This design comes from an exercise in tuning for small area and a short achievable clock period on the open sky130 flow, not from production work.
At most, simulation tests tie the RTL to the original design; equivalence was not proved.
Some runs may be left out. An edit can pass the tests and still lose a function that they never use.
For runs 5 to 10, only the layout was checked, not whether the RTL still works.
No activity file was given, so power comes from the tool's default toggle rates.

$ cat flow/config.mk
export PLATFORM = sky130hd
export DESIGN_NAME = TopModule
export DESIGN_NICKNAME = TopModule
export VERILOG_FILES = /design/flow/design.v
export SDC_FILE = /design/flow/constraint.sdc
export NUM_CORES = 4
export LEC_CHECK = 0
export CAP_MARGIN = 20
export CORE_MARGIN = 2
export CORE_UTILIZATION = 40
export SLEW_MARGIN = 20
$ cat flow/design.v
`timescale 1ns / 1ps
module alu (
    input clk,
    input [2:0] s,
    input [7:0] A,
    input [7:0] B,
    input cin,
    output reg [15:0] C
);
    wire [15:0] dadda_result;
    wire [7:0] sum_out;
    wire sum_cout;
    dadda_8 dadda_multiplier (.A(A), .B(B), .y(dadda_result));
    kb kb_adder (
        .a(A),
        .b(B),
        .cin(cin),
        .sum(sum_out),
        .cout(sum_cout)
    );
    always @(posedge clk) begin
        case (s)
            3'b000: C <= {8'b0, sum_cout, sum_out};
            3'b001: C <= dadda_result;
            3'b010: C <= {8'b0, A & B};
            3'b011: C <= {8'b0, A | B};
            3'b100: C <= {8'b0, ~A};
            3'b101: C <= {8'b0, ~B};
            default: C <= C;
        endcase
    end
endmodule
module re (
    input clk,
    input [1:0] cui,
    input [7:0] in1,
    input [7:0] filter,
    input [2:0] o,
    output reg [15:0] pe
);
    reg [7:0] alu_A, alu_B;
    wire [15:0] alu_result;
    always @(posedge clk) begin
        if (cui == 2'b00) begin
            alu_A <= in1;
            alu_B <= filter;
        end else if (cui == 2'b01) begin
            pe <= alu_result;
        end
    end
    alu alu_1 (
        .clk(clk),
        .s(o),
        .A(alu_A),
        .B(alu_B),
        .cin(1'b0),
        .C(alu_result)
    );
endmodule
module pe (
    input clk,
    input [2:0] a,
    input [1:0] r,
    input [7:0] in1,
    input [7:0] filter,
    output [15:0] pe_out
);
    wire [15:0] pe;
    re re_1 (
        .clk(clk),
        .cui(r),
        .in1(in1),
        .filter(filter),
        .o(a),
        .pe(pe)
    );
    assign pe_out = pe;
endmodule
module NoC (
    input clk,
    input [31:0] data_in,
    input [7:0] control,
    input [11:0] control2,
    input [31:0] filter,
    output [63:0] data_out
);
    genvar i;
    generate
        for (i = 0; i < 4; i = i + 1) begin : PE_INST
            pe pe_inst (
                .clk(clk),
                .a(control2[3*i +: 3]),
                .r(control[2*i +: 2]),
                .in1(data_in[8*i +: 8]),
                .filter(filter[8*i +: 8]),
                .pe_out(data_out[16*i +: 16])
            );
        end
    endgenerate
endmodule
module TopModule (
    input clk,
    input [31:0] global_data,
    input [7:0] global_control,
    input [11:0] global_control2,
    input [31:0] global_filter,
    output [63:0] global_output
);
    NoC noc_inst (
        .clk(clk),
        .data_in(global_data),
        .control(global_control),
        .control2(global_control2),
        .filter(global_filter),
        .data_out(global_output)
    );
endmodule
module dadda_8(A,B,y);
    input [7:0] A;
    input [7:0] B;
    output wire [15:0] y;
    wire  gen_pp [0:7][7:0];
    wire [0:5]s1,c1;
    wire [0:13]s2,c2;  
    wire [0:9]s3,c3;
    wire [0:11]s4,c4;
    wire [0:13]s5,c5;
genvar i;
genvar j;
for(i = 0; i<8; i=i+1)begin
   for(j = 0; j<8;j = j+1)begin
      assign gen_pp[i][j] = A[j]*B[i];
end
end
    HA h1(.a(gen_pp[6][0]),.b(gen_pp[5][1]),.Sum(s1[0]),.Cout(c1[0]));
    HA h2(.a(gen_pp[4][3]),.b(gen_pp[3][4]),.Sum(s1[2]),.Cout(c1[2]));
    HA h3(.a(gen_pp[4][4]),.b(gen_pp[3][5]),.Sum(s1[4]),.Cout(c1[4]));
    csa_dadda c11(.A(gen_pp[7][0]),.B(gen_pp[6][1]),.Cin(gen_pp[5][2]),.Y(s1[1]),.Cout(c1[1]));
    csa_dadda c12(.A(gen_pp[7][1]),.B(gen_pp[6][2]),.Cin(gen_pp[5][3]),.Y(s1[3]),.Cout(c1[3]));    
    csa_dadda c13(.A(gen_pp[7][2]),.B(gen_pp[6][3]),.Cin(gen_pp[5][4]),.Y(s1[5]),.Cout(c1[5]));
    HA h4(.a(gen_pp[4][0]),.b(gen_pp[3][1]),.Sum(s2[0]),.Cout(c2[0]));
    HA h5(.a(gen_pp[2][3]),.b(gen_pp[1][4]),.Sum(s2[2]),.Cout(c2[2]));
    csa_dadda c21(.A(gen_pp[5][0]),.B(gen_pp[4][1]),.Cin(gen_pp[3][2]),.Y(s2[1]),.Cout(c2[1]));
    csa_dadda c22(.A(s1[0]),.B(gen_pp[4][2]),.Cin(gen_pp[3][3]),.Y(s2[3]),.Cout(c2[3]));
    csa_dadda c23(.A(gen_pp[2][4]),.B(gen_pp[1][5]),.Cin(gen_pp[0][6]),.Y(s2[4]),.Cout(c2[4]));
    csa_dadda c24(.A(s1[1]),.B(s1[2]),.Cin(c1[0]),.Y(s2[5]),.Cout(c2[5]));
    csa_dadda c25(.A(gen_pp[2][5]),.B(gen_pp[1][6]),.Cin(gen_pp[0][7]),.Y(s2[6]),.Cout(c2[6]));
    csa_dadda c26(.A(s1[3]),.B(s1[4]),.Cin(c1[1]),.Y(s2[7]),.Cout(c2[7]));
    csa_dadda c27(.A(c1[2]),.B(gen_pp[2][6]),.Cin(gen_pp[1][7]),.Y(s2[8]),.Cout(c2[8]));
    csa_dadda c28(.A(s1[5]),.B(c1[3]),.Cin(c1[4]),.Y(s2[9]),.Cout(c2[9]));
    csa_dadda c29(.A(gen_pp[4][5]),.B(gen_pp[3][6]),.Cin(gen_pp[2][7]),.Y(s2[10]),.Cout(c2[10]));
    csa_dadda c210(.A(gen_pp[7][3]),.B(c1[5]),.Cin(gen_pp[6][4]),.Y(s2[11]),.Cout(c2[11]));
    csa_dadda c211(.A(gen_pp[5][5]),.B(gen_pp[4][6]),.Cin(gen_pp[3][7]),.Y(s2[12]),.Cout(c2[12]));
    csa_dadda c212(.A(gen_pp[7][4]),.B(gen_pp[6][5]),.Cin(gen_pp[5][6]),.Y(s2[13]),.Cout(c2[13]));
    HA h6(.a(gen_pp[3][0]),.b(gen_pp[2][1]),.Sum(s3[0]),.Cout(c3[0]));
    csa_dadda c31(.A(s2[0]),.B(gen_pp[2][2]),.Cin(gen_pp[1][3]),.Y(s3[1]),.Cout(c3[1]));
    csa_dadda c32(.A(s2[1]),.B(s2[2]),.Cin(c2[0]),.Y(s3[2]),.Cout(c3[2]));
    csa_dadda c33(.A(c2[1]),.B(c2[2]),.Cin(s2[3]),.Y(s3[3]),.Cout(c3[3]));
    csa_dadda c34(.A(c2[3]),.B(c2[4]),.Cin(s2[5]),.Y(s3[4]),.Cout(c3[4]));
    csa_dadda c35(.A(c2[5]),.B(c2[6]),.Cin(s2[7]),.Y(s3[5]),.Cout(c3[5]));
    csa_dadda c36(.A(c2[7]),.B(c2[8]),.Cin(s2[9]),.Y(s3[6]),.Cout(c3[6]));
    csa_dadda c37(.A(c2[9]),.B(c2[10]),.Cin(s2[11]),.Y(s3[7]),.Cout(c3[7]));
    csa_dadda c38(.A(c2[11]),.B(c2[12]),.Cin(s2[13]),.Y(s3[8]),.Cout(c3[8]));
    csa_dadda c39(.A(gen_pp[7][5]),.B(gen_pp[6][6]),.Cin(gen_pp[5][7]),.Y(s3[9]),.Cout(c3[9]));
    HA h7(.a(gen_pp[2][0]),.b(gen_pp[1][1]),.Sum(s4[0]),.Cout(c4[0]));
    csa_dadda c41(.A(s3[0]),.B(gen_pp[1][2]),.Cin(gen_pp[0][3]),.Y(s4[1]),.Cout(c4[1]));
    csa_dadda c42(.A(c3[0]),.B(s3[1]),.Cin(gen_pp[0][4]),.Y(s4[2]),.Cout(c4[2]));
    csa_dadda c43(.A(c3[1]),.B(s3[2]),.Cin(gen_pp[0][5]),.Y(s4[3]),.Cout(c4[3]));
    csa_dadda c44(.A(c3[2]),.B(s3[3]),.Cin(s2[4]),.Y(s4[4]),.Cout(c4[4]));
    csa_dadda c45(.A(c3[3]),.B(s3[4]),.Cin(s2[6]),.Y(s4[5]),.Cout(c4[5]));
    csa_dadda c46(.A(c3[4]),.B(s3[5]),.Cin(s2[8]),.Y(s4[6]),.Cout(c4[6]));
    csa_dadda c47(.A(c3[5]),.B(s3[6]),.Cin(s2[10]),.Y(s4[7]),.Cout(c4[7]));
    csa_dadda c48(.A(c3[6]),.B(s3[7]),.Cin(s2[12]),.Y(s4[8]),.Cout(c4[8]));
    csa_dadda c49(.A(c3[7]),.B(s3[8]),.Cin(gen_pp[4][7]),.Y(s4[9]),.Cout(c4[9]));
    csa_dadda c410(.A(c3[8]),.B(s3[9]),.Cin(c2[13]),.Y(s4[10]),.Cout(c4[10]));
    csa_dadda c411(.A(c3[9]),.B(gen_pp[7][6]),.Cin(gen_pp[6][7]),.Y(s4[11]),.Cout(c4[11]));
    HA h8(.a(gen_pp[1][0]),.b(gen_pp[0][1]),.Sum(y[1]),.Cout(c5[0]));
    csa_dadda c51(.A(s4[0]),.B(gen_pp[0][2]),.Cin(c5[0]),.Y(y[2]),.Cout(c5[1]));
    csa_dadda c52(.A(c4[0]),.B(s4[1]),.Cin(c5[1]),.Y(y[3]),.Cout(c5[2]));
    csa_dadda c54(.A(c4[1]),.B(s4[2]),.Cin(c5[2]),.Y(y[4]),.Cout(c5[3]));
    csa_dadda c55(.A(c4[2]),.B(s4[3]),.Cin(c5[3]),.Y(y[5]),.Cout(c5[4]));
    csa_dadda c56(.A(c4[3]),.B(s4[4]),.Cin(c5[4]),.Y(y[6]),.Cout(c5[5]));
    csa_dadda c57(.A(c4[4]),.B(s4[5]),.Cin(c5[5]),.Y(y[7]),.Cout(c5[6]));
    csa_dadda c58(.A(c4[5]),.B(s4[6]),.Cin(c5[6]),.Y(y[8]),.Cout(c5[7]));
    csa_dadda c59(.A(c4[6]),.B(s4[7]),.Cin(c5[7]),.Y(y[9]),.Cout(c5[8]));
    csa_dadda c510(.A(c4[7]),.B(s4[8]),.Cin(c5[8]),.Y(y[10]),.Cout(c5[9]));
    csa_dadda c511(.A(c4[8]),.B(s4[9]),.Cin(c5[9]),.Y(y[11]),.Cout(c5[10]));
    csa_dadda c512(.A(c4[9]),.B(s4[10]),.Cin(c5[10]),.Y(y[12]),.Cout(c5[11]));
    csa_dadda c513(.A(c4[10]),.B(s4[11]),.Cin(c5[11]),.Y(y[13]),.Cout(c5[12]));
    csa_dadda c514(.A(c4[11]),.B(gen_pp[7][7]),.Cin(c5[12]),.Y(y[14]),.Cout(c5[13]));
    assign y[0] =  gen_pp[0][0];
    assign y[15] = c5[13];
endmodule
module csa_dadda(A,B,Cin,Y,Cout);
input A,B,Cin;
output Y,Cout;
assign Y = A^B^Cin;
assign Cout = (A&B)|(A&Cin)|(B&Cin);
endmodule
module HA(a, b, Sum, Cout);
input a, b;  
output Sum, Cout;  
assign Sum = a ^ b;
assign Cout = a & b;
endmodule
module kb(
    input [7:0] a,
    input [7:0] b,
    input cin,
    output [7:0] sum,
    output cout
);
    wire [7:0] p, g, c;
    assign p = a ^ b;
    assign g = a & b;
    assign c[0] = cin;
    assign c[1] = g[0] | (p[0] & c[0]);
    assign c[2] = g[1] | (p[1] & c[1]);
    assign c[3] = g[2] | (p[2] & c[2]);
    assign c[4] = g[3] | (p[3] & c[3]);
    assign c[5] = g[4] | (p[4] & c[4]);
    assign c[6] = g[5] | (p[5] & c[5]);
    assign c[7] = g[6] | (p[6] & c[6]);
    assign cout = g[7] | (p[7] & c[7]);  
    assign sum = p ^ c;
endmodule
$ cat flow/run.sh
#!/bin/bash
# synth_recipe.tcl (not shown) runs the flow's synth.tcl, then flattens the netlist and writes it again
# the make line also repeats each setting of config.mk as NAME=value (left out here)
make -C /OpenROAD-flow-scripts/flow DESIGN_CONFIG=/design/flow/config.mk WORK_HOME=/design/flow/orfs CLKGATE_MAP_FILE= SYNTH_SCRIPT=/design/flow/synth_recipe.tcl finish
$ cat flow/constraint.sdc
create_clock -name core_clock -period 7.0 [get_ports {clk}]
set_input_delay 1.4000 -clock core_clock [delete_from_list [all_inputs] [get_ports {clk}]]
set_output_delay 1.4000 -clock core_clock [all_outputs]
set_load 0.01 [all_outputs]
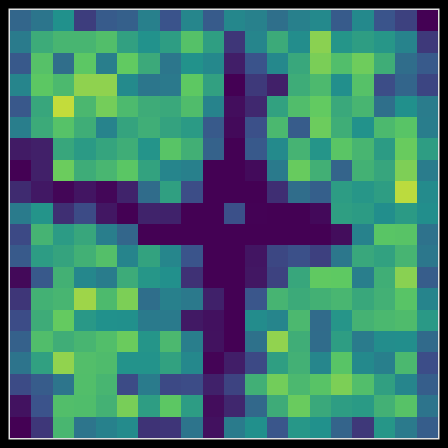
*Placement density heat map, run 1*
20 x 20 tiles, from dark purple (low) to yellow (high), 0 to 100% covered.
The emptiest ninth of the die: centre. 6.8% of the tiles are over 75% full. The fullest tile reaches 91%.
core area: 38600 um^2
Final Util: 47.4%
Initial Utilization: 40.4%

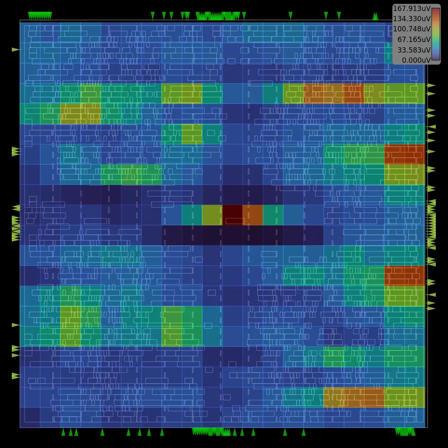
*Static IR drop, run 1*
Int Pwr: 0.00274 W
Switch Pwr: 0.00141 W

==> flow_summary.toml, run 1 <==
[routing]
vias = 9889
postRouteAntennaNets = 0
drt_first_iter_violations = 555
drtPass1Iterations = 5
wire_per_inst_um = 16.7
vias_per_cell = 4.81

[sta]
slew_violations = 0
layout_setup_ws_ps = 309
max_freq_mhz = 149
fin_worst_skew_ps = 16.1
hold_viol_final = 0

[yosys]
synth-main-ff-cell = "edfxtp_1"
synth.top_cells.by_count = "273 x inv_1, 222 x nor2_1, 220 x fa_1"
netlist_area_um2 = 15600
yosysUniqueCellTypes = 53
ys_top_cells_by_area = "edfxtp_1 37%, fa_1 28%, ha_1 7.7%"
synth-async-reset-ratio_pct = 0
ys_warn_count = 3
synth_top_area_share_pct = 37.0
ys_ff_latch = 192
yosys.area.top_type = "edfxtp_1"
synth_most_common_cell = "inv_1"
yosysSeqAreaShare_pct = 37.0
synth_edf_count = 192
syn_nets = 1768
netlist_instances = 1367

[clocking]
clk_latency_ps = 470
cts.repair.resized = 0
path_clk_slew_ps = 70
cts.path.max_buffers = 2
cts_setup_buffers = 0
cts_tree = "built"
clock-sinks = 192
htreeDepth = 4

[global_route]
grt_overflow = 0
grt_pass1_wl_um = 57100
grt_use_total_pct = 18.1
grt_max_degree = 38
grt_pass1_vias = 10700

[setup_path]
worst_setup_path_end_kind = "flop"
critPathLaunch = "noc_inst.PE_INST[0].pe_inst.re_1.alu_B[3]"
cp.required_ps = 7320
slowest_delay_ps = 570
crit_top_cell = "fa_1"
worstSetupStartpointType = "flop"
path_class = "flop to flop"
crit_fanout = 7
arrival_ps = 7010
worst-path-buf-inv = 2

[hold_path]
hp-class = "flop to flop"
hp-start = "noc_inst.PE_INST[0].pe_inst.re_1.alu_1.C[6]"

[final_layout]
drive_gt1_share_pct = 4.62
area_growth_pct = 17.3
n_antenna_cell = 0
stdcell_area_um2 = 18300
fin_nets = 1927

[placement]
gp_congestion = 0.890
dp_hpwl_um = 27600
place_ws_ps = 367
port_buffers = 148
placedInstanceArea_um2 = 17700

[power_and_ir_drop]
power.density_nw_per_um2 = 227
p_leak_nw = 7.84
power_w = 0.00415

[floorplanning]
die_h_um = 201
dieArea_um2 = 40500

[outcome]
status = "finished clean"
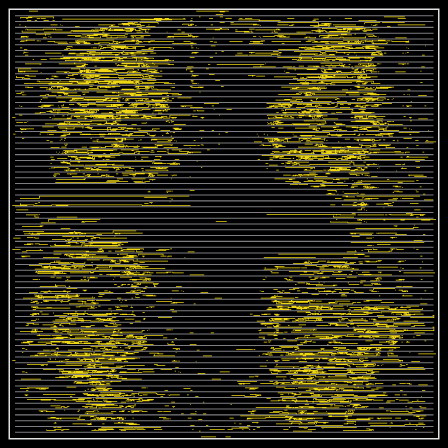
*Met1 routing, run 1*
Supply wires on this layer in grey.
The wires run mostly horizontal. The longest straight run is 70.4 um. The layer carries 15100 um of wire. The layer holds 44% of the routed length. 1729 nets have wire on it.

run 1: cell type report:
cell class	instances	area (um^2)	area share, %
multi-input cells	852	8520	46.7
flip-flops and latches	192	5770	31.6
repair buffers	171	1660	9.10
inverters	292	1100	6.00
well taps	518	648	3.55
clock buffers	18	429	2.35
clock inverters	11	140	0.767
run 1: per-stage QoR:
step | cells | hold slack (ps)
global placement | 2024 | 400
floorplan | 1367 | 400
global route | 2054 | 425
CTS | 2053 | 420
detailed placement | 2024 | 405
finish | 2054 | 416
run 1: cells in the final DEF, fill, tap and decap left out, types with 15 or more instances in the layout:
master / synthesis / routed
nand2_1: 84 / 84
edfxtp_1: 192 / 192
nor2_1: 222 / 222
ha_1: 96 / 96
clkinv_1: 15 / 18
o21ai_0: 27 / 27
clkdlybuf4s50_1: 0 / 148
inv_1: 273 / 273
a21oi_1: 31 / 31
buf_4: 5 / 22
nor2b_1: 15 / 15
fa_1: 220 / 220
clkbuf_16: 0 / 17
mux2i_1: 27 / 27
run 1: state kept, by name, summed over array words and instances, names as in the netlist:
signal	cells
noc_inst.PE_INST.pe_inst.re_1.pe	64
noc_inst.PE_INST.pe_inst.re_1.alu_A	32
noc_inst.PE_INST.pe_inst.re_1.alu_B	32
noc_inst.PE_INST.pe_inst.re_1.alu_1.C	64
run 1: cell families (layout without fill, tap and decap cells):
| logic type | count (synthesis) | after routing | synth area share, % |
|---|---|---|---|
| AO/OA/AOI/OAI | 122 | 122 | 5.14 |
| XOR/XNOR | 1 | 1 | 0.0563 |
| adder cells (fa/ha/maj) | 316 | 316 | 36.0 |
| buffers and inverters | 323 | 492 | 8.26 |
| flip-flops | 192 | 192 | 37.0 |
| multiplexers | 42 | 42 | 3.59 |
| AND/OR/NAND/NOR | 371 | 371 | 9.92 |
run 1: final timing paths:
check        slack, ps                                            to  cells past startpoint
max reg2reg        310  noc_inst.PE_INST[0].pe_inst.re_1.alu_1.C[14]                     18
min reg2reg        420        noc_inst.PE_INST[0].pe_inst.re_1.pe[6]                      0
min                420        noc_inst.PE_INST[0].pe_inst.re_1.pe[6]                      0
max                310  noc_inst.PE_INST[0].pe_inst.re_1.alu_1.C[14]                     18
run 1: worst register-to-register path, delay by kind of cell, from the launching register on:
| kind | cells | cell delay (ps) |
|---|---|---|
| AND/OR/NAND/NOR | 2 | 170 |
| buffers and inverters | 2 | 310 |
| adder cells (fa/ha/maj) | 14 | 5620 |
| flip-flops | 1 | 470 |
run 1: where the power goes:
group          total (W)  internal, W  switching (W)  leakage [nW]
Sequential       0.00150      0.00144      0.0000650          1.89
Combinational    0.00166     0.000746       0.000912          5.67
Clock           0.000986     0.000554       0.000432         0.275
Total            0.00415      0.00274        0.00141          7.84
run 1: routing by layer:
layer	track usage, %	share of wire (%)	routed length (um)
met5	0	0	0
met4	4.91	1.3	454
met3	3.14	4.1	1400
met2	31.2	51	17500
met1	23.7	44	15100
==> run 2: a larger rewrite; changed files in full <==
==> flow/design.v <==
`timescale 1ns / 1ps
module mul_csa (
    input  [7:0] A,
    input  [7:0] B,
    output [15:0] s,
    output [14:0] t
);
    wire pp [0:7][0:7];
    genvar i, j;
    for (i = 0; i < 8; i = i + 1) begin : g_i
        for (j = 0; j < 8; j = j + 1) begin : g_j
            assign pp[i][j] = A[j] & B[i];
        end
    end
    wire hs0 = pp[0][2] ^ pp[1][1];
    wire hc0 = pp[0][2] & pp[1][1];
    wire fs0 = pp[0][3] ^ pp[1][2] ^ pp[2][1];
    wire fc0 = (pp[0][3] & pp[1][2]) | (pp[0][3] & pp[2][1]) | (pp[1][2] & pp[2][1]);
    wire hs1 = pp[3][0] ^ hc0;
    wire hc1 = pp[3][0] & hc0;
    wire fs1 = pp[0][4] ^ pp[1][3] ^ pp[2][2];
    wire fc1 = (pp[0][4] & pp[1][3]) | (pp[0][4] & pp[2][2]) | (pp[1][3] & pp[2][2]);
    wire fs2 = pp[3][1] ^ pp[4][0] ^ fc0;
    wire fc2 = (pp[3][1] & pp[4][0]) | (pp[3][1] & fc0) | (pp[4][0] & fc0);
    wire hs2 = hc1 ^ fs1;
    wire hc2 = hc1 & fs1;
    wire fs3 = pp[0][5] ^ pp[1][4] ^ pp[2][3];
    wire fc3 = (pp[0][5] & pp[1][4]) | (pp[0][5] & pp[2][3]) | (pp[1][4] & pp[2][3]);
    wire fs4 = pp[3][2] ^ pp[4][1] ^ pp[5][0];
    wire fc4 = (pp[3][2] & pp[4][1]) | (pp[3][2] & pp[5][0]) | (pp[4][1] & pp[5][0]);
    wire fs5 = fc1 ^ fs3 ^ fs4;
    wire fc5 = (fc1 & fs3) | (fc1 & fs4) | (fs3 & fs4);
    wire hs3 = hc2 ^ fc2;
    wire hc3 = hc2 & fc2;
    wire fs6 = pp[0][6] ^ pp[1][5] ^ pp[2][4];
    wire fc6 = (pp[0][6] & pp[1][5]) | (pp[0][6] & pp[2][4]) | (pp[1][5] & pp[2][4]);
    wire fs7 = pp[3][3] ^ pp[4][2] ^ pp[5][1];
    wire fc7 = (pp[3][3] & pp[4][2]) | (pp[3][3] & pp[5][1]) | (pp[4][2] & pp[5][1]);
    wire fs8 = pp[6][0] ^ fc3 ^ fc4;
    wire fc8 = (pp[6][0] & fc3) | (pp[6][0] & fc4) | (fc3 & fc4);
    wire fs9 = fs6 ^ fs7 ^ fc5;
    wire fc9 = (fs6 & fs7) | (fs6 & fc5) | (fs7 & fc5);
    wire hs4 = fs8 ^ hc3;
    wire hc4 = fs8 & hc3;
    wire fs10 = pp[0][7] ^ pp[1][6] ^ pp[2][5];
    wire fc10 = (pp[0][7] & pp[1][6]) | (pp[0][7] & pp[2][5]) | (pp[1][6] & pp[2][5]);
    wire fs11 = pp[3][4] ^ pp[4][3] ^ pp[5][2];
    wire fc11 = (pp[3][4] & pp[4][3]) | (pp[3][4] & pp[5][2]) | (pp[4][3] & pp[5][2]);
    wire fs12 = pp[6][1] ^ pp[7][0] ^ fc6;
    wire fc12 = (pp[6][1] & pp[7][0]) | (pp[6][1] & fc6) | (pp[7][0] & fc6);
    wire fs13 = fc7 ^ fs10 ^ fs11;
    wire fc13 = (fc7 & fs10) | (fc7 & fs11) | (fs10 & fs11);
    wire fs14 = fc8 ^ fs12 ^ fs13;
    wire fc14 = (fc8 & fs12) | (fc8 & fs13) | (fs12 & fs13);
    wire hs5 = hc4 ^ fc9;
    wire hc5 = hc4 & fc9;
    wire fs15 = pp[1][7] ^ pp[2][6] ^ pp[3][5];
    wire fc15 = (pp[1][7] & pp[2][6]) | (pp[1][7] & pp[3][5]) | (pp[2][6] & pp[3][5]);
    wire fs16 = pp[4][4] ^ pp[5][3] ^ pp[6][2];
    wire fc16 = (pp[4][4] & pp[5][3]) | (pp[4][4] & pp[6][2]) | (pp[5][3] & pp[6][2]);
    wire fs17 = pp[7][1] ^ fc10 ^ fc11;
    wire fc17 = (pp[7][1] & fc10) | (pp[7][1] & fc11) | (fc10 & fc11);
    wire fs18 = fs15 ^ fs16 ^ fc12;
    wire fc18 = (fs15 & fs16) | (fs15 & fc12) | (fs16 & fc12);
    wire fs19 = fc13 ^ fs17 ^ fs18;
    wire fc19 = (fc13 & fs17) | (fc13 & fs18) | (fs17 & fs18);
    wire hs6 = fc14 ^ hc5;
    wire hc6 = fc14 & hc5;
    wire fs20 = pp[2][7] ^ pp[3][6] ^ pp[4][5];
    wire fc20 = (pp[2][7] & pp[3][6]) | (pp[2][7] & pp[4][5]) | (pp[3][6] & pp[4][5]);
    wire fs21 = pp[5][4] ^ pp[6][3] ^ pp[7][2];
    wire fc21 = (pp[5][4] & pp[6][3]) | (pp[5][4] & pp[7][2]) | (pp[6][3] & pp[7][2]);
    wire fs22 = fc15 ^ fc16 ^ fs20;
    wire fc22 = (fc15 & fc16) | (fc15 & fs20) | (fc16 & fs20);
    wire fs23 = fs21 ^ fc17 ^ fs22;
    wire fc23 = (fs21 & fc17) | (fs21 & fs22) | (fc17 & fs22);
    wire fs24 = fc18 ^ fs23 ^ hc6;
    wire fc24 = (fc18 & fs23) | (fc18 & hc6) | (fs23 & hc6);
    wire fs25 = pp[3][7] ^ pp[4][6] ^ pp[5][5];
    wire fc25 = (pp[3][7] & pp[4][6]) | (pp[3][7] & pp[5][5]) | (pp[4][6] & pp[5][5]);
    wire fs26 = pp[6][4] ^ pp[7][3] ^ fc20;
    wire fc26 = (pp[6][4] & pp[7][3]) | (pp[6][4] & fc20) | (pp[7][3] & fc20);
    wire fs27 = fc21 ^ fs25 ^ fc22;
    wire fc27 = (fc21 & fs25) | (fc21 & fc22) | (fs25 & fc22);
    wire fs28 = fs26 ^ fc23 ^ fs27;
    wire fc28 = (fs26 & fc23) | (fs26 & fs27) | (fc23 & fs27);
    wire fs29 = pp[4][7] ^ pp[5][6] ^ pp[6][5];
    wire fc29 = (pp[4][7] & pp[5][6]) | (pp[4][7] & pp[6][5]) | (pp[5][6] & pp[6][5]);
    wire fs30 = pp[7][4] ^ fc25 ^ fs29;
    wire fc30 = (pp[7][4] & fc25) | (pp[7][4] & fs29) | (fc25 & fs29);
    wire fs31 = fc26 ^ fs30 ^ fc27;
    wire fc31 = (fc26 & fs30) | (fc26 & fc27) | (fs30 & fc27);
    wire fs32 = pp[5][7] ^ pp[6][6] ^ pp[7][5];
    wire fc32 = (pp[5][7] & pp[6][6]) | (pp[5][7] & pp[7][5]) | (pp[6][6] & pp[7][5]);
    wire fs33 = fc29 ^ fs32 ^ fc30;
    wire fc33 = (fc29 & fs32) | (fc29 & fc30) | (fs32 & fc30);
    wire fs34 = pp[6][7] ^ pp[7][6] ^ fc32;
    wire fc34 = (pp[6][7] & pp[7][6]) | (pp[6][7] & fc32) | (pp[7][6] & fc32);
    assign s[0] = pp[0][0];
    assign s[1] = pp[0][1];
    assign s[2] = pp[2][0];
    assign s[3] = fs0;
    assign s[4] = hs2;
    assign s[5] = fs5;
    assign s[6] = hs4;
    assign s[7] = fs14;
    assign s[8] = fs19;
    assign s[9] = fc19;
    assign s[10] = fs28;
    assign s[11] = fc28;
    assign s[12] = fs33;
    assign s[13] = fs34;
    assign s[14] = pp[7][7];
    assign s[15] = 1'b0;
    assign t[0] = 1'b0;
    assign t[1] = pp[1][0];
    assign t[2] = hs0;
    assign t[3] = hs1;
    assign t[4] = fs2;
    assign t[5] = hs3;
    assign t[6] = fs9;
    assign t[7] = hs5;
    assign t[8] = hs6;
    assign t[9] = fs24;
    assign t[10] = fc24;
    assign t[11] = fs31;
    assign t[12] = fc31;
    assign t[13] = fc33;
    assign t[14] = fc34;
endmodule
module pe (
    input clk,
    input [2:0] a,
    input [1:0] r,
    input [7:0] in1,
    input [7:0] filter,
    output reg [15:0] pe_out
);
    reg [7:0] A, B;
    reg [15:0] cs;
    reg [14:0] ct;
    wire [15:0] ms;
    wire [14:0] mt;
    mul_csa mul (.A(A), .B(B), .s(ms), .t(mt));
    always @(posedge clk) begin
        if (r == 2'b00) begin
            A <= in1;
            B <= filter;
        end
        if (r == 2'b01)
            pe_out <= cs + ct;
        case (a)
            3'b000: begin cs <= {8'b0, A};  ct <= {{(15-8){1'b0}}, B}; end
            3'b001: begin cs <= ms;         ct <= mt; end
            3'b010: begin cs <= {8'b0, A & B}; ct <= 0; end
            3'b011: begin cs <= {8'b0, A | B}; ct <= 0; end
            3'b100: begin cs <= {8'b0, ~A}; ct <= 0; end
            3'b101: begin cs <= {8'b0, ~B}; ct <= 0; end
            default: ;
        endcase
    end
endmodule
module TopModule (
    input clk,
    input [31:0] global_data,
    input [7:0] global_control,
    input [11:0] global_control2,
    input [31:0] global_filter,
    output [63:0] global_output
);
    genvar i;
    generate
        for (i = 0; i < 4; i = i + 1) begin : PE_INST
            pe pe_inst (
                .clk(clk),
                .a(global_control2[3*i +: 3]),
                .r(global_control[2*i +: 2]),
                .in1(global_data[8*i +: 8]),
                .filter(global_filter[8*i +: 8]),
                .pe_out(global_output[16*i +: 16])
            );
        end
    endgenerate
endmodule
==> flow/config.mk <==
export PLATFORM = sky130hd
export DESIGN_NAME = TopModule
export DESIGN_NICKNAME = TopModule
export VERILOG_FILES = /design/flow/design.v
export SDC_FILE = /design/flow/constraint.sdc
export NUM_CORES = 4
export LEC_CHECK = 0
export ABC_CLOCK_PERIOD_IN_PS = 2500
export CAP_MARGIN = 20
export CORE_MARGIN = 2
export CORE_UTILIZATION = 40
export SETUP_SLACK_MARGIN = 4.5
export SLEW_MARGIN = 20
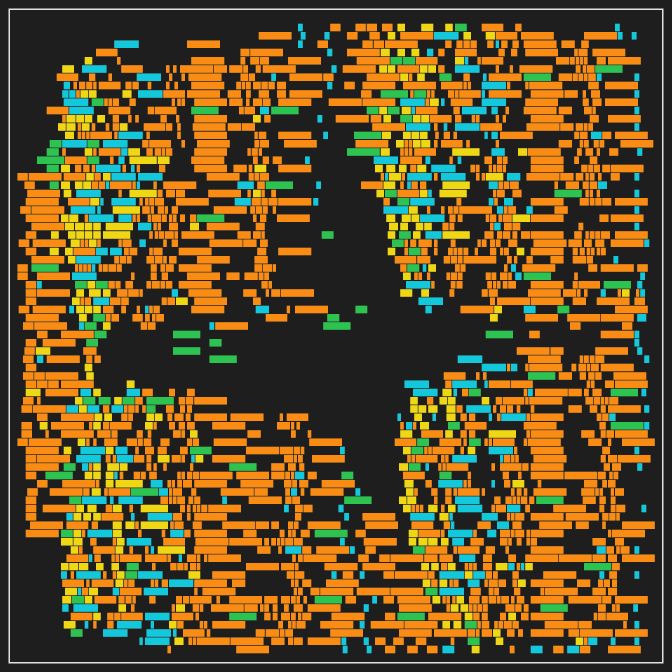
*Sizing map, run 2*
Key: x3 and x4 = yellow [cells 245]; x2 = cyan [cells 254]; x1 and smaller = orange [cells 1365]; x6 and larger = green [cells 90]

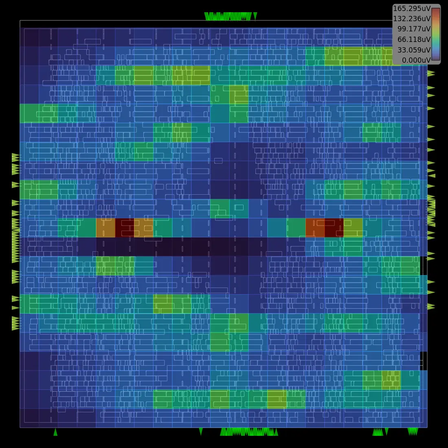
*Static IR drop, run 2*
PwrDens: 216 nW/um^2
Power, Total: 0.00490 W

==> run 2 against run 1 <==
Compared with the run above: area after synthesis up 13%; still clean on timing, DRC and antenna; setup slack better by 3600 ps; critical endpoint is now PE_INST[2].pe_inst.ct[9]; cell area up 24%; utilization up 5.0 points; global-route usage down 0.36 points; sequential cell count up 56; first-iteration DRC count up 31%.
==> flow_summary.toml, run 2 <==
[sta]
slew_violations = 0
setup-violations-final = 0
maxSlewHeadroom_pct = 47.5
fin_worst_skew_ps = 14.9
fin_hold_ws_ps = 529
rsz0062_at_grt = "yes"
setup_tns_ps = 0
max_freq_mhz = 321
period_needed_ps = 3110
hold_viol_final = 0
tightest_slew_ps = 784
post-route-period-util_pct = 44.5

[setup_path]
arrival_ps = 3410
ff2ff_path_depth = 10
crit_fanout = 6
cp.required_ps = 7300
worst_setup_path_end_kind = "flop"
critPathLaunch = "PE_INST[2].pe_inst.B[2]"
path_class = "flop to flop"
r2r_start = "PE_INST[2].pe_inst.B[2]"
worstSetupStartpointType = "flop"

[final_layout]
num-fill-cells = 3837
largest_register_ff_count = 64
area_growth_pct = 28.6
fin_nets = 2248
top_register = "PE_INST.pe_inst.pe_out"
stdcell_area_um2 = 22600
reg_top3 = "PE_INST.pe_inst.pe_out x64, PE_INST.pe_inst.cs x60, PE_INST.pe_inst.ct x60"
drive_gt1_share_pct = 30.1
layout_common_cells = "248 x edfxtp_1, 149 x buf_4, 127 x nand2_1, 122 x inv_1, 121 x nor2_1"
n_antenna_cell = 0
final_cells = 2539
layout_commonest_cell = "edfxtp_1"

[floorplanning]
die_h_um = 214
dieArea_um2 = 45700
num_io_pins = 149
start_util_pct = 40.7
fp.dieW_um = 214
coreArea_um2 = 43300
rows = 76

[yosys]
synth.top_cells.by_count = "248 x edfxtp_1, 169 x inv_1, 157 x nand2_1"
synth-async-reset-ratio_pct = 0
syn_nets = 1963
yosysUniqueCellTypes = 56
netlist_area_um2 = 17600
netlist_instances = 1646
ys_ff_latch = 248
synth-main-ff-cell = "edfxtp_1"
synth_top_area_share_pct = 42.3
avgSynthCellArea_um2 = 10.7
yosysSeqAreaShare_pct = 42.3
synth_edf_count = 248
ys_top_cells_by_area = "edfxtp_1 42%, fa_1 16%, ha_1 6.3%"
ys_warn_count = 2
yosys.area.top_type = "edfxtp_1"
synth_most_common_cell = "edfxtp_1"

[global_route]
grt_pass1_vias = 13100
grt_overflow = 0
grt_max_degree = 29
grt_pass1_wl_um = 65000
antenna_found_initial = 0
grt_use_total_pct = 17.7

[hold_path]
whs_path_depth = 1
hp-class = "flop to flop"
hp-start = "PE_INST[2].pe_inst.cs[0]"

[placement]
gp_congestion = 0.862
dp_hpwl_um = 28000
port_buffers = 148
dp_cells = 2289
placedInstanceArea_um2 = 19800

[clocking]
clock-sinks = 248
clk_latency_ps = 560
cts_tree = "built"
cts.path.max_buffers = 3
root_buffer = "clkbuf_16"
htreeDepth = 1
path_clk_slew_ps = 60
numCtsBuffers = 30

[routing]
vias_per_cell = 5.05
vias = 12800
drtPass1Iterations = 6
wire_per_inst_um = 15.9
totalWireLength_um = 40400
drc = 0
postRouteAntennaNets = 0
drt_first_iter_violations = 729

[outcome]
status = "finished clean"

[power_and_ir_drop]
irDropWorstVdd_uv = 175
p_leak_nw = 9.44

[flow_run]
cap_violations = 0
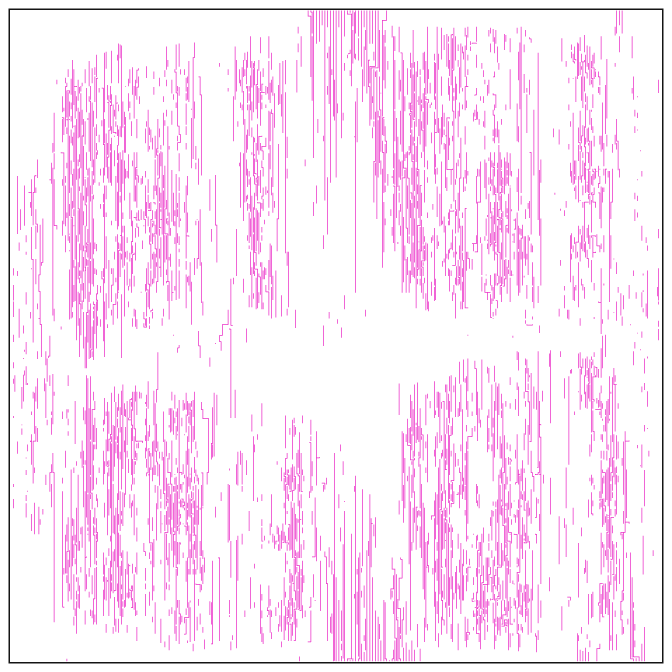
*M2 wires, run 2*
1910 nets have wire on it. The wires run mostly vertical. The layer carries 20.3 mm of wire.

-- run 2: changes by cell type after synthesis, sizes merged, moves of 56 or more --
cell	delta
and2	+142
clkbuf	+81
edfxtp	+56
fa	-76
inv	-108
nand2	+73
nor2	-93
-- run 2: final timing paths --
check	slack (ps)	end
max	3890	PE_INST[2].pe_inst.ct[9]
min	530	PE_INST[2].pe_inst.pe_out[0]
max reg2reg	3890	PE_INST[2].pe_inst.ct[9]
min reg2reg	530	PE_INST[2].pe_inst.pe_out[0]
-- run 2: repair_timing --
action	CTS	global route
setup buffers	159	36
setup endpoints to repair	316	185
resized for setup	392	126
pin swaps	60	60
hold buffers	0	0
endpoints found under the hold margin	0	0
-- run 2: area by class of cell --
type,instances,area (um^2),share of cell area [%]
tap,585,732,3.23
multi-input combinational,1135,9970,44.0
inverter,170,654,2.89
sequential,248,7450,32.9
clock inverter,23,206,0.912
clock buffer,32,779,3.44
timing repair buffer,346,2860,12.6
-- run 2: where the power goes --
part | total (W) | switching [W] | leakage (nW) | internal [W]
registers | 0.00191 | 0.0000801 | 2.51 | 0.00183
clock network | 0.00153 | 0.000615 | 0.493 | 0.000915
logic | 0.00146 | 0.000766 | 6.44 | 0.000694
total | 0.00490 | 0.00146 | 9.44 | 0.00344
-- run 2: worst max-delay path, cell delays in order (launching register included) --
cell	delay, ps
edfxtp_1	520
and2_4	220
fa_1	490
inv_2	40
fa_1	470
fa_2	360
inv_2	80
ha_4	130
inv_2	30
fa_1	470
nor2_1	40
-- run 2: metal layers --
layer	global-route usage (%)	share of wire, %	routed length [um]
met5	0	0	0
met2	31.5	50	20300
met1	22.2	43	17400
met3	2.97	4.3	1760
met4	5.20	2.4	953
-- run 2: logic make-up after synthesis --
kind of cell             after synthesis  synth area share (%)
flip-flops                           248                  42.3
XOR/XNOR                              50                  2.49
AND/OR/NAND/NOR                      533                  14.7
AO/OA/AOI/OAI                        304                  11.3
multiplexers                          16                 0.959
adder cells (fa/ha/maj)              232                  22.6
buffers and inverters                263                  5.62
-- run 2: per-stage QoR --
step | worst slack (ps) | total power (W) | utilization, %
after floorplan | 4000 | 0.00287 | -
after global placement | 3280 | 0.00321 | 45.8
after detailed placement | 3220 | 0.00324 | 45.9
after CTS | 3930 | 0.00487 | 50.9
after global routing | 3800 | 0.00521 | 52.3
final | 3890 | 0.00490 | 52.3
--- run 3 (diff from run 2) ---
--- a/flow/config.mk
+++ b/flow/config.mk
@@ -6,5 +6,4 @@
 export NUM_CORES = 4
 export LEC_CHECK = 0
-export ABC_CLOCK_PERIOD_IN_PS = 2500
 export CAP_MARGIN = 20
 export CORE_MARGIN = 2
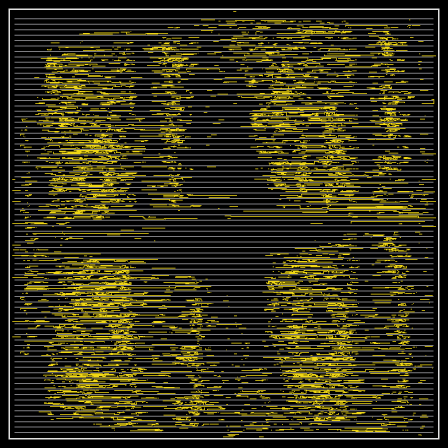
*Met1 routing, run 3*
Supply wires on this layer in grey.
The wires run mostly horizontal. The layer holds 43% of the routed length.

==> run 3 against run 2 <==
Compared with the run above: still clean on timing, DRC and antenna; setup slack unchanged; combinational power is essentially flat; non-clock buffer count unchanged; utilization unchanged; critical path type unchanged; highest routed layer unchanged.
==> flow_summary.toml, run 3 <==
[clocking]
path_clk_slew_ps = 60
cts_tree = "built"
cts.path.max_buffers = 3
root_buffer = "clkbuf_16"
clock-sinks = 248

[global_route]
grt_pass1_vias = 13100
antenna_found_initial = 0
grt_pass1_wl_um = 65000

[floorplanning]
rows = 76
fp.dieW_um = 214

[setup_path]
worstSetupStartpointType = "flop"
cp_slowest_cell = "edfxtp_1"
slowest_delay_ps = 520
worstPathCellList = "and2_4 > fa_1 > inv_2 > fa_1 > fa_2 > inv_2 > ha_4 > inv_2 > fa_1 > nor2_1"
arrival_ps = 3410
worst_setup_path_end_kind = "flop"
crit_fanout = 6

[final_layout]
finish.utilization_pct = 52.3
multi_input_area_um2 = 9970
top_register = "PE_INST.pe_inst.pe_out"
regArea_um2 = 7450
area_growth_pct = 28.6
num-fill-cells = 3837

[routing]
postRouteAntennaNets = 0

[sta]
post-route-period-util_pct = 44.5
fin_worst_skew_ps = 14.9
period_needed_ps = 3110
maxSlewHeadroom_pct = 47.5
setup_tns_ps = 0

[yosys]
ys_top_cells_by_area = "edfxtp_1 42%, fa_1 16%, ha_1 6.3%"
synth_edf_count = 248
yosysSeqAreaShare_pct = 42.3
synth_most_common_cell = "edfxtp_1"
yosysUniqueCellTypes = 56
ys_warn_count = 2
netlist_area_um2 = 17600

[placement]
dp_hpwl_um = 28000
port_buffers = 148

[power_and_ir_drop]
power.density_nw_per_um2 = 216
power_w = 0.00490
p_leak_nw = 9.44

[flow_run]
cap_violations = 0

[outcome]
status = "finished clean"
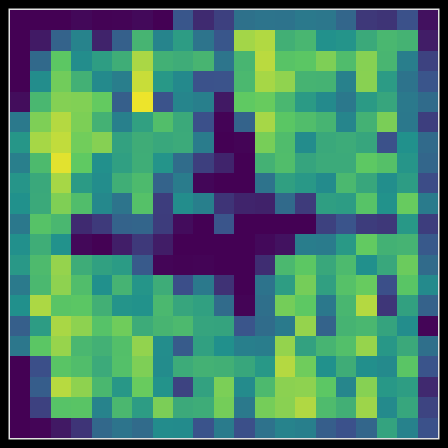
*Placement density heat map, run 3*
21 x 21 tiles, from dark purple (low) to yellow (high), 0 to 100% covered.
The fullest tile reaches 97%. The emptiest ninth of the die: centre. 15% of the tiles are over 75% full. The mean over all tiles is 48%.
Initial Utilization: 40.7%
core area: 43300 um^2

-- run 3: cell counts after synthesis --
No cell type changed its count.
-- run 3: worst paths after layout --
| kind | start | end | slack, ps | depth (start not counted) |
|---|---|---|---|---|
| setup reg to reg | PE_INST[2].pe_inst.B[2] | PE_INST[2].pe_inst.ct[9] | 3890 | 10 |
| hold / removal | PE_INST[2].pe_inst.cs[0] | PE_INST[2].pe_inst.pe_out[0] | 530 | 1 |
| setup / recovery | PE_INST[2].pe_inst.B[2] | PE_INST[2].pe_inst.ct[9] | 3890 | 10 |
| hold reg to reg | PE_INST[2].pe_inst.cs[0] | PE_INST[2].pe_inst.pe_out[0] | 530 | 1 |
-- run 3: worst max-delay path: cells and delay by family, from the launching register on --
family	cells	cell delay (ps)
adders and majority gates	5	1920
and+or+nand+nor	2	260
buffers and inverters	3	150
DFF	1	520
-- run 3: layer usage --
| metal | part of all wire, % | wire (um) | vias to the layer above | global-route usage, % |
|---|---|---|---|---|
| met5 | 0 | 0 | - | 0 |
| met4 | 2.4 | 953 | 0 | 5.20 |
| met3 | 4.3 | 1760 | 67 | 2.97 |
| met2 | 50 | 20300 | 299 | 31.5 |
| met1 | 43 | 17400 | 6239 | 22.2 |
| li1 | - | - | 6210 | - |
-- run 3: kinds of logic (layout without fill, tap and decap cells) --
family,Yosys count,after routing,share of synthesized area [%]
compound gates,304,304,11.3
xor+xnor,50,50,2.49
fa+ha+maj,232,232,22.6
buf+inv,263,571,5.62
flops,248,248,42.3
mux,16,16,0.959
simple gates,533,533,14.7
-- run 3: per-stage QoR --
| step | hold WS (ps) | setup WS, ps | cell area [um^2] | cells |
|---|---|---|---|---|
| after global placement | 534 | 3280 | 19800 | 2288 |
| after global routing | 556 | 3800 | 22600 | 2539 |
| final | 529 | 3890 | 22600 | 2539 |
| after CTS | 533 | 3930 | 22000 | 2503 |
| after detailed placement | 526 | 3220 | 19800 | 2289 |
| after floorplan | 513 | 4000 | 18300 | 1646 |
-- run 3: report_power, final --
| part | internal [W] | switching [W] | total [W] |
|---|---|---|---|
| combinational | 0.000694 | 0.000766 | 0.00146 |
| clock | 0.000915 | 0.000615 | 0.00153 |
| sequential | 0.00183 | 0.0000801 | 0.00191 |
| total | 0.00344 | 0.00146 | 0.00490 |
-- run 3: cell type report --
type / count / area share (%)
Multi-Input combinational cell: 1135 / 44.0
Sequential cell: 248 / 32.9
Inverter: 170 / 2.89
Clock buffer: 32 / 3.44
Timing Repair Buffer: 346 / 12.6
Tap cell: 585 / 3.23
Clock inverter: 23 / 0.912
-- run 3: timing repair --
action,CTS,global route
setup buffers,159,36
pin swaps,60,60
setup endpoints to repair,316,185
gates resized for setup,392,126
--- run 4 (diff from run 3) ---
--- a/flow/config.mk
+++ b/flow/config.mk
@@ -9,4 +9,3 @@
 export CORE_MARGIN = 2
 export CORE_UTILIZATION = 40
-export SETUP_SLACK_MARGIN = 4.5
 export SLEW_MARGIN = 20
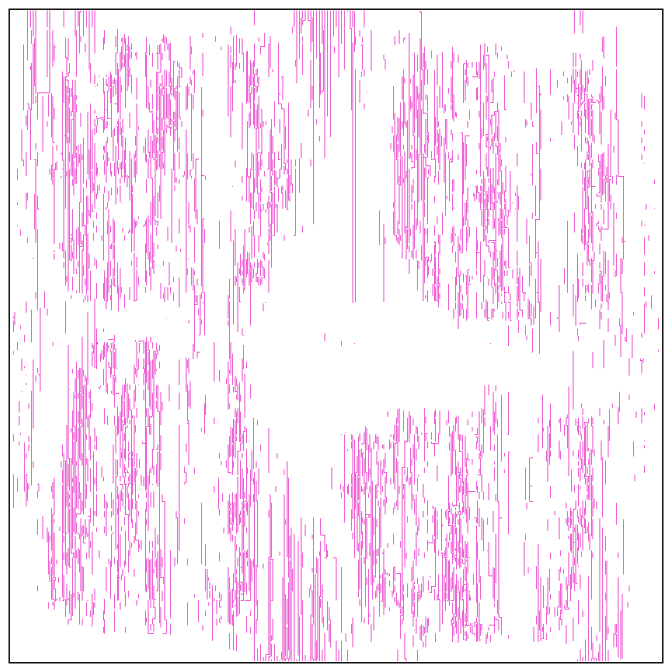
*M2 wires, run 4*
The wires run mostly vertical. 1660 nets have wire on it. The longest straight run is 85.3 um. The layer holds 49% of the routed length. The layer carries 18700 um of wire.
M2 GR Usage: 29.6%
final WL: 38100 um

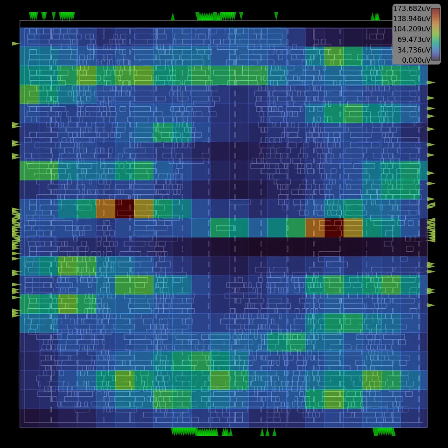
*Static IR drop, run 4*
Power, Total: 0.00461 W
PwrDens: 226 nW/um^2
Switch Pwr: 0.00139 W
Int Pwr: 0.00323 W

==> run 4 against run 3 <==
Compared with the run above: still clean on timing, DRC and antenna; clock skew rose by 5.1 ps; die area is the same; routed wire length down 5.7%; critical path type unchanged; critical endpoint is now PE_INST[0].pe_inst.ct[9]; largest power group unchanged.
==> flow_summary.toml, run 4 <==
[outcome]
status = "finished clean"

[flow_run]
cap_violations = 0

[sta]
max_freq_mhz = 288
period_needed_ps = 3470
tightest_slew_ps = 1030
slew_violations = 0
fin_worst_skew_ps = 20.1
fin_hold_ws_ps = 536

[hold_path]
hp-class = "flop to flop"

[power_and_ir_drop]
p_leak_nw = 8.33
irDropWorstVdd_uv = 193

[routing]
drc = 0
postRouteAntennaNets = 0
drtPass1Iterations = 5
drt_first_iter_violations = 838

[yosys]
yosysUniqueCellTypes = 56
ys_ff_latch = 248
netlist_area_um2 = 17600
synth-async-reset-ratio_pct = 0
synth_edf_count = 248
yosysSeqAreaShare_pct = 42.3
synth_top_area_share_pct = 42.3
netlist_instances = 1646
ys_top_cells_by_area = "edfxtp_1 42%, fa_1 16%, ha_1 6.3%"

[setup_path]
rrSetupSlack_ps = 3530
arrival_ps = 3780
crit_top_cell = "fa_1"
path_class = "flop to flop"
ff2ff_path_depth = 10
worstPathCellList = "and2_1 > fa_1 > inv_1 > fa_1 > fa_1 > inv_1 > ha_1 > inv_1 > fa_1 > nor2_1"
cp_slowest_cell = "edfxtp_1"
r2r_start = "PE_INST[0].pe_inst.B[2]"

[global_route]
grt_pass1_vias = 12200
grt_overflow = 0
grt_use_total_pct = 17.1
grt_max_degree = 29
grt_pass1_wl_um = 62700

[floorplanning]
num_io_pins = 149
dieArea_um2 = 45700
rows = 76
coreArea_um2 = 43300
fp.dieW_um = 214
start_util_pct = 40.7

[final_layout]
stdcell_area_um2 = 20500
num-fill-cells = 4020
top_register = "PE_INST.pe_inst.pe_out"
layout_commonest_cell = "edfxtp_1"
fin_nets = 2056
n_antenna_cell = 0
finish.utilization_pct = 47.3
layout_common_cells = "248 x edfxtp_1, 169 x inv_1, 157 x nand2_1, 148 x and2_1, 148 x clkdlybuf4s50_1"
largest_register_ff_count = 64
drive_gt1_share_pct = 3.92

[clocking]
cts_setup_buffers = 0
path_clk_slew_ps = 60
htreeDepth = 1
clock-sinks = 248
numCtsBuffers = 30

[placement]
dp_hpwl_um = 28300
port_buffers = 148
gp_congestion = 0.861
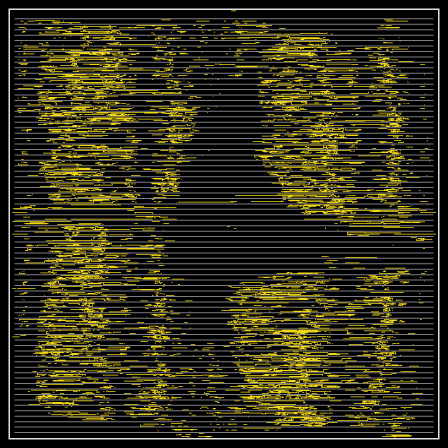
*Met1 routing, run 4*
Supply wires on this layer in grey.
The wires run mostly horizontal. The layer carries 16800 um of wire. The layer holds 44% of the routed length.
met1 GRT Util: 22.3%
via count: 12000

==> run 4: changes by cell type in the layout (fill, tap and decap cells not counted), moves of 43 or more <==
| cell | before | now |
|---|---|---|
| fa_1 | 76 | 144 |
| and2_4 | 51 | 0 |
| clkdlybuf4s50_1 | 72 | 148 |
| buf_4 | 149 | 6 |
| and2_1 | 97 | 148 |
| inv_1 | 122 | 169 |
| inv_2 | 43 | 0 |
| buf_2 | 63 | 0 |
| fa_2 | 68 | 0 |
| buf_6 | 53 | 0 |
==> run 4: worst max path at each step <==
| stage | to | cells past startpoint | from | slack (ps) |
|---|---|---|---|---|
| after global routing | PE_INST[1].pe_inst.ct[9] | 10 | PE_INST[1].pe_inst.B[2] | 3380 |
| after floorplan | PE_INST[1].pe_inst.ct[9] | 11 | PE_INST[1].pe_inst.B[2] | 3720 |
| after CTS | PE_INST[0].pe_inst.ct[9] | 10 | PE_INST[0].pe_inst.B[2] | 3520 |
| after global placement | PE_INST[0].pe_inst.ct[5] | 4 | global_control2[0] | 3180 |
| after detailed placement | PE_INST[0].pe_inst.ct[6] | 4 | global_control2[0] | 3080 |
| final | PE_INST[0].pe_inst.ct[9] | 10 | PE_INST[0].pe_inst.B[2] | 3530 |
==> run 4: final cells by class <==
| class | count | share of cell area (%) |
|---|---|---|
| clock buffers | 34 | 3.74 |
| inverters | 170 | 3.12 |
| well taps | 585 | 3.58 |
| clock inverters | 21 | 0.813 |
| multi-input cells | 1135 | 44.9 |
| repair buffers | 154 | 7.46 |
| flip-flops and latches | 248 | 36.4 |
==> run 4: power by group <==
part | switching, W | internal [W]
clock network | 0.000613 | 0.000827
registers | 0.000124 | 0.00183
logic | 0.000651 | 0.000566
==> run 4: cell families (layout without fill, tap and decap cells) <==
family	Yosys count	count (layout)	synth area share, %
DFF	248	248	42.3
AOI/OAI and AO/OA	304	304	11.3
and+or+nand+nor	533	533	14.7
xor gates and xnor gates	50	50	2.49
buffers and inverters	263	379	5.62
muxes	16	16	0.959
adders and majority gates	232	232	22.6
==> run 4: through the flow <==
stage | worst slack (ps) | std cells
floorplan | 3720 | 1646
global placement | 3180 | 2292
detailed placement | 3080 | 2292
CTS | 3520 | 2347
global route | 3380 | 2347
finish | 3530 | 2347
==> run 4: worst max-delay path: cells and delay by family, from the launching register on <==
kind,cells,cell delay [ps]
AND/OR/NAND/NOR,2,320
buffers and inverters,3,170
flip-flops,1,580
adder cells (fa/ha/maj),5,2130
==> run 4: routing by layer <==
metal  wire, um  GRT usage [%]
met5          0              0
met4        714           4.00
met3       1900           2.87
met2      18700           29.6
met1      16800           22.3
--- run 5 (diff from run 4) ---
--- a/flow/design.v
+++ b/flow/design.v
@@ -143,20 +143,26 @@
     wire [14:0] mt;
     mul_csa mul (.A(A), .B(B), .s(ms), .t(mt));
+    wire ld = (r == 2'b00);      
+    wire up = (r == 2'b01);      
+    wire en = ~(a[2] & a[1]);    
+    reg [15:0] cs_n;
+    reg [14:0] ct_n;
+    always @(*) begin
+        case (a)
+            3'b000: begin cs_n = {8'b0, A};  ct_n = {{(15-8){1'b0}}, B}; end
+            3'b001: begin cs_n = ms;         ct_n = mt; end
+            3'b010: begin cs_n = {8'b0, A & B}; ct_n = 0; end
+            3'b011: begin cs_n = {8'b0, A | B}; ct_n = 0; end
+            3'b100: begin cs_n = {8'b0, ~A}; ct_n = 0; end
+            3'b101: begin cs_n = {8'b0, ~B}; ct_n = 0; end
+            default: begin cs_n = 16'b0; ct_n = 0; end
+        endcase
+    end
     always @(posedge clk) begin
-        if (r == 2'b00) begin
-            A <= in1;
-            B <= filter;
-        end
-        if (r == 2'b01)
-            pe_out <= cs + ct;
-        case (a)
-            3'b000: begin cs <= {8'b0, A};  ct <= {{(15-8){1'b0}}, B}; end
-            3'b001: begin cs <= ms;         ct <= mt; end
-            3'b010: begin cs <= {8'b0, A & B}; ct <= 0; end
-            3'b011: begin cs <= {8'b0, A | B}; ct <= 0; end
-            3'b100: begin cs <= {8'b0, ~A}; ct <= 0; end
-            3'b101: begin cs <= {8'b0, ~B}; ct <= 0; end
-            default: ;
-        endcase
+        A <= (in1 & {8{ld}}) | (A & {8{~ld}});
+        B <= (filter & {8{ld}}) | (B & {8{~ld}});
+        pe_out <= ((cs + ct) & {16{up}}) | (pe_out & {16{~up}});
+        cs <= (cs_n & {16{en}}) | (cs & {16{~en}});
+        ct <= (ct_n & {15{en}}) | (ct & {15{~en}});
     end
 endmodule
--- a/flow/config.mk
+++ b/flow/config.mk
@@ -9,3 +9,4 @@
 export CORE_MARGIN = 2
 export CORE_UTILIZATION = 40
+export SETUP_SLACK_MARGIN = 4.5
 export SLEW_MARGIN = 20
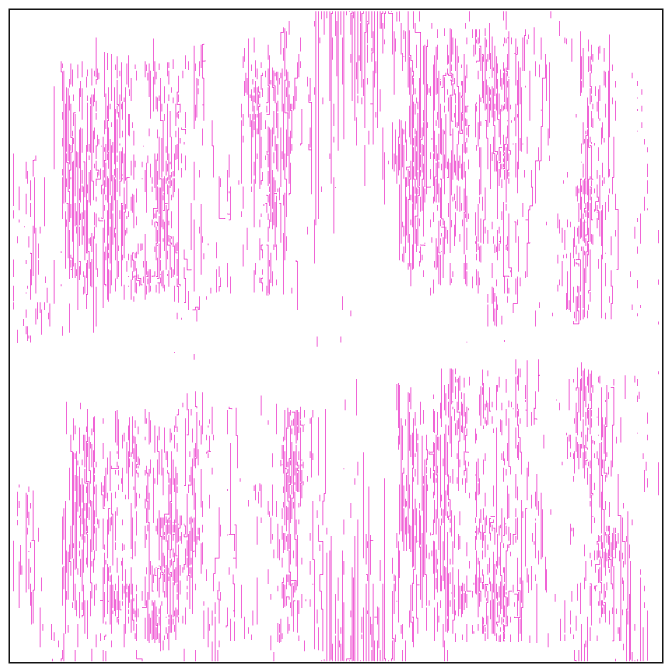
*M2 wires, run 5*
1836 nets have wire on it. The layer carries 18600 um of wire. The longest straight run is 70.2 um. The wires run mostly vertical.
final WL: 37300 um
M2 GR Usage: 29.1%
via count: 12300

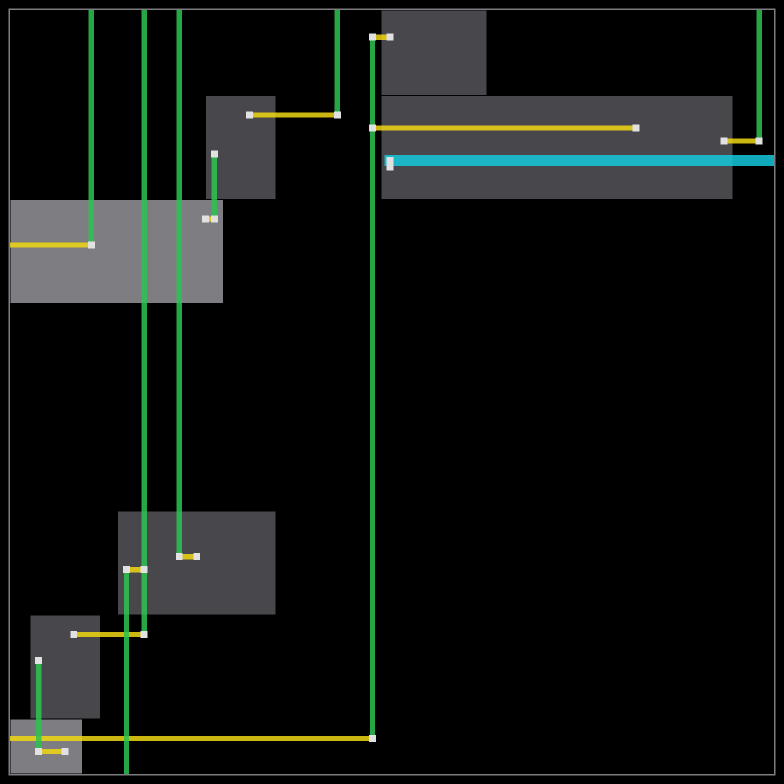
*Close-up of the layout, run 5*
Region (97, 140) to (117, 160) um. Cells in grey, sequential cells in the stronger grey; small squares are vias.
Key: M2 = green; M1 = yellow; M3 = cyan
Most frequent: buf_2 (2). Sequential cells in the window: 1. 6 logic cells have their middle in the window.

==> run 5 against run 4 <==
Compared with the run above: power grew 3.9%; clock skew decreased by 2.7 ps; largest power group unchanged; largest cell class unchanged; critical path depth up 1; critical path type unchanged; still clean on timing, DRC and antenna; sequential power is 3% lower.
==> flow_summary.toml, run 5 <==
[outcome]
status = "finished clean"

[clocking]
cts_hold_buf = 0
cts.path.max_buffers = 3
htreeDepth = 1
path_clk_slew_ps = 60
clock-sinks = 252
root_buffer = "clkbuf_16"
numCtsBuffers = 29
cts_tree = "built"
clk_latency_ps = 560

[yosys]
synth.top_cells.by_count = "248 x edfxtp_1, 163 x nand2_1, 158 x inv_1"
synth_top_area_share_pct = 42.1
synth-main-ff-cell = "edfxtp_1"
netlist_instances = 1648
yosys.area.top_type = "edfxtp_1"
netlist_area_um2 = 17700
yosysUniqueCellTypes = 68
ys_warn_count = 2
ys_ff_latch = 252
synth-async-reset-ratio_pct = 0
synth_edf_count = 248
ys_top_cells_by_area = "edfxtp_1 42%, fa_1 16%, ha_1 6.2%"
syn_nets = 1965
synth_most_common_cell = "edfxtp_1"
avgSynthCellArea_um2 = 10.7
yosysSeqAreaShare_pct = 42.5

[global_route]
grt_use_total_pct = 16.3
grt_overflow = 0
antenna_found_initial = 1
grt_max_degree = 37
grt_pass1_vias = 12500
grt_pass1_wl_um = 62200

[floorplanning]
num_io_pins = 149
fp.dieW_um = 214
dieArea_um2 = 45900
rows = 77
start_util_pct = 40.3
coreArea_um2 = 43900
die_h_um = 214

[setup_path]
path_class = "flop to flop"
crit_fanout = 6
arrival_ps = 3350
ff2ff_path_depth = 11
cp.required_ps = 7300
worst_setup_path_end_kind = "flop"
worstSetupStartpointType = "flop"

[placement]
place_ws_ps = 3550
dp_hpwl_um = 26100
dp_cells = 2282
port_buffers = 148
gp_congestion = 0.841

[sta]
slew_violations = 0
hold_viol_final = 0
maxSlewHeadroom_pct = 43.2
max_freq_mhz = 328
setup-violations-final = 0
fin_worst_skew_ps = 17.4
period_needed_ps = 3050
layout_setup_ws_ps = 3950
rsz0062_at_grt = "yes"
tightest_slew_ps = 848
setup_tns_ps = 0
post-route-period-util_pct = 43.5

[routing]
wire_per_inst_um = 14.9
drc = 0
postRouteAntennaNets = 0
drt_first_iter_violations = 855
vias_per_cell = 4.91
drtPass1Iterations = 6

[power_and_ir_drop]
p_int_w = 0.00342
power.density_nw_per_um2 = 214
power_frac_seq_pct = 39.8
pwr-share-clk_pct = 31.5
switchingPower_w = 0.00138
p_leak_nw = 9.27
switching_share_pct = 28.7
pwr-share-comb_pct = 28.7
irDropWorstVdd_uv = 191

[final_layout]
multi_input_area_um2 = 9860
drive_gt1_share_pct = 29.3
final_cells = 2508
regArea_um2 = 7530
num-fill-cells = 3908
area_growth_pct = 26.6
n_antenna_cell = 0
layout_commonest_cell = "edfxtp_1"
layout_common_cells = "248 x edfxtp_1, 135 x nor2_1, 133 x buf_4, 125 x nand2_1, 116 x inv_1"
fin_nets = 2210

[hold_path]
hp-start = "PE_INST[3].pe_inst.cs[15]"
hp-class = "flop to flop"
whs_path_depth = 1

[flow_run]
cap_violations = 0
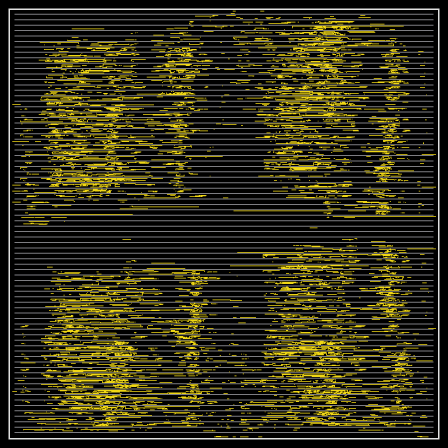
*Met1 routing, run 5*
Supply wires on this layer in grey.
The longest straight run is 55.7 um. 2050 nets have wire on it. The layer carries 16300 um of wire.

run 5: changes by cell type after synthesis, moves of 11 or more:
cell      before  now
nor2_1       130  147
and2_1       148  114
clkbuf_1      88   99
nor2b_1       20    9
a31oi_1       23   11
inv_1        169  158
a211oi_1      29   18
mux2i_1        9   28
o21ai_0       56   80
a22o_1        17    0
run 5: cell type report:
type	instances	area share, %
well taps	592	3.31
flip-flops and latches	252	33.6
clock buffers	38	3.48
inverters	158	2.65
multi-input cells	1125	44.0
repair buffers	327	12.1
clock inverters	16	0.827
run 5: worst max-delay path, cell delays in order, from the launching register on:
cell and delay [ps]:
edfxtp_1 510, and2_4 200, fa_1 390, inv_1 100, fa_1 430, inv_1 70, ha_2 180, ha_4 140
ha_4 130, inv_2 40, fa_2 540, nor2_1 40
run 5: cells by family after synthesis:
group                      share of synthesized area [%]
AOI/OAI and AO/OA                                   10.4
DFF                                                 42.5
muxes                                               2.60
adders and majority gates                           22.7
and+or+nand+nor                                     13.6
xor gates and xnor gates                            2.23
buffers and inverters                               5.88
run 5: stage by stage:
step           total power [W]  hold slack, ps  util [%]  instance area (um^2)
2_1_floorplan          0.00282             484         -                 18400
6_report               0.00479             516      51.0                 22400
5_1_grt                0.00510             534      51.0                 22400
3_3_place_gp           0.00314             507      45.1                 19800
4_1_cts                0.00478             517      50.0                 22000
3_5_place_dp           0.00315             504      45.1                 19800
run 5: metal layers:
metal	wire length, um	part of all wire [%]	track usage (%)
met1	16300	44	20.7
met2	18600	50	29.1
met3	1530	4.1	2.68
met4	840	2.3	3.89
met5	0	0	0
run 5: timing repair:
item                                    in CTS  in global routing
endpoints found under the setup margin     261                151
gates resized for setup                    406                 96
pin swaps                                  111                 48
setup buffers                              153                 19
run 5: path summary, 6_finish.rpt:
check                              endpoint  slack (ps)
hold reg to reg   PE_INST[3].pe_inst.cs[15]         520
setup reg to reg                       flop        3950
setup / recovery                       flop        3950
hold / removal    PE_INST[3].pe_inst.cs[15]         520
run 5: power by group through the flow:
| stage | Combinational (W) | Sequential, W | Clock [W] |
|---|---|---|---|
| finish | 0.00138 | 0.00191 | 0.00151 |
| global route | 0.00155 | 0.00192 | 0.00162 |
| CTS | 0.00132 | 0.00191 | 0.00155 |
| detailed placement | 0.00117 | 0.00198 | 0 |
| global placement | 0.00116 | 0.00198 | 0 |
| floorplan | 0.000898 | 0.00192 | 0 |
--- run 6 (diff from run 5) ---
--- a/flow/config.mk
+++ b/flow/config.mk
@@ -9,4 +9,3 @@
 export CORE_MARGIN = 2
 export CORE_UTILIZATION = 40
-export SETUP_SLACK_MARGIN = 4.5
 export SLEW_MARGIN = 20
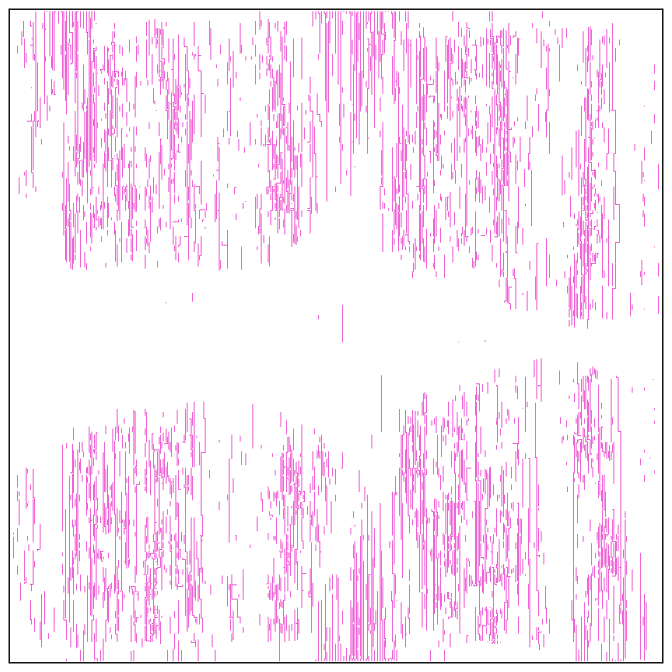
*M2 wires, run 6*
1654 nets have wire on it. The layer carries 17300 um of wire. The wires run mostly vertical.

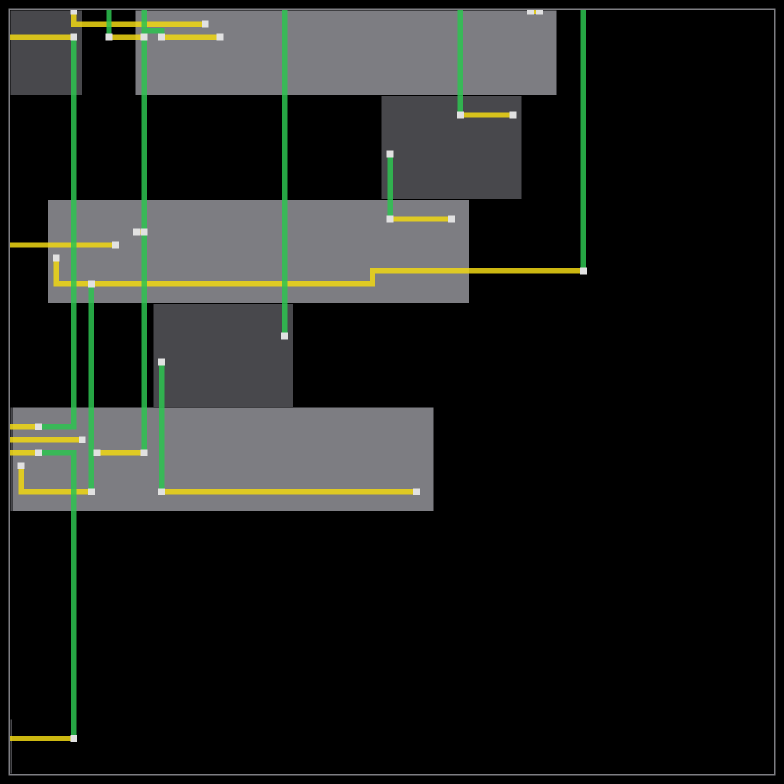
*Close-up of the layout, run 6*
Region (97, 140) to (117, 160) um. Cells in grey, sequential cells in the stronger grey; small squares are vias.
Key: M1 = yellow; M2 = green
6 logic cells have their middle in the window. Most frequent: edfxtp_1 (3), clkdlybuf4s50_1 (2), xnor2_1 (1). Sequential cells in the window: 3.

==> run 6 against run 5 <==
Compared with the run above: still clean; non-clock buffer count is 167 lower; first-iteration DRC count shrank 14%; sequential power hardly changed; sequential cell count unchanged; synthesized cell count unchanged; via count is 5.1% lower; clock-buffer cell count is 1 lower; setup slack worse by 320 ps; critical path depth fell by 2; cell area fell by 7.6%; cell count fell by 6.5%; register-to-register slack lost 320 ps; largest power group unchanged.
==> flow_summary.toml, run 6 <==
[routing]
dr_wl_met2_um = 17300
top_layer_used = "met4"
drt_first_iter_violations = 732
met1_length_um = 16200
vias_per_cell = 4.98
postRouteAntennaNets = 0
vias = 11700
drc = 0
wire_per_inst_um = 15.1

[clocking]
cts_tree = "built"
numCtsBuffers = 31
cts_hold_buf = 0
cts_setup_buffers = 0
clock-sinks = 252
cts.path.max_buffers = 3
root_buffer = "clkbuf_16"

[sta]
setup_tns_ps = 0
max_freq_mhz = 297
maxSlewHeadroom_pct = 44.0
post-route-period-util_pct = 48.1
layout_setup_ws_ps = 3630
rsz0062_at_grt = "no"
fin_worst_skew_ps = 8.54
period_needed_ps = 3370
setup-violations-final = 0
hold_viol_final = 0
slew_violations = 0

[hold_path]
hp-class = "flop to flop"
whs_path_depth = 1
hp-start = "PE_INST[3].pe_inst.cs[15]"
min_to = "PE_INST[3].pe_inst.cs[15]"

[final_layout]
area_growth_pct = 16.9
layout_commonest_cell = "edfxtp_1"
drive_gt1_share_pct = 5.70
multi_input_area_um2 = 9140
regArea_um2 = 7530
num-fill-cells = 4066
n_antenna_cell = 0
fin_nets = 2045
layout_common_cells = "248 x edfxtp_1, 159 x nand2_1, 158 x inv_1, 148 x clkdlybuf4s50_1, 146 x nor2_1"

[yosys]
syn_nets = 1965
synth-async-reset-ratio_pct = 0
ys_ff_latch = 252
ys_top_cells_by_area = "edfxtp_1 42%, fa_1 16%, ha_1 6.2%"
synth_edf_count = 248
yosys.area.top_type = "edfxtp_1"
synth-main-ff-cell = "edfxtp_1"
yosysSeqAreaShare_pct = 42.5
netlist_instances = 1648
ys_warn_count = 2
avgSynthCellArea_um2 = 10.7
synth_top_area_share_pct = 42.1
yosysUniqueCellTypes = 68
synth.top_cells.by_count = "248 x edfxtp_1, 163 x nand2_1, 158 x inv_1"

[global_route]
grt_pass1_wl_um = 59600
grt_pass1_vias = 11900
grt_max_degree = 37
grt_overflow = 0
grt_use_total_pct = 15.5

[setup_path]
path_class = "flop to flop"
cp.required_ps = 7410
rrSetupSlack_ps = 3630
ff2ff_path_depth = 9
worstSetupStartpointType = "flop"
arrival_ps = 3770
crit_fanout = 11

[placement]
place_ws_ps = 3140
gp_congestion = 0.859
port_buffers = 148

[floorplanning]
fp.dieW_um = 214
num_io_pins = 149
dieArea_um2 = 45900
die_h_um = 214
coreArea_um2 = 43900
start_util_pct = 40.3
rows = 77

[flow_run]
cap_violations = 0

[outcome]
status = "finished clean"

[power_and_ir_drop]
irDropWorstVdd_uv = 211
power.density_nw_per_um2 = 230
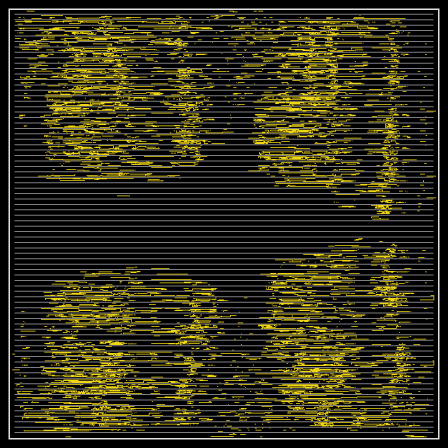
*Met1 routing, run 6*
Supply wires on this layer in grey.
1918 nets have wire on it. The layer holds 46% of the routed length. The layer carries 16200 um of wire.

-- run 6: kinds of logic (layout without fill, tap and decap cells) --
| group | Yosys count | in the layout | share of synthesized area (%) |
|---|---|---|---|
| AO/OA/AOI/OAI | 294 | 294 | 10.4 |
| XOR/XNOR | 45 | 45 | 2.23 |
| adder cells (fa/ha/maj) | 235 | 235 | 22.7 |
| buffers and inverters | 271 | 376 | 5.88 |
| flip-flops | 252 | 252 | 42.5 |
| multiplexers | 44 | 44 | 2.60 |
| AND/OR/NAND/NOR | 507 | 507 | 13.6 |
-- run 6: area by class of cell --
class	count	share of cell area (%)
multi-input cells	1125	44.2
flip-flops and latches	252	36.4
repair buffers	160	7.60
clock buffers	37	4.01
well taps	592	3.58
inverters	158	2.87
clock inverters	21	1.36
-- run 6: where the power goes --
group          total (W)  internal [W]  switching [W]
Sequential       0.00194       0.00184       0.000109
Clock            0.00168       0.00107       0.000611
Combinational    0.00114      0.000531       0.000612
-- run 6: layer usage --
layer | track usage, % | vias up
met2 | 26.8 | 205
met5 | 0 | -
li1 | - | 5759
met4 | 4.03 | 0
met3 | 2.24 | 57
met1 | 20.6 | 5659
-- run 6: worst max-delay path: stages, from the launching register on --
cell,delay [ps]
edfxtp_1,560
and2_1,240
fa_1,500
fa_1,490
fa_1,440
ha_1,210
ha_1,190
inv_1,80
fa_1,390
nor2_1,110
-- run 6: worst max-delay path by stage --
stage,endpoint,slack (ps),cells past startpoint
3_3_place_gp,flop,3210,2
4_1_cts,flop,3610,9
2_1_floorplan,flop,3820,10
5_1_grt,flop,3480,9
6_report,flop,3630,9
3_5_place_dp,flop,3140,2
-- run 6: stage by stage --
stage	util [%]	total power [W]	hold slack, ps	std cells	cell area, um^2
6_report	47.1	0.00477	527	2345	20700
5_1_grt	47.1	0.00506	554	2345	20700
4_1_cts	47.0	0.00483	538	2345	20700
3_5_place_dp	44.5	0.00312	522	2287	19600
3_3_place_gp	44.5	0.00310	513	2287	19600
2_1_floorplan	-	0.00276	484	1648	17700
--- run 7 (changed files replaced; the others as in run 6) ---
==> flow/design.v <==
`timescale 1ns / 1ps
module mul_csa (
    input  [7:0] A,
    input  [3:0] b1,
    input  [3:0] b2,
    input  [3:0] bn,
    output [15:0] s,
    output [15:0] t
);
    wire [9:0] r0, r1, r2, r3;
    wire [7:0] r4;
    wire [9:0] ax = {1'b0, A, 1'b0};
    genvar k0;
    for (k0 = 0; k0 < 10; k0 = k0 + 1) begin : g_r0
        wire lo = (k0 < 9) ? ax[k0 + 1] : 1'b0;
        assign r0[k0] = bn[0] ^ ((b1[0] & lo) | (b2[0] & ax[k0]));
    end
    genvar k1;
    for (k1 = 0; k1 < 10; k1 = k1 + 1) begin : g_r1
        wire lo = (k1 < 9) ? ax[k1 + 1] : 1'b0;
        assign r1[k1] = bn[1] ^ ((b1[1] & lo) | (b2[1] & ax[k1]));
    end
    genvar k2;
    for (k2 = 0; k2 < 10; k2 = k2 + 1) begin : g_r2
        wire lo = (k2 < 9) ? ax[k2 + 1] : 1'b0;
        assign r2[k2] = bn[2] ^ ((b1[2] & lo) | (b2[2] & ax[k2]));
    end
    genvar k3;
    for (k3 = 0; k3 < 10; k3 = k3 + 1) begin : g_r3
        wire lo = (k3 < 9) ? ax[k3 + 1] : 1'b0;
        assign r3[k3] = bn[3] ^ ((b1[3] & lo) | (b2[3] & ax[k3]));
    end
    assign r4 = A & {8{bn[3]}};
    wire hs0 = bn[1] ^ r0[2];
    wire hc0 = bn[1] & r0[2];
    wire hs1 = r0[3] ^ r1[1];
    wire hc1 = r0[3] & r1[1];
    wire fs0 = bn[2] ^ r0[4] ^ r1[2];
    wire fc0 = (bn[2] & r0[4]) | (bn[2] & r1[2]) | (r0[4] & r1[2]);
    wire hs2 = r2[0] ^ hc1;
    wire hc2 = r2[0] & hc1;
    wire fs1 = r0[5] ^ r1[3] ^ r2[1];
    wire fc1 = (r0[5] & r1[3]) | (r0[5] & r2[1]) | (r1[3] & r2[1]);
    wire hs3 = hc2 ^ fc0;
    wire hc3 = hc2 & fc0;
    wire fs2 = bn[3] ^ r0[6] ^ r1[4];
    wire fc2 = (bn[3] & r0[6]) | (bn[3] & r1[4]) | (r0[6] & r1[4]);
    wire fs3 = r2[2] ^ r3[0] ^ fc1;
    wire fc3 = (r2[2] & r3[0]) | (r2[2] & fc1) | (r3[0] & fc1);
    wire hs4 = fs2 ^ hc3;
    wire hc4 = fs2 & hc3;
    wire fs4 = r0[7] ^ r1[5] ^ r2[3];
    wire fc4 = (r0[7] & r1[5]) | (r0[7] & r2[3]) | (r1[5] & r2[3]);
    wire fs5 = r3[1] ^ fc2 ^ fs4;
    wire fc5 = (r3[1] & fc2) | (r3[1] & fs4) | (fc2 & fs4);
    wire hs5 = hc4 ^ fc3;
    wire hc5 = hc4 & fc3;
    wire fs6 = r4[0] ^ r0[8] ^ r1[6];
    wire fc6 = (r4[0] & r0[8]) | (r4[0] & r1[6]) | (r0[8] & r1[6]);
    wire fs7 = r2[4] ^ r3[2] ^ fc4;
    wire fc7 = (r2[4] & r3[2]) | (r2[4] & fc4) | (r3[2] & fc4);
    wire fs8 = fs6 ^ fc5 ^ fs7;
    wire fc8 = (fs6 & fc5) | (fs6 & fs7) | (fc5 & fs7);
    wire fs9 = 1'b1 ^ r4[1] ^ r1[7];
    wire fc9 = (1'b1 & r4[1]) | (1'b1 & r1[7]) | (r4[1] & r1[7]);
    wire fs10 = r2[5] ^ r3[3] ^ ~r0[9];
    wire fc10 = (r2[5] & r3[3]) | (r2[5] & ~r0[9]) | (r3[3] & ~r0[9]);
    wire fs11 = fc6 ^ fs10 ^ fs9;
    wire fc11 = (fc6 & fs10) | (fc6 & fs9) | (fs10 & fs9);
    wire hs6 = fc7 ^ fs11;
    wire hc6 = fc7 & fs11;
    wire fs12 = 1'b1 ^ r4[2] ^ r1[8];
    wire fc12 = (1'b1 & r4[2]) | (1'b1 & r1[8]) | (r4[2] & r1[8]);
    wire fs13 = r2[6] ^ r3[4] ^ fc10;
    wire fc13 = (r2[6] & r3[4]) | (r2[6] & fc10) | (r3[4] & fc10);
    wire fs14 = fc9 ^ fs12 ^ fc11;
    wire fc14 = (fc9 & fs12) | (fc9 & fc11) | (fs12 & fc11);
    wire hs7 = fs13 ^ hc6;
    wire hc7 = fs13 & hc6;
    wire fs15 = r4[3] ^ r2[7] ^ r3[5];
    wire fc15 = (r4[3] & r2[7]) | (r4[3] & r3[5]) | (r2[7] & r3[5]);
    wire fs16 = ~r1[9] ^ fc12 ^ fs15;
    wire fc16 = (~r1[9] & fc12) | (~r1[9] & fs15) | (fc12 & fs15);
    wire fs17 = fc13 ^ fs16 ^ fc14;
    wire fc17 = (fc13 & fs16) | (fc13 & fc14) | (fs16 & fc14);
    wire fs18 = 1'b1 ^ r4[4] ^ r2[8];
    wire fc18 = (1'b1 & r4[4]) | (1'b1 & r2[8]) | (r4[4] & r2[8]);
    wire fs19 = r3[6] ^ fc15 ^ fs18;
    wire fc19 = (r3[6] & fc15) | (r3[6] & fs18) | (fc15 & fs18);
    wire hs8 = fc16 ^ fs19;
    wire hc8 = fc16 & fs19;
    wire fs20 = r4[5] ^ r3[7] ^ ~r2[9];
    wire fc20 = (r4[5] & r3[7]) | (r4[5] & ~r2[9]) | (r3[7] & ~r2[9]);
    wire fs21 = fc18 ^ fs20 ^ fc19;
    wire fc21 = (fc18 & fs20) | (fc18 & fc19) | (fs20 & fc19);
    wire fs22 = 1'b1 ^ r4[6] ^ r3[8];
    wire fc22 = (1'b1 & r4[6]) | (1'b1 & r3[8]) | (r4[6] & r3[8]);
    wire hs9 = fc20 ^ fs22;
    wire hc9 = fc20 & fs22;
    wire fs23 = r4[7] ^ ~r3[9] ^ fc22;
    wire fc23 = (r4[7] & ~r3[9]) | (r4[7] & fc22) | (~r3[9] & fc22);
    assign s[0] = bn[0];
    assign s[1] = r0[1];
    assign s[2] = r1[0];
    assign s[3] = hc0;
    assign s[4] = hs2;
    assign s[5] = fs1;
    assign s[6] = hs4;
    assign s[7] = fs5;
    assign s[8] = hc5;
    assign s[9] = hs6;
    assign s[10] = fs14;
    assign s[11] = hc7;
    assign s[12] = hs8;
    assign s[13] = hc8;
    assign s[14] = hs9;
    assign s[15] = hc9;
    assign t[0] = r0[0];
    assign t[1] = 1'b0;
    assign t[2] = hs0;
    assign t[3] = hs1;
    assign t[4] = fs0;
    assign t[5] = hs3;
    assign t[6] = fs3;
    assign t[7] = hs5;
    assign t[8] = fs8;
    assign t[9] = fc8;
    assign t[10] = hs7;
    assign t[11] = fs17;
    assign t[12] = fc17;
    assign t[13] = fs21;
    assign t[14] = fc21;
    assign t[15] = fs23;
endmodule
module pe (
    input clk,
    input [2:0] a,
    input [1:0] r,
    input [7:0] in1,
    input [7:0] filter,
    output reg [15:0] pe_out
);
    reg [7:0] A;
    reg [3:0] b1, b2, bn;
    reg [15:0] cs, ct;
    wire [15:0] ms, mt;
    wire [8:0] fx = {filter, 1'b0};
    wire [3:0] f1, f2, fn;
    genvar i;
    for (i = 0; i < 4; i = i + 1) begin : g_enc
        assign fn[i] = fx[2*i+2];
        assign f1[i] = fx[2*i+1] ^ fx[2*i];
        assign f2[i] = (fx[2*i+2] & ~fx[2*i+1] & ~fx[2*i]) |
                       (~fx[2*i+2] & fx[2*i+1] & fx[2*i]);
    end
    wire [7:0] B = {bn[3], b1[3] ^ bn[2], bn[2], b1[2] ^ bn[1],
                    bn[1], b1[1] ^ bn[0], bn[0], b1[0]};
    mul_csa mul (.A(A), .b1(b1), .b2(b2), .bn(bn), .s(ms), .t(mt));
    always @(posedge clk) begin
        if (r == 2'b00) begin
            A <= in1;
            b1 <= f1;
            b2 <= f2;
            bn <= fn;
        end
        if (r == 2'b01)
            pe_out <= cs + ct;
        case (a)
            3'b000: begin cs <= {8'b0, A};  ct <= {8'b0, B}; end
            3'b001: begin cs <= ms;         ct <= mt; end
            3'b010: begin cs <= {8'b0, A & B}; ct <= 16'b0; end
            3'b011: begin cs <= {8'b0, A | B}; ct <= 16'b0; end
            3'b100: begin cs <= {8'b0, ~A}; ct <= 16'b0; end
            3'b101: begin cs <= {8'b0, ~B}; ct <= 16'b0; end
            default: ;
        endcase
    end
endmodule
module TopModule (
    input clk,
    input [31:0] global_data,
    input [7:0] global_control,
    input [11:0] global_control2,
    input [31:0] global_filter,
    output [63:0] global_output
);
    genvar i;
    generate
        for (i = 0; i < 4; i = i + 1) begin : PE_INST
            pe pe_inst (
                .clk(clk),
                .a(global_control2[3*i +: 3]),
                .r(global_control[2*i +: 2]),
                .in1(global_data[8*i +: 8]),
                .filter(global_filter[8*i +: 8]),
                .pe_out(global_output[16*i +: 16])
            );
        end
    endgenerate
endmodule
==> flow/config.mk <==
export PLATFORM = sky130hd
export DESIGN_NAME = TopModule
export DESIGN_NICKNAME = TopModule
export VERILOG_FILES = /design/flow/design.v
export SDC_FILE = /design/flow/constraint.sdc
export NUM_CORES = 4
export LEC_CHECK = 0
export CAP_MARGIN = 20
export CORE_MARGIN = 2
export CORE_UTILIZATION = 40
export SETUP_SLACK_MARGIN = 4.5
export SLEW_MARGIN = 20
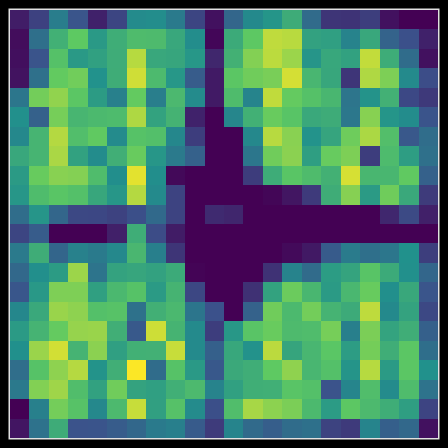
*Placement density heat map, run 7*
22 x 22 tiles, from dark purple (low) to yellow (high), 0 to 100% covered.
The emptiest ninth of the die: centre. The fullest tile reaches 100%. The densest ninth of the die: lower left.
Initial Utilization: 40.5%
Final Util: 51.7%
core area: 47700 um^2

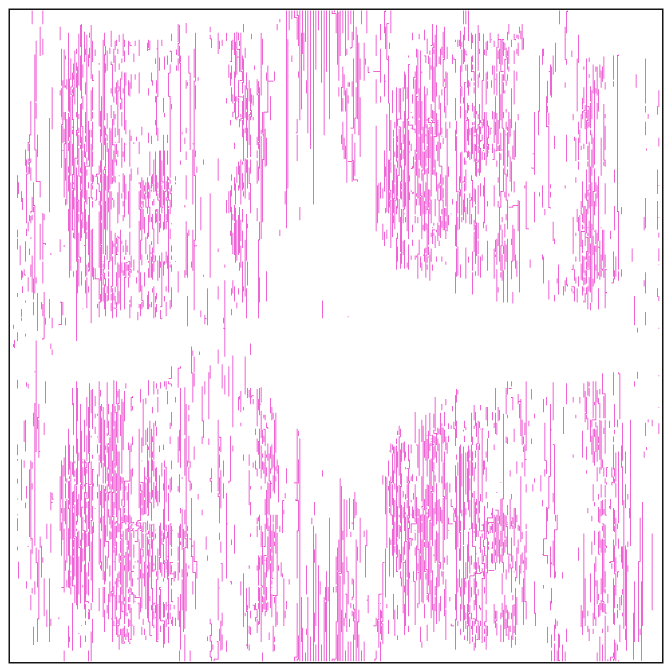
*M2 wires, run 7*
1943 nets have wire on it. The layer holds 50% of the routed length. The layer carries 22.4 mm of wire. The wires run mostly vertical. The longest straight run is 76.3 um.
final WL: 45200 um
M2 GR Usage: 29.9%
via count: 14400

==> run 7 against run 6 <==
Compared with the run above: still clean; maximum frequency rose by 15%; power up 28%; global-route usage up 2.0 points; sequential power is about 10% higher; register-to-register slack improved by 430 ps; utilization grew 4.6 points; critical path type unchanged; largest cell class unchanged.
==> flow_summary.toml, run 7 <==
[outcome]
status = "finished clean"

[setup_path]
cp.required_ps = 7280
crit_top_cell = "fa_2"
arrival_ps = 3220
cp_slowest_cell = "fa_1"

[sta]
fin_worst_skew_ps = 10.8
post-route-period-util_pct = 42.0
max_freq_mhz = 340
hold_viol_final = 0
slew_violations = 0
maxSlewHeadroom_pct = 37.1

[yosys]
yosysUniqueCellTypes = 68
synth_most_common_cell = "edfxtp_1"
netlist_area_um2 = 19400
synth-main-ff-cell = "edfxtp_1"
synth.top_cells.by_count = "272 x edfxtp_1, 171 x xnor2_1, 121 x nor2_1"
synth-async-reset-ratio_pct = 0
synth_edf_count = 272
avgSynthCellArea_um2 = 10.5
netlist_instances = 1839

[placement]
gp_congestion = 0.857

[final_layout]
num-fill-cells = 4166
multi_input_area_um2 = 11500
regArea_um2 = 8170
drive_gt1_share_pct = 28.6
layout_common_cells = "272 x edfxtp_1, 148 x xnor2_1, 118 x buf_4, 110 x nand2_1, 108 x a21oi_1"

[routing]
drc = 0
wire_per_inst_um = 16.7

[global_route]
grt_overflow = 0
grt_pass1_wl_um = 72000
antenna_found_initial = 0
use_met1_pct = 21.8
busiest_layer = "met2"
grt_max_degree = 35

[flow_run]
cap_violations = 0

[clocking]
clock-sinks = 272
cts_tree = "built"
clk_latency_ps = 530

[power_and_ir_drop]
pwr-share-comb_pct = 34.9
pwr-share-clk_pct = 30.0

[hold_path]
hp-class = "flop to flop"

[floorplanning]
dieArea_um2 = 50200
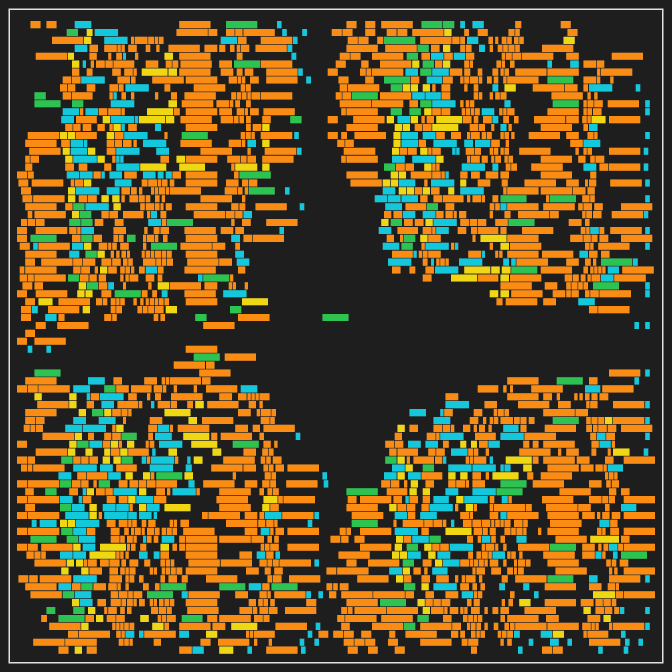
*Sizing map, run 7*
Key: x2 = cyan [cells 315]; x3 and x4 = yellow [cells 183]; x1 and smaller = orange [cells 1491]; x6 and larger = green [cells 98]
Final WS setup: 4060 ps
Non-clk bufs: 316
post-route cell area: 24700 um^2
Layout area overhead: 27.4%

[run 7: cell count changes in the layout (fill, tap and decap cells not counted), sizes merged, moves of 61 or more]
cell and change:
clkdlybuf4s50 -76, fa -68, and2 -61, buf +222, xnor2 +142, a22oi +104
[run 7: area by class of cell]
class                           instances  share of cell area, %
Sequential cell                       272                   33.1
Clock buffer                           38                   3.77
Timing Repair Buffer                  316                   10.8
Clock inverter                         23                   1.03
Tap cell                              615                   3.12
Inverter                              102                   1.63
Multi-Input combinational cell       1336                   46.6
[run 7: worst register-to-register path, cell delays in order, from the launching register on]
cell and delay [ps]:
edfxtp_1 500, a22oi_2 270, xnor2_2 100, fa_1 510, fa_2 370, fa_2 350, inv_2 70, fa_2 400
and2_1 140
[run 7: through the flow]
stage | worst slack, ps | hold WS [ps] | cell area (um^2) | power [W] | cells
after global routing | 3980 | 564 | 24700 | 0.00649 | 2702
after detailed placement | 3280 | 529 | 21400 | 0.00400 | 2474
after CTS | 4110 | 543 | 23800 | 0.00599 | 2669
final | 4060 | 543 | 24700 | 0.00610 | 2702
after floorplan | 4070 | 513 | 20000 | 0.00351 | 1839
after global placement | 3330 | 527 | 21400 | 0.00398 | 2474
[run 7: power by group through the flow]
stage	registers, W	logic (W)	clock network (W)
6_report	0.00214	0.00213	0.00183
5_1_grt	0.00216	0.00239	0.00194
4_1_cts	0.00214	0.00196	0.00188
3_5_place_dp	0.00225	0.00175	0
3_3_place_gp	0.00225	0.00173	0
2_1_floorplan	0.00215	0.00136	0
[run 7: layer usage]
metal	vias to the layer above	part of all wire (%)
met5	-	0
met4	0	3.8
met3	117	5.3
met2	459	50
met1	6781	41
li1	7000	-
[run 7: timing repair]
action | 4_1_cts | 5_1_grt
pin swaps | 73 | 104
buffers inserted | 134 | 32
hold endpoints to repair | 0 | 0
gates resized for setup | 422 | 151
gates cloned | 0 | 1
endpoints found under the setup margin | 314 | 178
hold buffers | 0 | 0
[run 7: cells by family (layout without fill, tap and decap cells)]
family          Yosys count  in the layout  synth area share [%]
mux                      12             12                 0.646
buf+inv                 231            479                  4.52
simple gates            437            437                  10.9
compound gates          470            470                  16.2
fa+ha+maj               194            194                  15.5
xor+xnor                223            223                  10.1
flops                   272            272                  42.2
[run 7: path summary, 6_finish.rpt]
check	startpoint	end	slack [ps]	cells after the start
min	PE_INST[1].pe_inst.cs[0]	PE_INST[1].pe_inst.pe_out[0]	540	1
max reg2reg	PE_INST[1].pe_inst.A[5]	PE_INST[1].pe_inst.ct[11]	4060	8
min reg2reg	PE_INST[1].pe_inst.cs[0]	PE_INST[1].pe_inst.pe_out[0]	540	1
max	PE_INST[1].pe_inst.A[5]	PE_INST[1].pe_inst.ct[11]	4060	8
--- run 8 (diff from run 7) ---
--- a/flow/config.mk
+++ b/flow/config.mk
@@ -9,4 +9,3 @@
 export CORE_MARGIN = 2
 export CORE_UTILIZATION = 40
-export SETUP_SLACK_MARGIN = 4.5
 export SLEW_MARGIN = 20
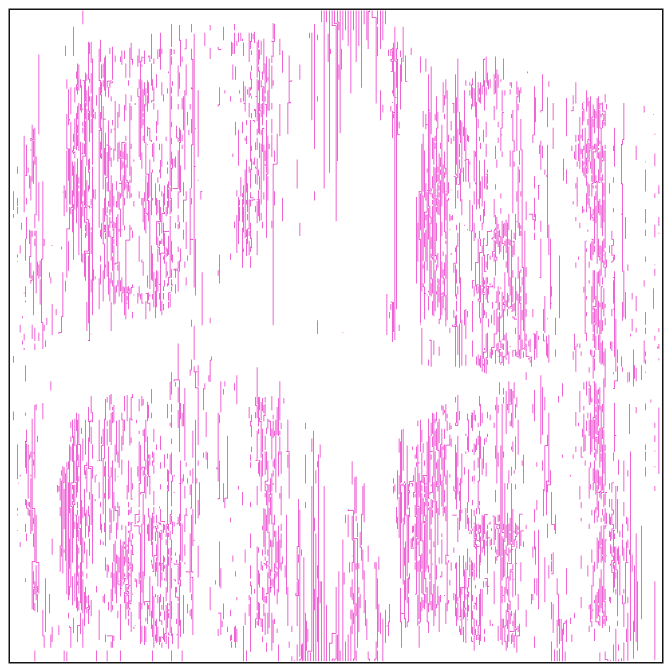
*M2 wires, run 8*
The layer carries 20.2 mm of wire. The longest straight run is 92.1 um. The layer holds 49% of the routed length.
final WL: 41500 um
M2 GR Usage: 28.5%
via count: 13600

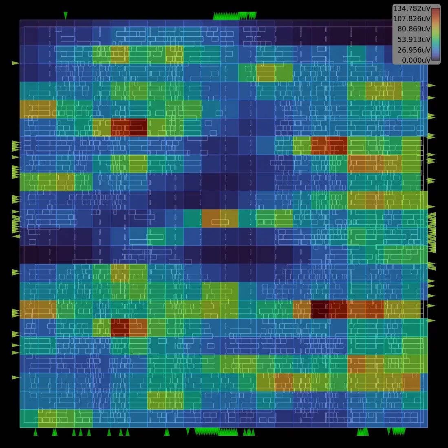
*Static IR drop, run 8*
Switch Pwr: 0.00173 W
Int Pwr: 0.00391 W
PwrDens: 253 nW/um^2

==> run 8 against run 7 <==
Compared with the run above: die area did not move; cell area decreased by 9.6%; sequential power rose by 3%; clock power is 4% lower; largest cell class unchanged; still clean.
==> flow_summary.toml, run 8 <==
[routing]
drt_first_iter_violations = 833
vias_per_cell = 5.36
drc = 0
postRouteAntennaNets = 0

[yosys]
yosys.area.top_type = "edfxtp_1"
synth_edf_count = 272
netlist_area_um2 = 19400
synth-main-ff-cell = "edfxtp_1"
syn_nets = 2116
yosysUniqueCellTypes = 68
ys_top_cells_by_area = "edfxtp_1 42%, fa_1 7.9%, xnor2_1 7.7%"
synth-async-reset-ratio_pct = 0
avgSynthCellArea_um2 = 10.5
ys_warn_count = 1
synth_most_common_cell = "edfxtp_1"
yosysSeqAreaShare_pct = 42.2
netlist_instances = 1839

[setup_path]
crit_top_cell = "fa_1"
cp_slowest_cell = "edfxtp_1"
r2r_start = "PE_INST[0].pe_inst.bn[1]"
cp.depth = 8
arrival_ps = 3840
worstSetupStartpointType = "flop"
critPathLaunch = "PE_INST[0].pe_inst.bn[1]"
worstPathCellList = "clkinv_1 > xnor2_1 > fa_1 > fa_1 > fa_1 > inv_1 > fa_1 > and2_1"
slowest_delay_ps = 760

[outcome]
status = "finished clean"

[final_layout]
num-fill-cells = 4377
reg_top3 = "PE_INST.pe_inst.cs x64, PE_INST.pe_inst.ct x64, PE_INST.pe_inst.pe_out x64"
layout_common_cells = "272 x edfxtp_1, 171 x xnor2_1, 147 x clkdlybuf4s50_1, 118 x nand2_1, 118 x nor2_1"
stdcell_area_um2 = 22300
drive_gt1_share_pct = 5.09

[sta]
tightest_slew_ps = 1030
setup-violations-final = 0
hold_viol_final = 0
rsz0062_at_grt = "no"

[flow_run]
cap_violations = 0

[power_and_ir_drop]
power_w = 0.00563

[clocking]
htreeDepth = 2
cts_tree = "built"
path_clk_slew_ps = 60
cts.repair.resized = 0
cts_setup_buffers = 0
cts.path.max_buffers = 3

[placement]
dp_cells = 2479
gp_congestion = 0.854

[global_route]
grt_pass1_wl_um = 68300
grt_overflow = 0
grt_pass1_vias = 13400
grt_use_total_pct = 16.5
antenna_found_initial = 0

[floorplanning]
dieArea_um2 = 50200

[hold_path]
whs_path_depth = 1
hp-class = "flop to flop"
hp-start = "PE_INST[0].pe_inst.cs[0]"
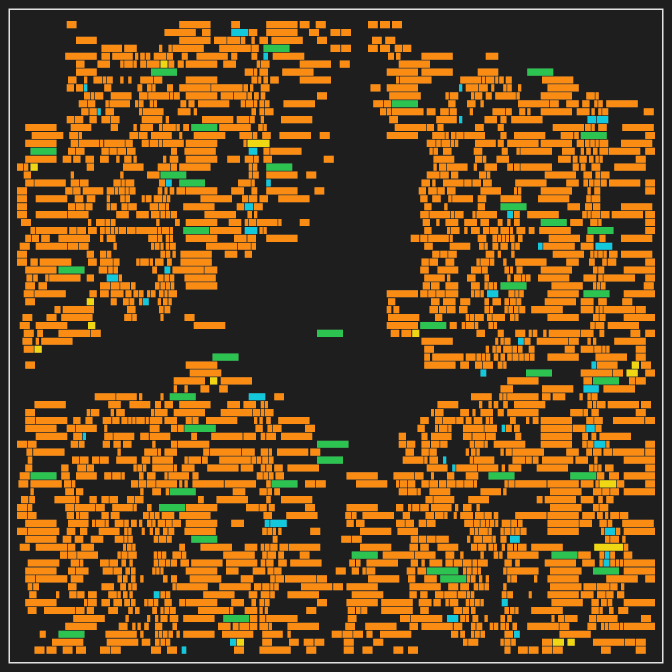
*Sizing map, run 8*
Key: x2 = cyan [cells 43]; x3 and x4 = yellow [cells 15]; x6 and larger = green [cells 40]; x1 and smaller = orange [cells 1828]

==> run 8: kinds of logic (layout without fill, tap and decap cells) <==
kind of cell               count (synthesis)  count (layout)  synth area share, %
AOI/OAI and AO/OA                        470             470                 16.2
and+or+nand+nor                          437             437                 10.9
DFF                                      272             272                 42.2
buffers and inverters                    231             318                 4.52
xor gates and xnor gates                 223             223                 10.1
adders and majority gates                194             194                 15.5
muxes                                     12              12                0.646
==> run 8: area by class of cell <==
cell class	instances	share of cell area (%)
multi-input combinational	1336	46.3
sequential	272	36.6
timing repair buffer	154	6.82
clock buffer	42	4.24
tap	615	3.45
inverter	102	1.72
clock inverter	20	0.791
==> run 8: path summary, 6_finish.rpt <==
check / slack (ps) / endpoint
worst min-delay path: 540 / PE_INST[0].pe_inst.pe_out[0]
worst max-delay path: 3460 / PE_INST[0].pe_inst.ct[11]
worst max register to register: 3460 / PE_INST[0].pe_inst.ct[11]
worst min register to register: 540 / PE_INST[0].pe_inst.pe_out[0]
==> run 8: metal layers <==
| metal | GRT usage (%) | up-vias | share of wire, % |
|---|---|---|---|
| li1 | - | 6672 | - |
| met1 | 21.3 | 6531 | 45 |
| met2 | 28.5 | 346 | 49 |
| met3 | 2.62 | 59 | 4.7 |
| met4 | 5.20 | 0 | 2.0 |
| met5 | 0 | - | 0 |
==> run 8: worst reg2reg max path, cell delays in order, from the launching register on <==
cell and delay [ps]:
edfxtp_1 760, clkinv_1 430, xnor2_1 250, fa_1 440, fa_1 400, fa_1 420, inv_1 90, fa_1 370
and2_1 140
==> run 8: power breakdown <==
part	switching (W)	internal (W)
Clock	0.000683	0.00107
Combinational	0.000875	0.000796
Sequential	0.000169	0.00204
Total	0.00173	0.00391
==> run 8: metrics by stage <==
step / hold WS [ps] / worst slack, ps
after floorplan: 513 / 3580
after global placement: 536 / 3070
after detailed placement: 534 / 3010
after CTS: 548 / 3470
after global routing: 559 / 3270
final: 544 / 3460
--- run 9 (changed files replaced; the others as in run 8) ---
==> flow/design.v <==
`timescale 1ns / 1ps
module mul_csa (
    input  [7:0] A,
    input  [7:0] B,
    output [14:0] s,
    output [14:0] t
);
    wire pp [0:7][0:7];
    genvar i, j;
    for (i = 0; i < 8; i = i + 1) begin : g_i
        for (j = 0; j < 8; j = j + 1) begin : g_j
            assign pp[i][j] = A[j] & B[i];
        end
    end
    wire hs0 = pp[0][6] ^ pp[1][5];
    wire hc0 = pp[0][6] & pp[1][5];
    wire fs0 = pp[0][7] ^ pp[1][6] ^ pp[2][5];
    wire fc0 = (pp[0][7] & pp[1][6]) | (pp[0][7] & pp[2][5]) | (pp[1][6] & pp[2][5]);
    wire hs1 = pp[3][4] ^ pp[4][3];
    wire hc1 = pp[3][4] & pp[4][3];
    wire fs1 = pp[1][7] ^ pp[2][6] ^ pp[3][5];
    wire fc1 = (pp[1][7] & pp[2][6]) | (pp[1][7] & pp[3][5]) | (pp[2][6] & pp[3][5]);
    wire hs2 = pp[4][4] ^ pp[5][3];
    wire hc2 = pp[4][4] & pp[5][3];
    wire fs2 = pp[2][7] ^ pp[3][6] ^ pp[4][5];
    wire fc2 = (pp[2][7] & pp[3][6]) | (pp[2][7] & pp[4][5]) | (pp[3][6] & pp[4][5]);
    wire hs3 = pp[0][4] ^ pp[1][3];
    wire hc3 = pp[0][4] & pp[1][3];
    wire fs3 = pp[0][5] ^ pp[1][4] ^ pp[2][3];
    wire fc3 = (pp[0][5] & pp[1][4]) | (pp[0][5] & pp[2][3]) | (pp[1][4] & pp[2][3]);
    wire hs4 = pp[3][2] ^ pp[4][1];
    wire hc4 = pp[3][2] & pp[4][1];
    wire fs4 = pp[2][4] ^ pp[3][3] ^ pp[4][2];
    wire fc4 = (pp[2][4] & pp[3][3]) | (pp[2][4] & pp[4][2]) | (pp[3][3] & pp[4][2]);
    wire fs5 = pp[5][1] ^ pp[6][0] ^ hs0;
    wire fc5 = (pp[5][1] & pp[6][0]) | (pp[5][1] & hs0) | (pp[6][0] & hs0);
    wire fs6 = pp[5][2] ^ pp[6][1] ^ pp[7][0];
    wire fc6 = (pp[5][2] & pp[6][1]) | (pp[5][2] & pp[7][0]) | (pp[6][1] & pp[7][0]);
    wire fs7 = hc0 ^ hs1 ^ fs0;
    wire fc7 = (hc0 & hs1) | (hc0 & fs0) | (hs1 & fs0);
    wire fs8 = pp[6][2] ^ pp[7][1] ^ hc1;
    wire fc8 = (pp[6][2] & pp[7][1]) | (pp[6][2] & hc1) | (pp[7][1] & hc1);
    wire fs9 = hs2 ^ fc0 ^ fs1;
    wire fc9 = (hs2 & fc0) | (hs2 & fs1) | (fc0 & fs1);
    wire fs10 = pp[5][4] ^ pp[6][3] ^ pp[7][2];
    wire fc10 = (pp[5][4] & pp[6][3]) | (pp[5][4] & pp[7][2]) | (pp[6][3] & pp[7][2]);
    wire fs11 = hc2 ^ fc1 ^ fs2;
    wire fc11 = (hc2 & fc1) | (hc2 & fs2) | (fc1 & fs2);
    wire fs12 = pp[3][7] ^ pp[4][6] ^ pp[5][5];
    wire fc12 = (pp[3][7] & pp[4][6]) | (pp[3][7] & pp[5][5]) | (pp[4][6] & pp[5][5]);
    wire fs13 = pp[6][4] ^ pp[7][3] ^ fc2;
    wire fc13 = (pp[6][4] & pp[7][3]) | (pp[6][4] & fc2) | (pp[7][3] & fc2);
    wire fs14 = pp[4][7] ^ pp[5][6] ^ pp[6][5];
    wire fc14 = (pp[4][7] & pp[5][6]) | (pp[4][7] & pp[6][5]) | (pp[5][6] & pp[6][5]);
    wire hs5 = pp[0][3] ^ pp[1][2];
    wire hc5 = pp[0][3] & pp[1][2];
    wire fs15 = pp[2][2] ^ pp[3][1] ^ pp[4][0];
    wire fc15 = (pp[2][2] & pp[3][1]) | (pp[2][2] & pp[4][0]) | (pp[3][1] & pp[4][0]);
    wire fs16 = pp[5][0] ^ hc3 ^ hs4;
    wire fc16 = (pp[5][0] & hc3) | (pp[5][0] & hs4) | (hc3 & hs4);
    wire fs17 = hc4 ^ fc3 ^ fs4;
    wire fc17 = (hc4 & fc3) | (hc4 & fs4) | (fc3 & fs4);
    wire fs18 = fc4 ^ fs6 ^ fc5;
    wire fc18 = (fc4 & fs6) | (fc4 & fc5) | (fs6 & fc5);
    wire fs19 = fc6 ^ fs8 ^ fc7;
    wire fc19 = (fc6 & fs8) | (fc6 & fc7) | (fs8 & fc7);
    wire fs20 = fs10 ^ fc8 ^ fc9;
    wire fc20 = (fs10 & fc8) | (fs10 & fc9) | (fc8 & fc9);
    wire fs21 = fc10 ^ fs12 ^ fc11;
    wire fc21 = (fc10 & fs12) | (fc10 & fc11) | (fs12 & fc11);
    wire fs22 = pp[7][4] ^ fc12 ^ fs14;
    wire fc22 = (pp[7][4] & fc12) | (pp[7][4] & fs14) | (fc12 & fs14);
    wire fs23 = pp[5][7] ^ pp[6][6] ^ pp[7][5];
    wire fc23 = (pp[5][7] & pp[6][6]) | (pp[5][7] & pp[7][5]) | (pp[6][6] & pp[7][5]);
    wire hs6 = pp[0][2] ^ pp[1][1];
    wire hc6 = pp[0][2] & pp[1][1];
    wire fs24 = pp[2][1] ^ pp[3][0] ^ hs5;
    wire fc24 = (pp[2][1] & pp[3][0]) | (pp[2][1] & hs5) | (pp[3][0] & hs5);
    wire fs25 = hc5 ^ hs3 ^ fs15;
    wire fc25 = (hc5 & hs3) | (hc5 & fs15) | (hs3 & fs15);
    wire fs26 = fc15 ^ fs3 ^ fs16;
    wire fc26 = (fc15 & fs3) | (fc15 & fs16) | (fs3 & fs16);
    wire fs27 = fc16 ^ fs5 ^ fs17;
    wire fc27 = (fc16 & fs5) | (fc16 & fs17) | (fs5 & fs17);
    wire fs28 = fc17 ^ fs7 ^ fs18;
    wire fc28 = (fc17 & fs7) | (fc17 & fs18) | (fs7 & fs18);
    wire fs29 = fs9 ^ fc18 ^ fs19;
    wire fc29 = (fs9 & fc18) | (fs9 & fs19) | (fc18 & fs19);
    wire fs30 = fs11 ^ fc19 ^ fs20;
    wire fc30 = (fs11 & fc19) | (fs11 & fs20) | (fc19 & fs20);
    wire fs31 = fs13 ^ fc20 ^ fs21;
    wire fc31 = (fs13 & fc20) | (fs13 & fs21) | (fc20 & fs21);
    wire fs32 = fc13 ^ fs22 ^ fc21;
    wire fc32 = (fc13 & fs22) | (fc13 & fc21) | (fs22 & fc21);
    wire fs33 = fc14 ^ fs23 ^ fc22;
    wire fc33 = (fc14 & fs23) | (fc14 & fc22) | (fs23 & fc22);
    wire fs34 = pp[6][7] ^ pp[7][6] ^ fc23;
    wire fc34 = (pp[6][7] & pp[7][6]) | (pp[6][7] & fc23) | (pp[7][6] & fc23);
    assign s[0] = pp[0][0];
    assign s[1] = pp[0][1];
    assign s[2] = pp[2][0];
    assign s[3] = hc6;
    assign s[4] = fc24;
    assign s[5] = fc25;
    assign s[6] = fc26;
    assign s[7] = fc27;
    assign s[8] = fc28;
    assign s[9] = fc29;
    assign s[10] = fc30;
    assign s[11] = fs32;
    assign s[12] = fs33;
    assign s[13] = fs34;
    assign s[14] = pp[7][7];
    assign t[0] = 1'b0;
    assign t[1] = pp[1][0];
    assign t[2] = hs6;
    assign t[3] = fs24;
    assign t[4] = fs25;
    assign t[5] = fs26;
    assign t[6] = fs27;
    assign t[7] = fs28;
    assign t[8] = fs29;
    assign t[9] = fs30;
    assign t[10] = fs31;
    assign t[11] = fc31;
    assign t[12] = fc32;
    assign t[13] = fc33;
    assign t[14] = fc34;
endmodule
module pe (
    input clk,
    input [2:0] a,
    input [1:0] r,
    input [7:0] in1,
    input [7:0] filter,
    output reg [15:0] pe_out
);
    reg [7:0] A, B;
    reg [14:0] cs;
    reg [14:0] ct;
    wire [14:0] ms;
    wire [14:0] mt;
    mul_csa mul (.A(A), .B(B), .s(ms), .t(mt));
    always @(posedge clk) begin
        if (r == 2'b00) begin
            A <= in1;
            B <= filter;
        end
        if (r == 2'b01)
            pe_out <= {{(16-15){1'b0}}, cs} + {{(16-15){1'b0}}, ct};
        case (a)
            3'b000: begin cs <= {{(15-8){1'b0}}, A};  ct <= {{(15-8){1'b0}}, B}; end
            3'b001: begin cs <= ms;         ct <= mt; end
            3'b010: begin cs <= {{(15-8){1'b0}}, A & B}; ct <= 0; end
            3'b011: begin cs <= {{(15-8){1'b0}}, A | B}; ct <= 0; end
            3'b100: begin cs <= {{(15-8){1'b0}}, ~A}; ct <= 0; end
            3'b101: begin cs <= {{(15-8){1'b0}}, ~B}; ct <= 0; end
            default: ;
        endcase
    end
endmodule
module TopModule (
    input clk,
    input [31:0] global_data,
    input [7:0] global_control,
    input [11:0] global_control2,
    input [31:0] global_filter,
    output [63:0] global_output
);
    genvar i;
    generate
        for (i = 0; i < 4; i = i + 1) begin : PE_INST
            pe pe_inst (
                .clk(clk),
                .a(global_control2[3*i +: 3]),
                .r(global_control[2*i +: 2]),
                .in1(global_data[8*i +: 8]),
                .filter(global_filter[8*i +: 8]),
                .pe_out(global_output[16*i +: 16])
            );
        end
    endgenerate
endmodule
==> flow/config.mk <==
export PLATFORM = sky130hd
export DESIGN_NAME = TopModule
export DESIGN_NICKNAME = TopModule
export VERILOG_FILES = /design/flow/design.v
export SDC_FILE = /design/flow/constraint.sdc
export NUM_CORES = 4
export LEC_CHECK = 0
export CAP_MARGIN = 20
export CORE_MARGIN = 2
export CORE_UTILIZATION = 40
export SETUP_SLACK_MARGIN = 4.2
export SLEW_MARGIN = 20
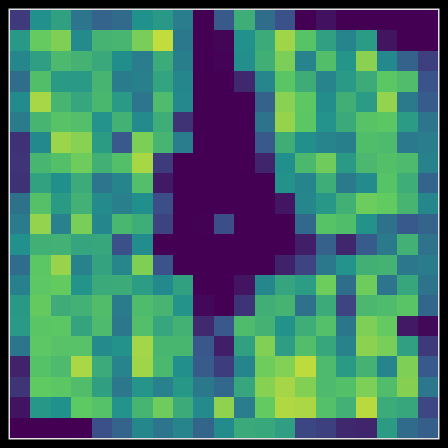
*Placement density heat map, run 9*
21 x 21 tiles, from dark purple (low) to yellow (high), 0 to 100% covered.
The emptiest ninth of the die: centre. The mean over all tiles is 46%. 12% of the tiles are over 75% full. 14% of the tiles are nearly empty. The fullest tile reaches 91%.
Initial Utilization: 40.3%
Final Util: 49.5%
core area: 44000 um^2

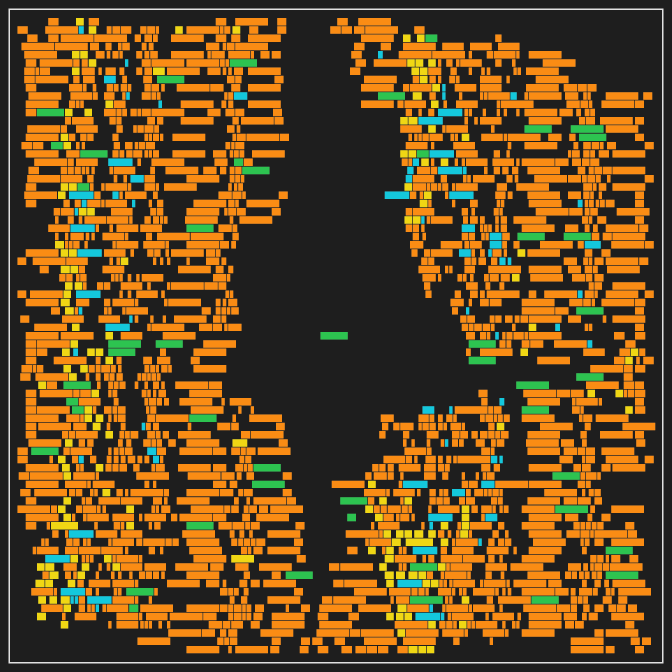
*Sizing map, run 9*
Key: x2 = cyan [cells 78]; x1 and smaller = orange [cells 1619]; x3 and x4 = yellow [cells 153]; x6 and larger = green [cells 47]

==> run 9 against run 8 <==
Compared with the run above: sequential power fell by 13%; largest power group unchanged; critical endpoint is now PE_INST[0].pe_inst.ct[9]; critical path type unchanged; still clean on timing, DRC and antenna; die area shrank 8.1%; largest cell class unchanged; utilization up 2.8 points; combinational power is about 20% lower; cell count decreased by 2.0%; clock-buffer cell count fell by 8; highest routed layer unchanged.
==> flow_summary.toml, run 9 <==
[yosys]
ys_warn_count = 2
yosysSeqAreaShare_pct = 42.0
synthAdderAreaFrac_pct = 22.4
netlist_instances = 1656
synth_top_family_by_area = "adder cells"
ys_ff_latch = 248
yosysUniqueCellTypes = 58
synth_most_common_cell = "edfxtp_1"
synth_compound_area_share_pct = 11.9
synth.top_cells.by_count = "248 x edfxtp_1, 169 x inv_1, 155 x and2_1"
netlist_area_um2 = 17700
synth.area.mux_share_pct = 0.987
synth-async-reset-ratio_pct = 0
synth-xor-area-share_pct = 2.42
synth_edf_count = 248
synth_simple_gate_area_share_pct = 14.5
synth-main-ff-cell = "edfxtp_1"
avgSynthCellArea_um2 = 10.7
yosys.area.top_type = "edfxtp_1"
synth_top_area_share_pct = 42.0
ys_top_cells_by_area = "edfxtp_1 42%, fa_1 16%, ha_1 6.2%"
syn_nets = 1973

[routing]
drtPass1Iterations = 8
wire_per_inst_um = 15.7
drt_first_iter_violations = 737
postRouteAntennaNets = 0
drc = 0
vias = 12400
totalWireLength_um = 39200
vias_per_cell = 5.00

[clocking]
cts_tree = "built"
cts.path.max_buffers = 3
clk_latency_ps = 560
clock-sinks = 248
numCtsBuffers = 30
htreeDepth = 1
root_buffer = "clkbuf_16"
path_clk_slew_ps = 60

[sta]
fin_hold_ws_ps = 549
setup_tns_ps = 0
setup-violations-final = 0
maxSlewHeadroom_pct = 46.6
rsz0062_at_grt = "yes"
max_freq_mhz = 342
slew_violations = 0
tightest_slew_ps = 801
hold_viol_final = 0
post-route-period-util_pct = 41.8
fin_worst_skew_ps = 7.41
period_needed_ps = 2930

[setup_path]
worstSetupStartpointType = "flop"
crit_fanout = 8
arrival_ps = 3230
path_class = "flop to flop"
worst_setup_path_end_kind = "flop"
cp.required_ps = 7300

[floorplanning]
fp.dieW_um = 215
rows = 77
num_io_pins = 149
dieArea_um2 = 46100
die_h_um = 215

[final_layout]
layout_common_cells = "248 x edfxtp_1, 154 x inv_1, 141 x nand2_1, 136 x and2_1, 126 x buf_4"
fin_nets = 2190
reg_top3 = "PE_INST.pe_inst.pe_out x64, PE_INST.pe_inst.cs x60, PE_INST.pe_inst.ct x60"
largest_register_ff_count = 64
regArea_um2 = 7450
multi_input_area_um2 = 9440
layout_commonest_cell = "edfxtp_1"
area_growth_pct = 22.7
final_cells = 2490
stdcell_area_um2 = 21800
top_register = "PE_INST.pe_inst.pe_out"
drive_gt1_share_pct = 14.7
num-fill-cells = 4018

[placement]
placedInstanceArea_um2 = 19700
dp_hpwl_um = 27800
port_buffers = 148
dp_cells = 2308
gp_congestion = 0.843

[global_route]
grt_max_degree = 29
grt_use_total_pct = 16.9
antenna_found_initial = 1
grt_pass1_vias = 12700
grt_pass1_wl_um = 64100
grt_overflow = 0

[flow_run]
cap_violations = 0

[power_and_ir_drop]
p_leak_nw = 9.08
irDropWorstVdd_uv = 186

[outcome]
status = "finished clean"

[hold_path]
hp-class = "flop to flop"
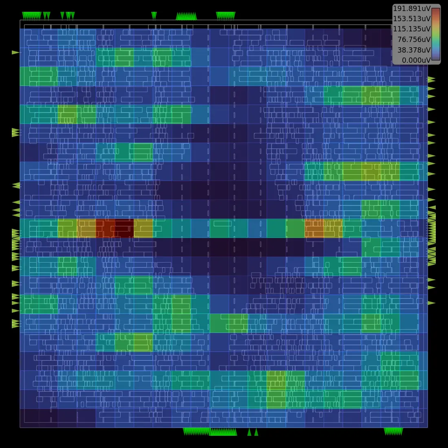
*Static IR drop, run 9*
PwrDens: 227 nW/um^2
Int Pwr: 0.00353 W
Power, Total: 0.00496 W

-- run 9: cell count changes after synthesis, sizes merged, moves of 24 or more --
cell and change:
a21oi -27, a22oi -102, and2 +102, edfxtp -24, fa +68, ha -28
inv +80, nand2 +28, o21ai -40, xnor2 -138, xor2 -36
-- run 9: metrics by stage --
stage | total power, W | setup WS [ps]
2_1_floorplan | 0.00284 | 4180
3_3_place_gp | 0.00322 | 3200
3_5_place_dp | 0.00324 | 3070
4_1_cts | 0.00498 | 4090
5_1_grt | 0.00526 | 4010
6_report | 0.00496 | 4070
-- run 9: layer usage --
layer,wire length [um],global-route usage (%),vias up
met5,0,0,-
met4,1120,5.23,0
met3,1630,2.84,73
met2,19200,29.6,252
met1,17200,21.2,6027
li1,-,-,6087
-- run 9: repair_timing --
item                                    in CTS  in global routing
resized for setup                          102                 46
hold buffers                                 0                  0
endpoints found under the setup margin     213                 89
buffers inserted                            89                 36
pin swaps                                   34                 37
-- run 9: worst max-delay path, cell delays in order (launching register included) --
cell and delay [ps]:
edfxtp_1 530, and2_4 210, fa_1 460, fa_2 380, fa_1 500, inv_1 50, fa_1 480, nor2_1 50
-- run 9: cell type report --
class	instances	area share, %
Clock inverter	22	1.37
Antenna cell	1	0.0115
Inverter	180	3.10
Tap cell	592	3.40
Timing Repair Buffer	281	11.0
Clock buffer	34	3.61
Multi-Input combinational cell	1132	43.3
Sequential cell	248	34.2
-- run 9: worst paths after layout --
path	cells after the start	start	to	slack [ps]
setup / recovery	7	PE_INST[0].pe_inst.B[3]	PE_INST[0].pe_inst.ct[9]	4070
hold / removal	1	PE_INST[0].pe_inst.cs[0]	PE_INST[0].pe_inst.pe_out[0]	550
setup reg to reg	7	PE_INST[0].pe_inst.B[3]	PE_INST[0].pe_inst.ct[9]	4070
hold reg to reg	1	PE_INST[0].pe_inst.cs[0]	PE_INST[0].pe_inst.pe_out[0]	550
-- run 9: logic make-up after synthesis --
group,count (synthesis)
XOR/XNOR,49
AND/OR/NAND/NOR,514
buffers and inverters,276
AO/OA/AOI/OAI,321
multiplexers,16
adder cells (fa/ha/maj),232
flip-flops,248
-- run 9: report_power, final --
group          total (W)  leakage (nW)  internal (W)  switching [W]
combinational    0.00134          6.05      0.000624       0.000718
sequential       0.00192          2.51       0.00184      0.0000832
clock            0.00169         0.522       0.00106       0.000629
--- run 10 (diff from run 9) ---
--- a/flow/config.mk
+++ b/flow/config.mk
@@ -9,4 +9,4 @@
 export CORE_MARGIN = 2
 export CORE_UTILIZATION = 40
-export SETUP_SLACK_MARGIN = 4.2
+export SETUP_SLACK_MARGIN = 4.5
 export SLEW_MARGIN = 20
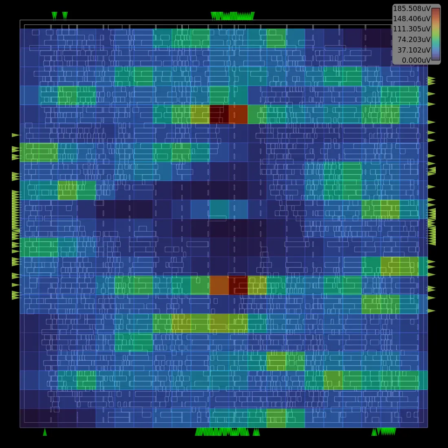
*Static IR drop, run 10*
PwrDens: 225 nW/um^2
Int Pwr: 0.00355 W
Switch Pwr: 0.00149 W
Power, Total: 0.00504 W

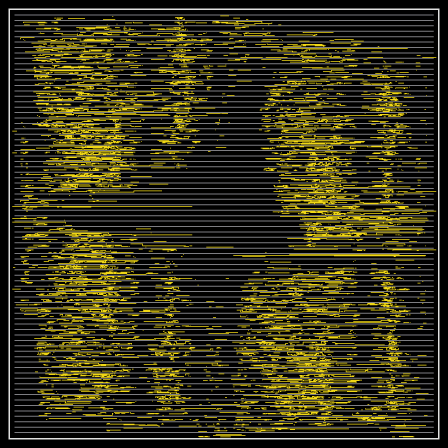
*Met1 routing, run 10*
Supply wires on this layer in grey.
The wires run mostly horizontal. The longest straight run is 96.6 um.
via count: 12700
met1 GRT Util: 23.3%
final WL: 41800 um

==> run 10 against run 9 <==
Compared with the run above: power increased by 1.7%; first-iteration DRC count increased by 7.6%; largest cell class unchanged; maximum frequency increased by 0.17%; sequential share of layout area decreased by 0.97 points; routed wire length increased by 6.8%; global-route usage increased by 1.2 points; critical path depth unchanged; critical path type unchanged; utilization increased by 1.4 points; highest routed layer unchanged; cell count increased by 1.4%.
==> flow_summary.toml, run 10 <==
[placement]
port_buffers = 148
gp_congestion = 0.847
dp_hpwl_um = 28500
place_ws_ps = 3360

[routing]
drt_first_iter_violations = 793
vias_per_cell = 5.02
postRouteAntennaNets = 0
drtPass1Iterations = 8
wire_per_inst_um = 16.6
drc = 0

[floorplanning]
fp.dieW_um = 215
coreArea_um2 = 44000
rows = 77
num_io_pins = 149
dieArea_um2 = 46100
start_util_pct = 40.3
die_h_um = 215

[global_route]
grt_max_degree = 29
grt_overflow = 0
grt_use_total_pct = 18.1
grt_pass1_wl_um = 68300
antenna_found_initial = 0
grt_pass1_vias = 13000

[final_layout]
fin_nets = 2227
top_register = "PE_INST.pe_inst.pe_out"
layout_commonest_cell = "edfxtp_1"
area_growth_pct = 26.3
regArea_um2 = 7450
drive_gt1_share_pct = 27.5
n_antenna_cell = 0
reg_top3 = "PE_INST.pe_inst.pe_out x64, PE_INST.pe_inst.cs x60, PE_INST.pe_inst.ct x60"
largest_register_ff_count = 64
multi_input_area_um2 = 9910
num-fill-cells = 3917
layout_common_cells = "248 x edfxtp_1, 131 x inv_1, 130 x buf_4, 120 x nand2_1, 109 x and2_1"

[clocking]
path_clk_slew_ps = 70
cts_tree = "built"
cts_hold_buf = 0
root_buffer = "clkbuf_16"
numCtsBuffers = 30
clk_latency_ps = 570
clock-sinks = 248
cts.path.max_buffers = 3
htreeDepth = 1

[setup_path]
worst_setup_path_end_kind = "flop"
rrSetupSlack_ps = 4080
path_class = "flop to flop"
cp.required_ps = 7300
worstSetupStartpointType = "flop"
crit_fanout = 5
arrival_ps = 3220

[sta]
fin_worst_skew_ps = 13.3
tightest_slew_ps = 867
hold_viol_final = 0
period_needed_ps = 2920
setup-violations-final = 0
layout_setup_ws_ps = 4080
slew_violations = 0
setup_tns_ps = 0
post-route-period-util_pct = 41.7
rsz0062_at_grt = "yes"
max_freq_mhz = 342
maxSlewHeadroom_pct = 41.9

[flow_run]
cap_violations = 0

[yosys]
netlist_area_um2 = 17700
ys_top_cells_by_area = "edfxtp_1 42%, fa_1 16%, ha_1 6.2%"
yosysUniqueCellTypes = 58
yosys.area.top_type = "edfxtp_1"
syn_nets = 1973
synth.top_cells.by_count = "248 x edfxtp_1, 169 x inv_1, 155 x and2_1"
ys_warn_count = 2
netlist_instances = 1656
synth_most_common_cell = "edfxtp_1"
ys_ff_latch = 248
synth-main-ff-cell = "edfxtp_1"
avgSynthCellArea_um2 = 10.7
synth_edf_count = 248
yosysSeqAreaShare_pct = 42.0
synth-async-reset-ratio_pct = 0
synth_top_area_share_pct = 42.0

[outcome]
status = "finished clean"

[hold_path]
hp-class = "flop to flop"

[power_and_ir_drop]
p_leak_nw = 9.27
irDropWorstVdd_uv = 194
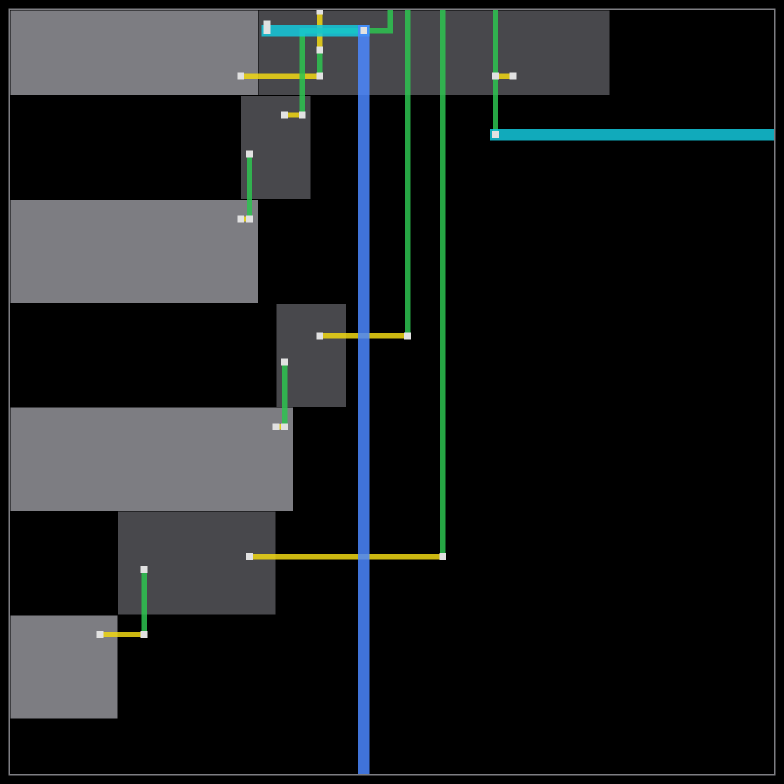
*Close-up of the layout, run 10*
Region (97, 140) to (117, 160) um. Cells in grey, sequential cells in the stronger grey; small squares are vias.
Key: M1 = yellow; M3 = cyan; M4 = blue; M2 = green
7 logic cells have their middle in the window. Most frequent: edfxtp_1 (3), buf_2 (2). Netlist names of flops here include PE_INST.pe_inst.pe_out (3). Sequential cells in the window: 3.

[run 10: worst paths after layout]
check                                start                            to  cells after the start
setup / recovery   PE_INST[2].pe_inst.B[3]      PE_INST[2].pe_inst.ct[9]                      7
hold / removal    PE_INST[1].pe_inst.cs[0]  PE_INST[1].pe_inst.pe_out[0]                      1
setup reg to reg   PE_INST[2].pe_inst.B[3]      PE_INST[2].pe_inst.ct[9]                      7
hold reg to reg   PE_INST[1].pe_inst.cs[0]  PE_INST[1].pe_inst.pe_out[0]                      1
[run 10: per-stage QoR]
| step | std cells | util (%) | area (um^2) | hold WS (ps) | power, W |
|---|---|---|---|---|---|
| after floorplan | 1656 | - | 18300 | 513 | 0.00288 |
| after global placement | 2303 | 45.1 | 19900 | 527 | 0.00325 |
| after detailed placement | 2303 | 45.1 | 19900 | 533 | 0.00328 |
| after CTS | 2482 | 49.6 | 21800 | 552 | 0.00503 |
| after global routing | 2526 | 50.9 | 22400 | 555 | 0.00536 |
| final | 2526 | 50.9 | 22400 | 540 | 0.00504 |
[run 10: cell families (layout without fill, tap and decap cells)]
family          Yosys count  count (layout)  share of synthesized area [%]
compound gates          321             321                           11.9
flops                   248             248                           42.0
mux                      16              16                          0.987
buf+inv                 276             554                           5.88
xor+xnor                 49              49                           2.42
simple gates            514             514                           14.5
fa+ha+maj               232             232                           22.4
[run 10: what timing repair did]
item	4_1_cts	5_1_grt
gates resized for setup	379	94
pin swaps	67	73
gates cloned	0	0
endpoints found under the setup margin	321	241
hold endpoints to repair	0	0
setup buffers	123	44
[run 10: worst max-delay path, stage by stage (launching register included)]
cell,delay [ps]
edfxtp_1,510
and2_4,190
fa_1,460
fa_2,360
fa_1,490
inv_1,60
fa_2,530
nor2_1,50
[run 10: report_power, final]
| part | switching (W) | leakage (nW) | total [W] | internal (W) |
|---|---|---|---|---|
| Combinational | 0.000768 | 6.24 | 0.00146 | 0.000688 |
| Sequential | 0.0000869 | 2.51 | 0.00192 | 0.00184 |
| Clock | 0.000633 | 0.519 | 0.00166 | 0.00103 |
| Total | 0.00149 | 9.27 | 0.00504 | 0.00355 |
[run 10: area by class of cell]
type	count	area share [%]
Multi-Input combinational cell	1132	44.2
Sequential cell	248	33.2
Timing Repair Buffer	318	11.5
Clock buffer	35	3.53
Tap cell	592	3.30
Inverter	180	3.01
Clock inverter	21	1.21
[run 10: metal layers]
layer | vias to the layer above | track usage [%] | share of wire, %
li1 | 6164 | - | -
met1 | 6121 | 23.3 | 43
met2 | 323 | 31.1 | 49
met3 | 85 | 2.94 | 4.8
met4 | 0 | 5.83 | 2.8
met5 | - | 0 | 0

separate check: timing with driven ports:
The flow's constraints put no driver on any port. The routed layouts listed below were extracted and timed again, unchanged, in two steps.
Step 1, drivers: a clkbuf_16 drives clk and a buf_2 each remaining input, both assumed.
Step 2 also shifts input and output timing later by t, the mid clock arrival at the registers, as if the neighbouring blocks saw the same clock.
Three values: no drivers, after step 1, after step 2; two values: the first two.
run | shift t [ns] | setup slack, ns | latest minus earliest clock arrival (ns)
run 1 | 0.515 | 0.309 / 0.309 / 0.309 | 0.016 / 0.016
run 2 | 0.605 | 3.885 / 3.885 / 3.885 | 0.015 / 0.015
run 3 | 0.605 | 3.885 / 3.885 / 3.885 | 0.015 / 0.015
run 4 | 0.613 | 3.525 / 3.525 / 3.033 | 0.025 / 0.025
run 5 | 0.604 | 3.953 / 3.953 / 3.953 | 0.026 / 0.026
run 6 | 0.603 | 3.631 / 3.631 / 3.454 | 0.011 / 0.012
run 7 | 0.575 | 4.059 / 4.059 / 3.970 | 0.025 / 0.025
run 8 | 0.581 | 3.457 / 3.457 / 2.981 | 0.019 / 0.019
run 9 | 0.610 | 4.073 / 4.073 / 3.682 | 0.010 / 0.010
run 10 | 0.617 | 4.078 / 4.078 / 3.932 | 0.015 / 0.015
After both steps every run listed still meets setup and hold. The setup slack of run 4, which loses most, moves by 0.000 ns with the drivers and by -0.492 ns with both steps.
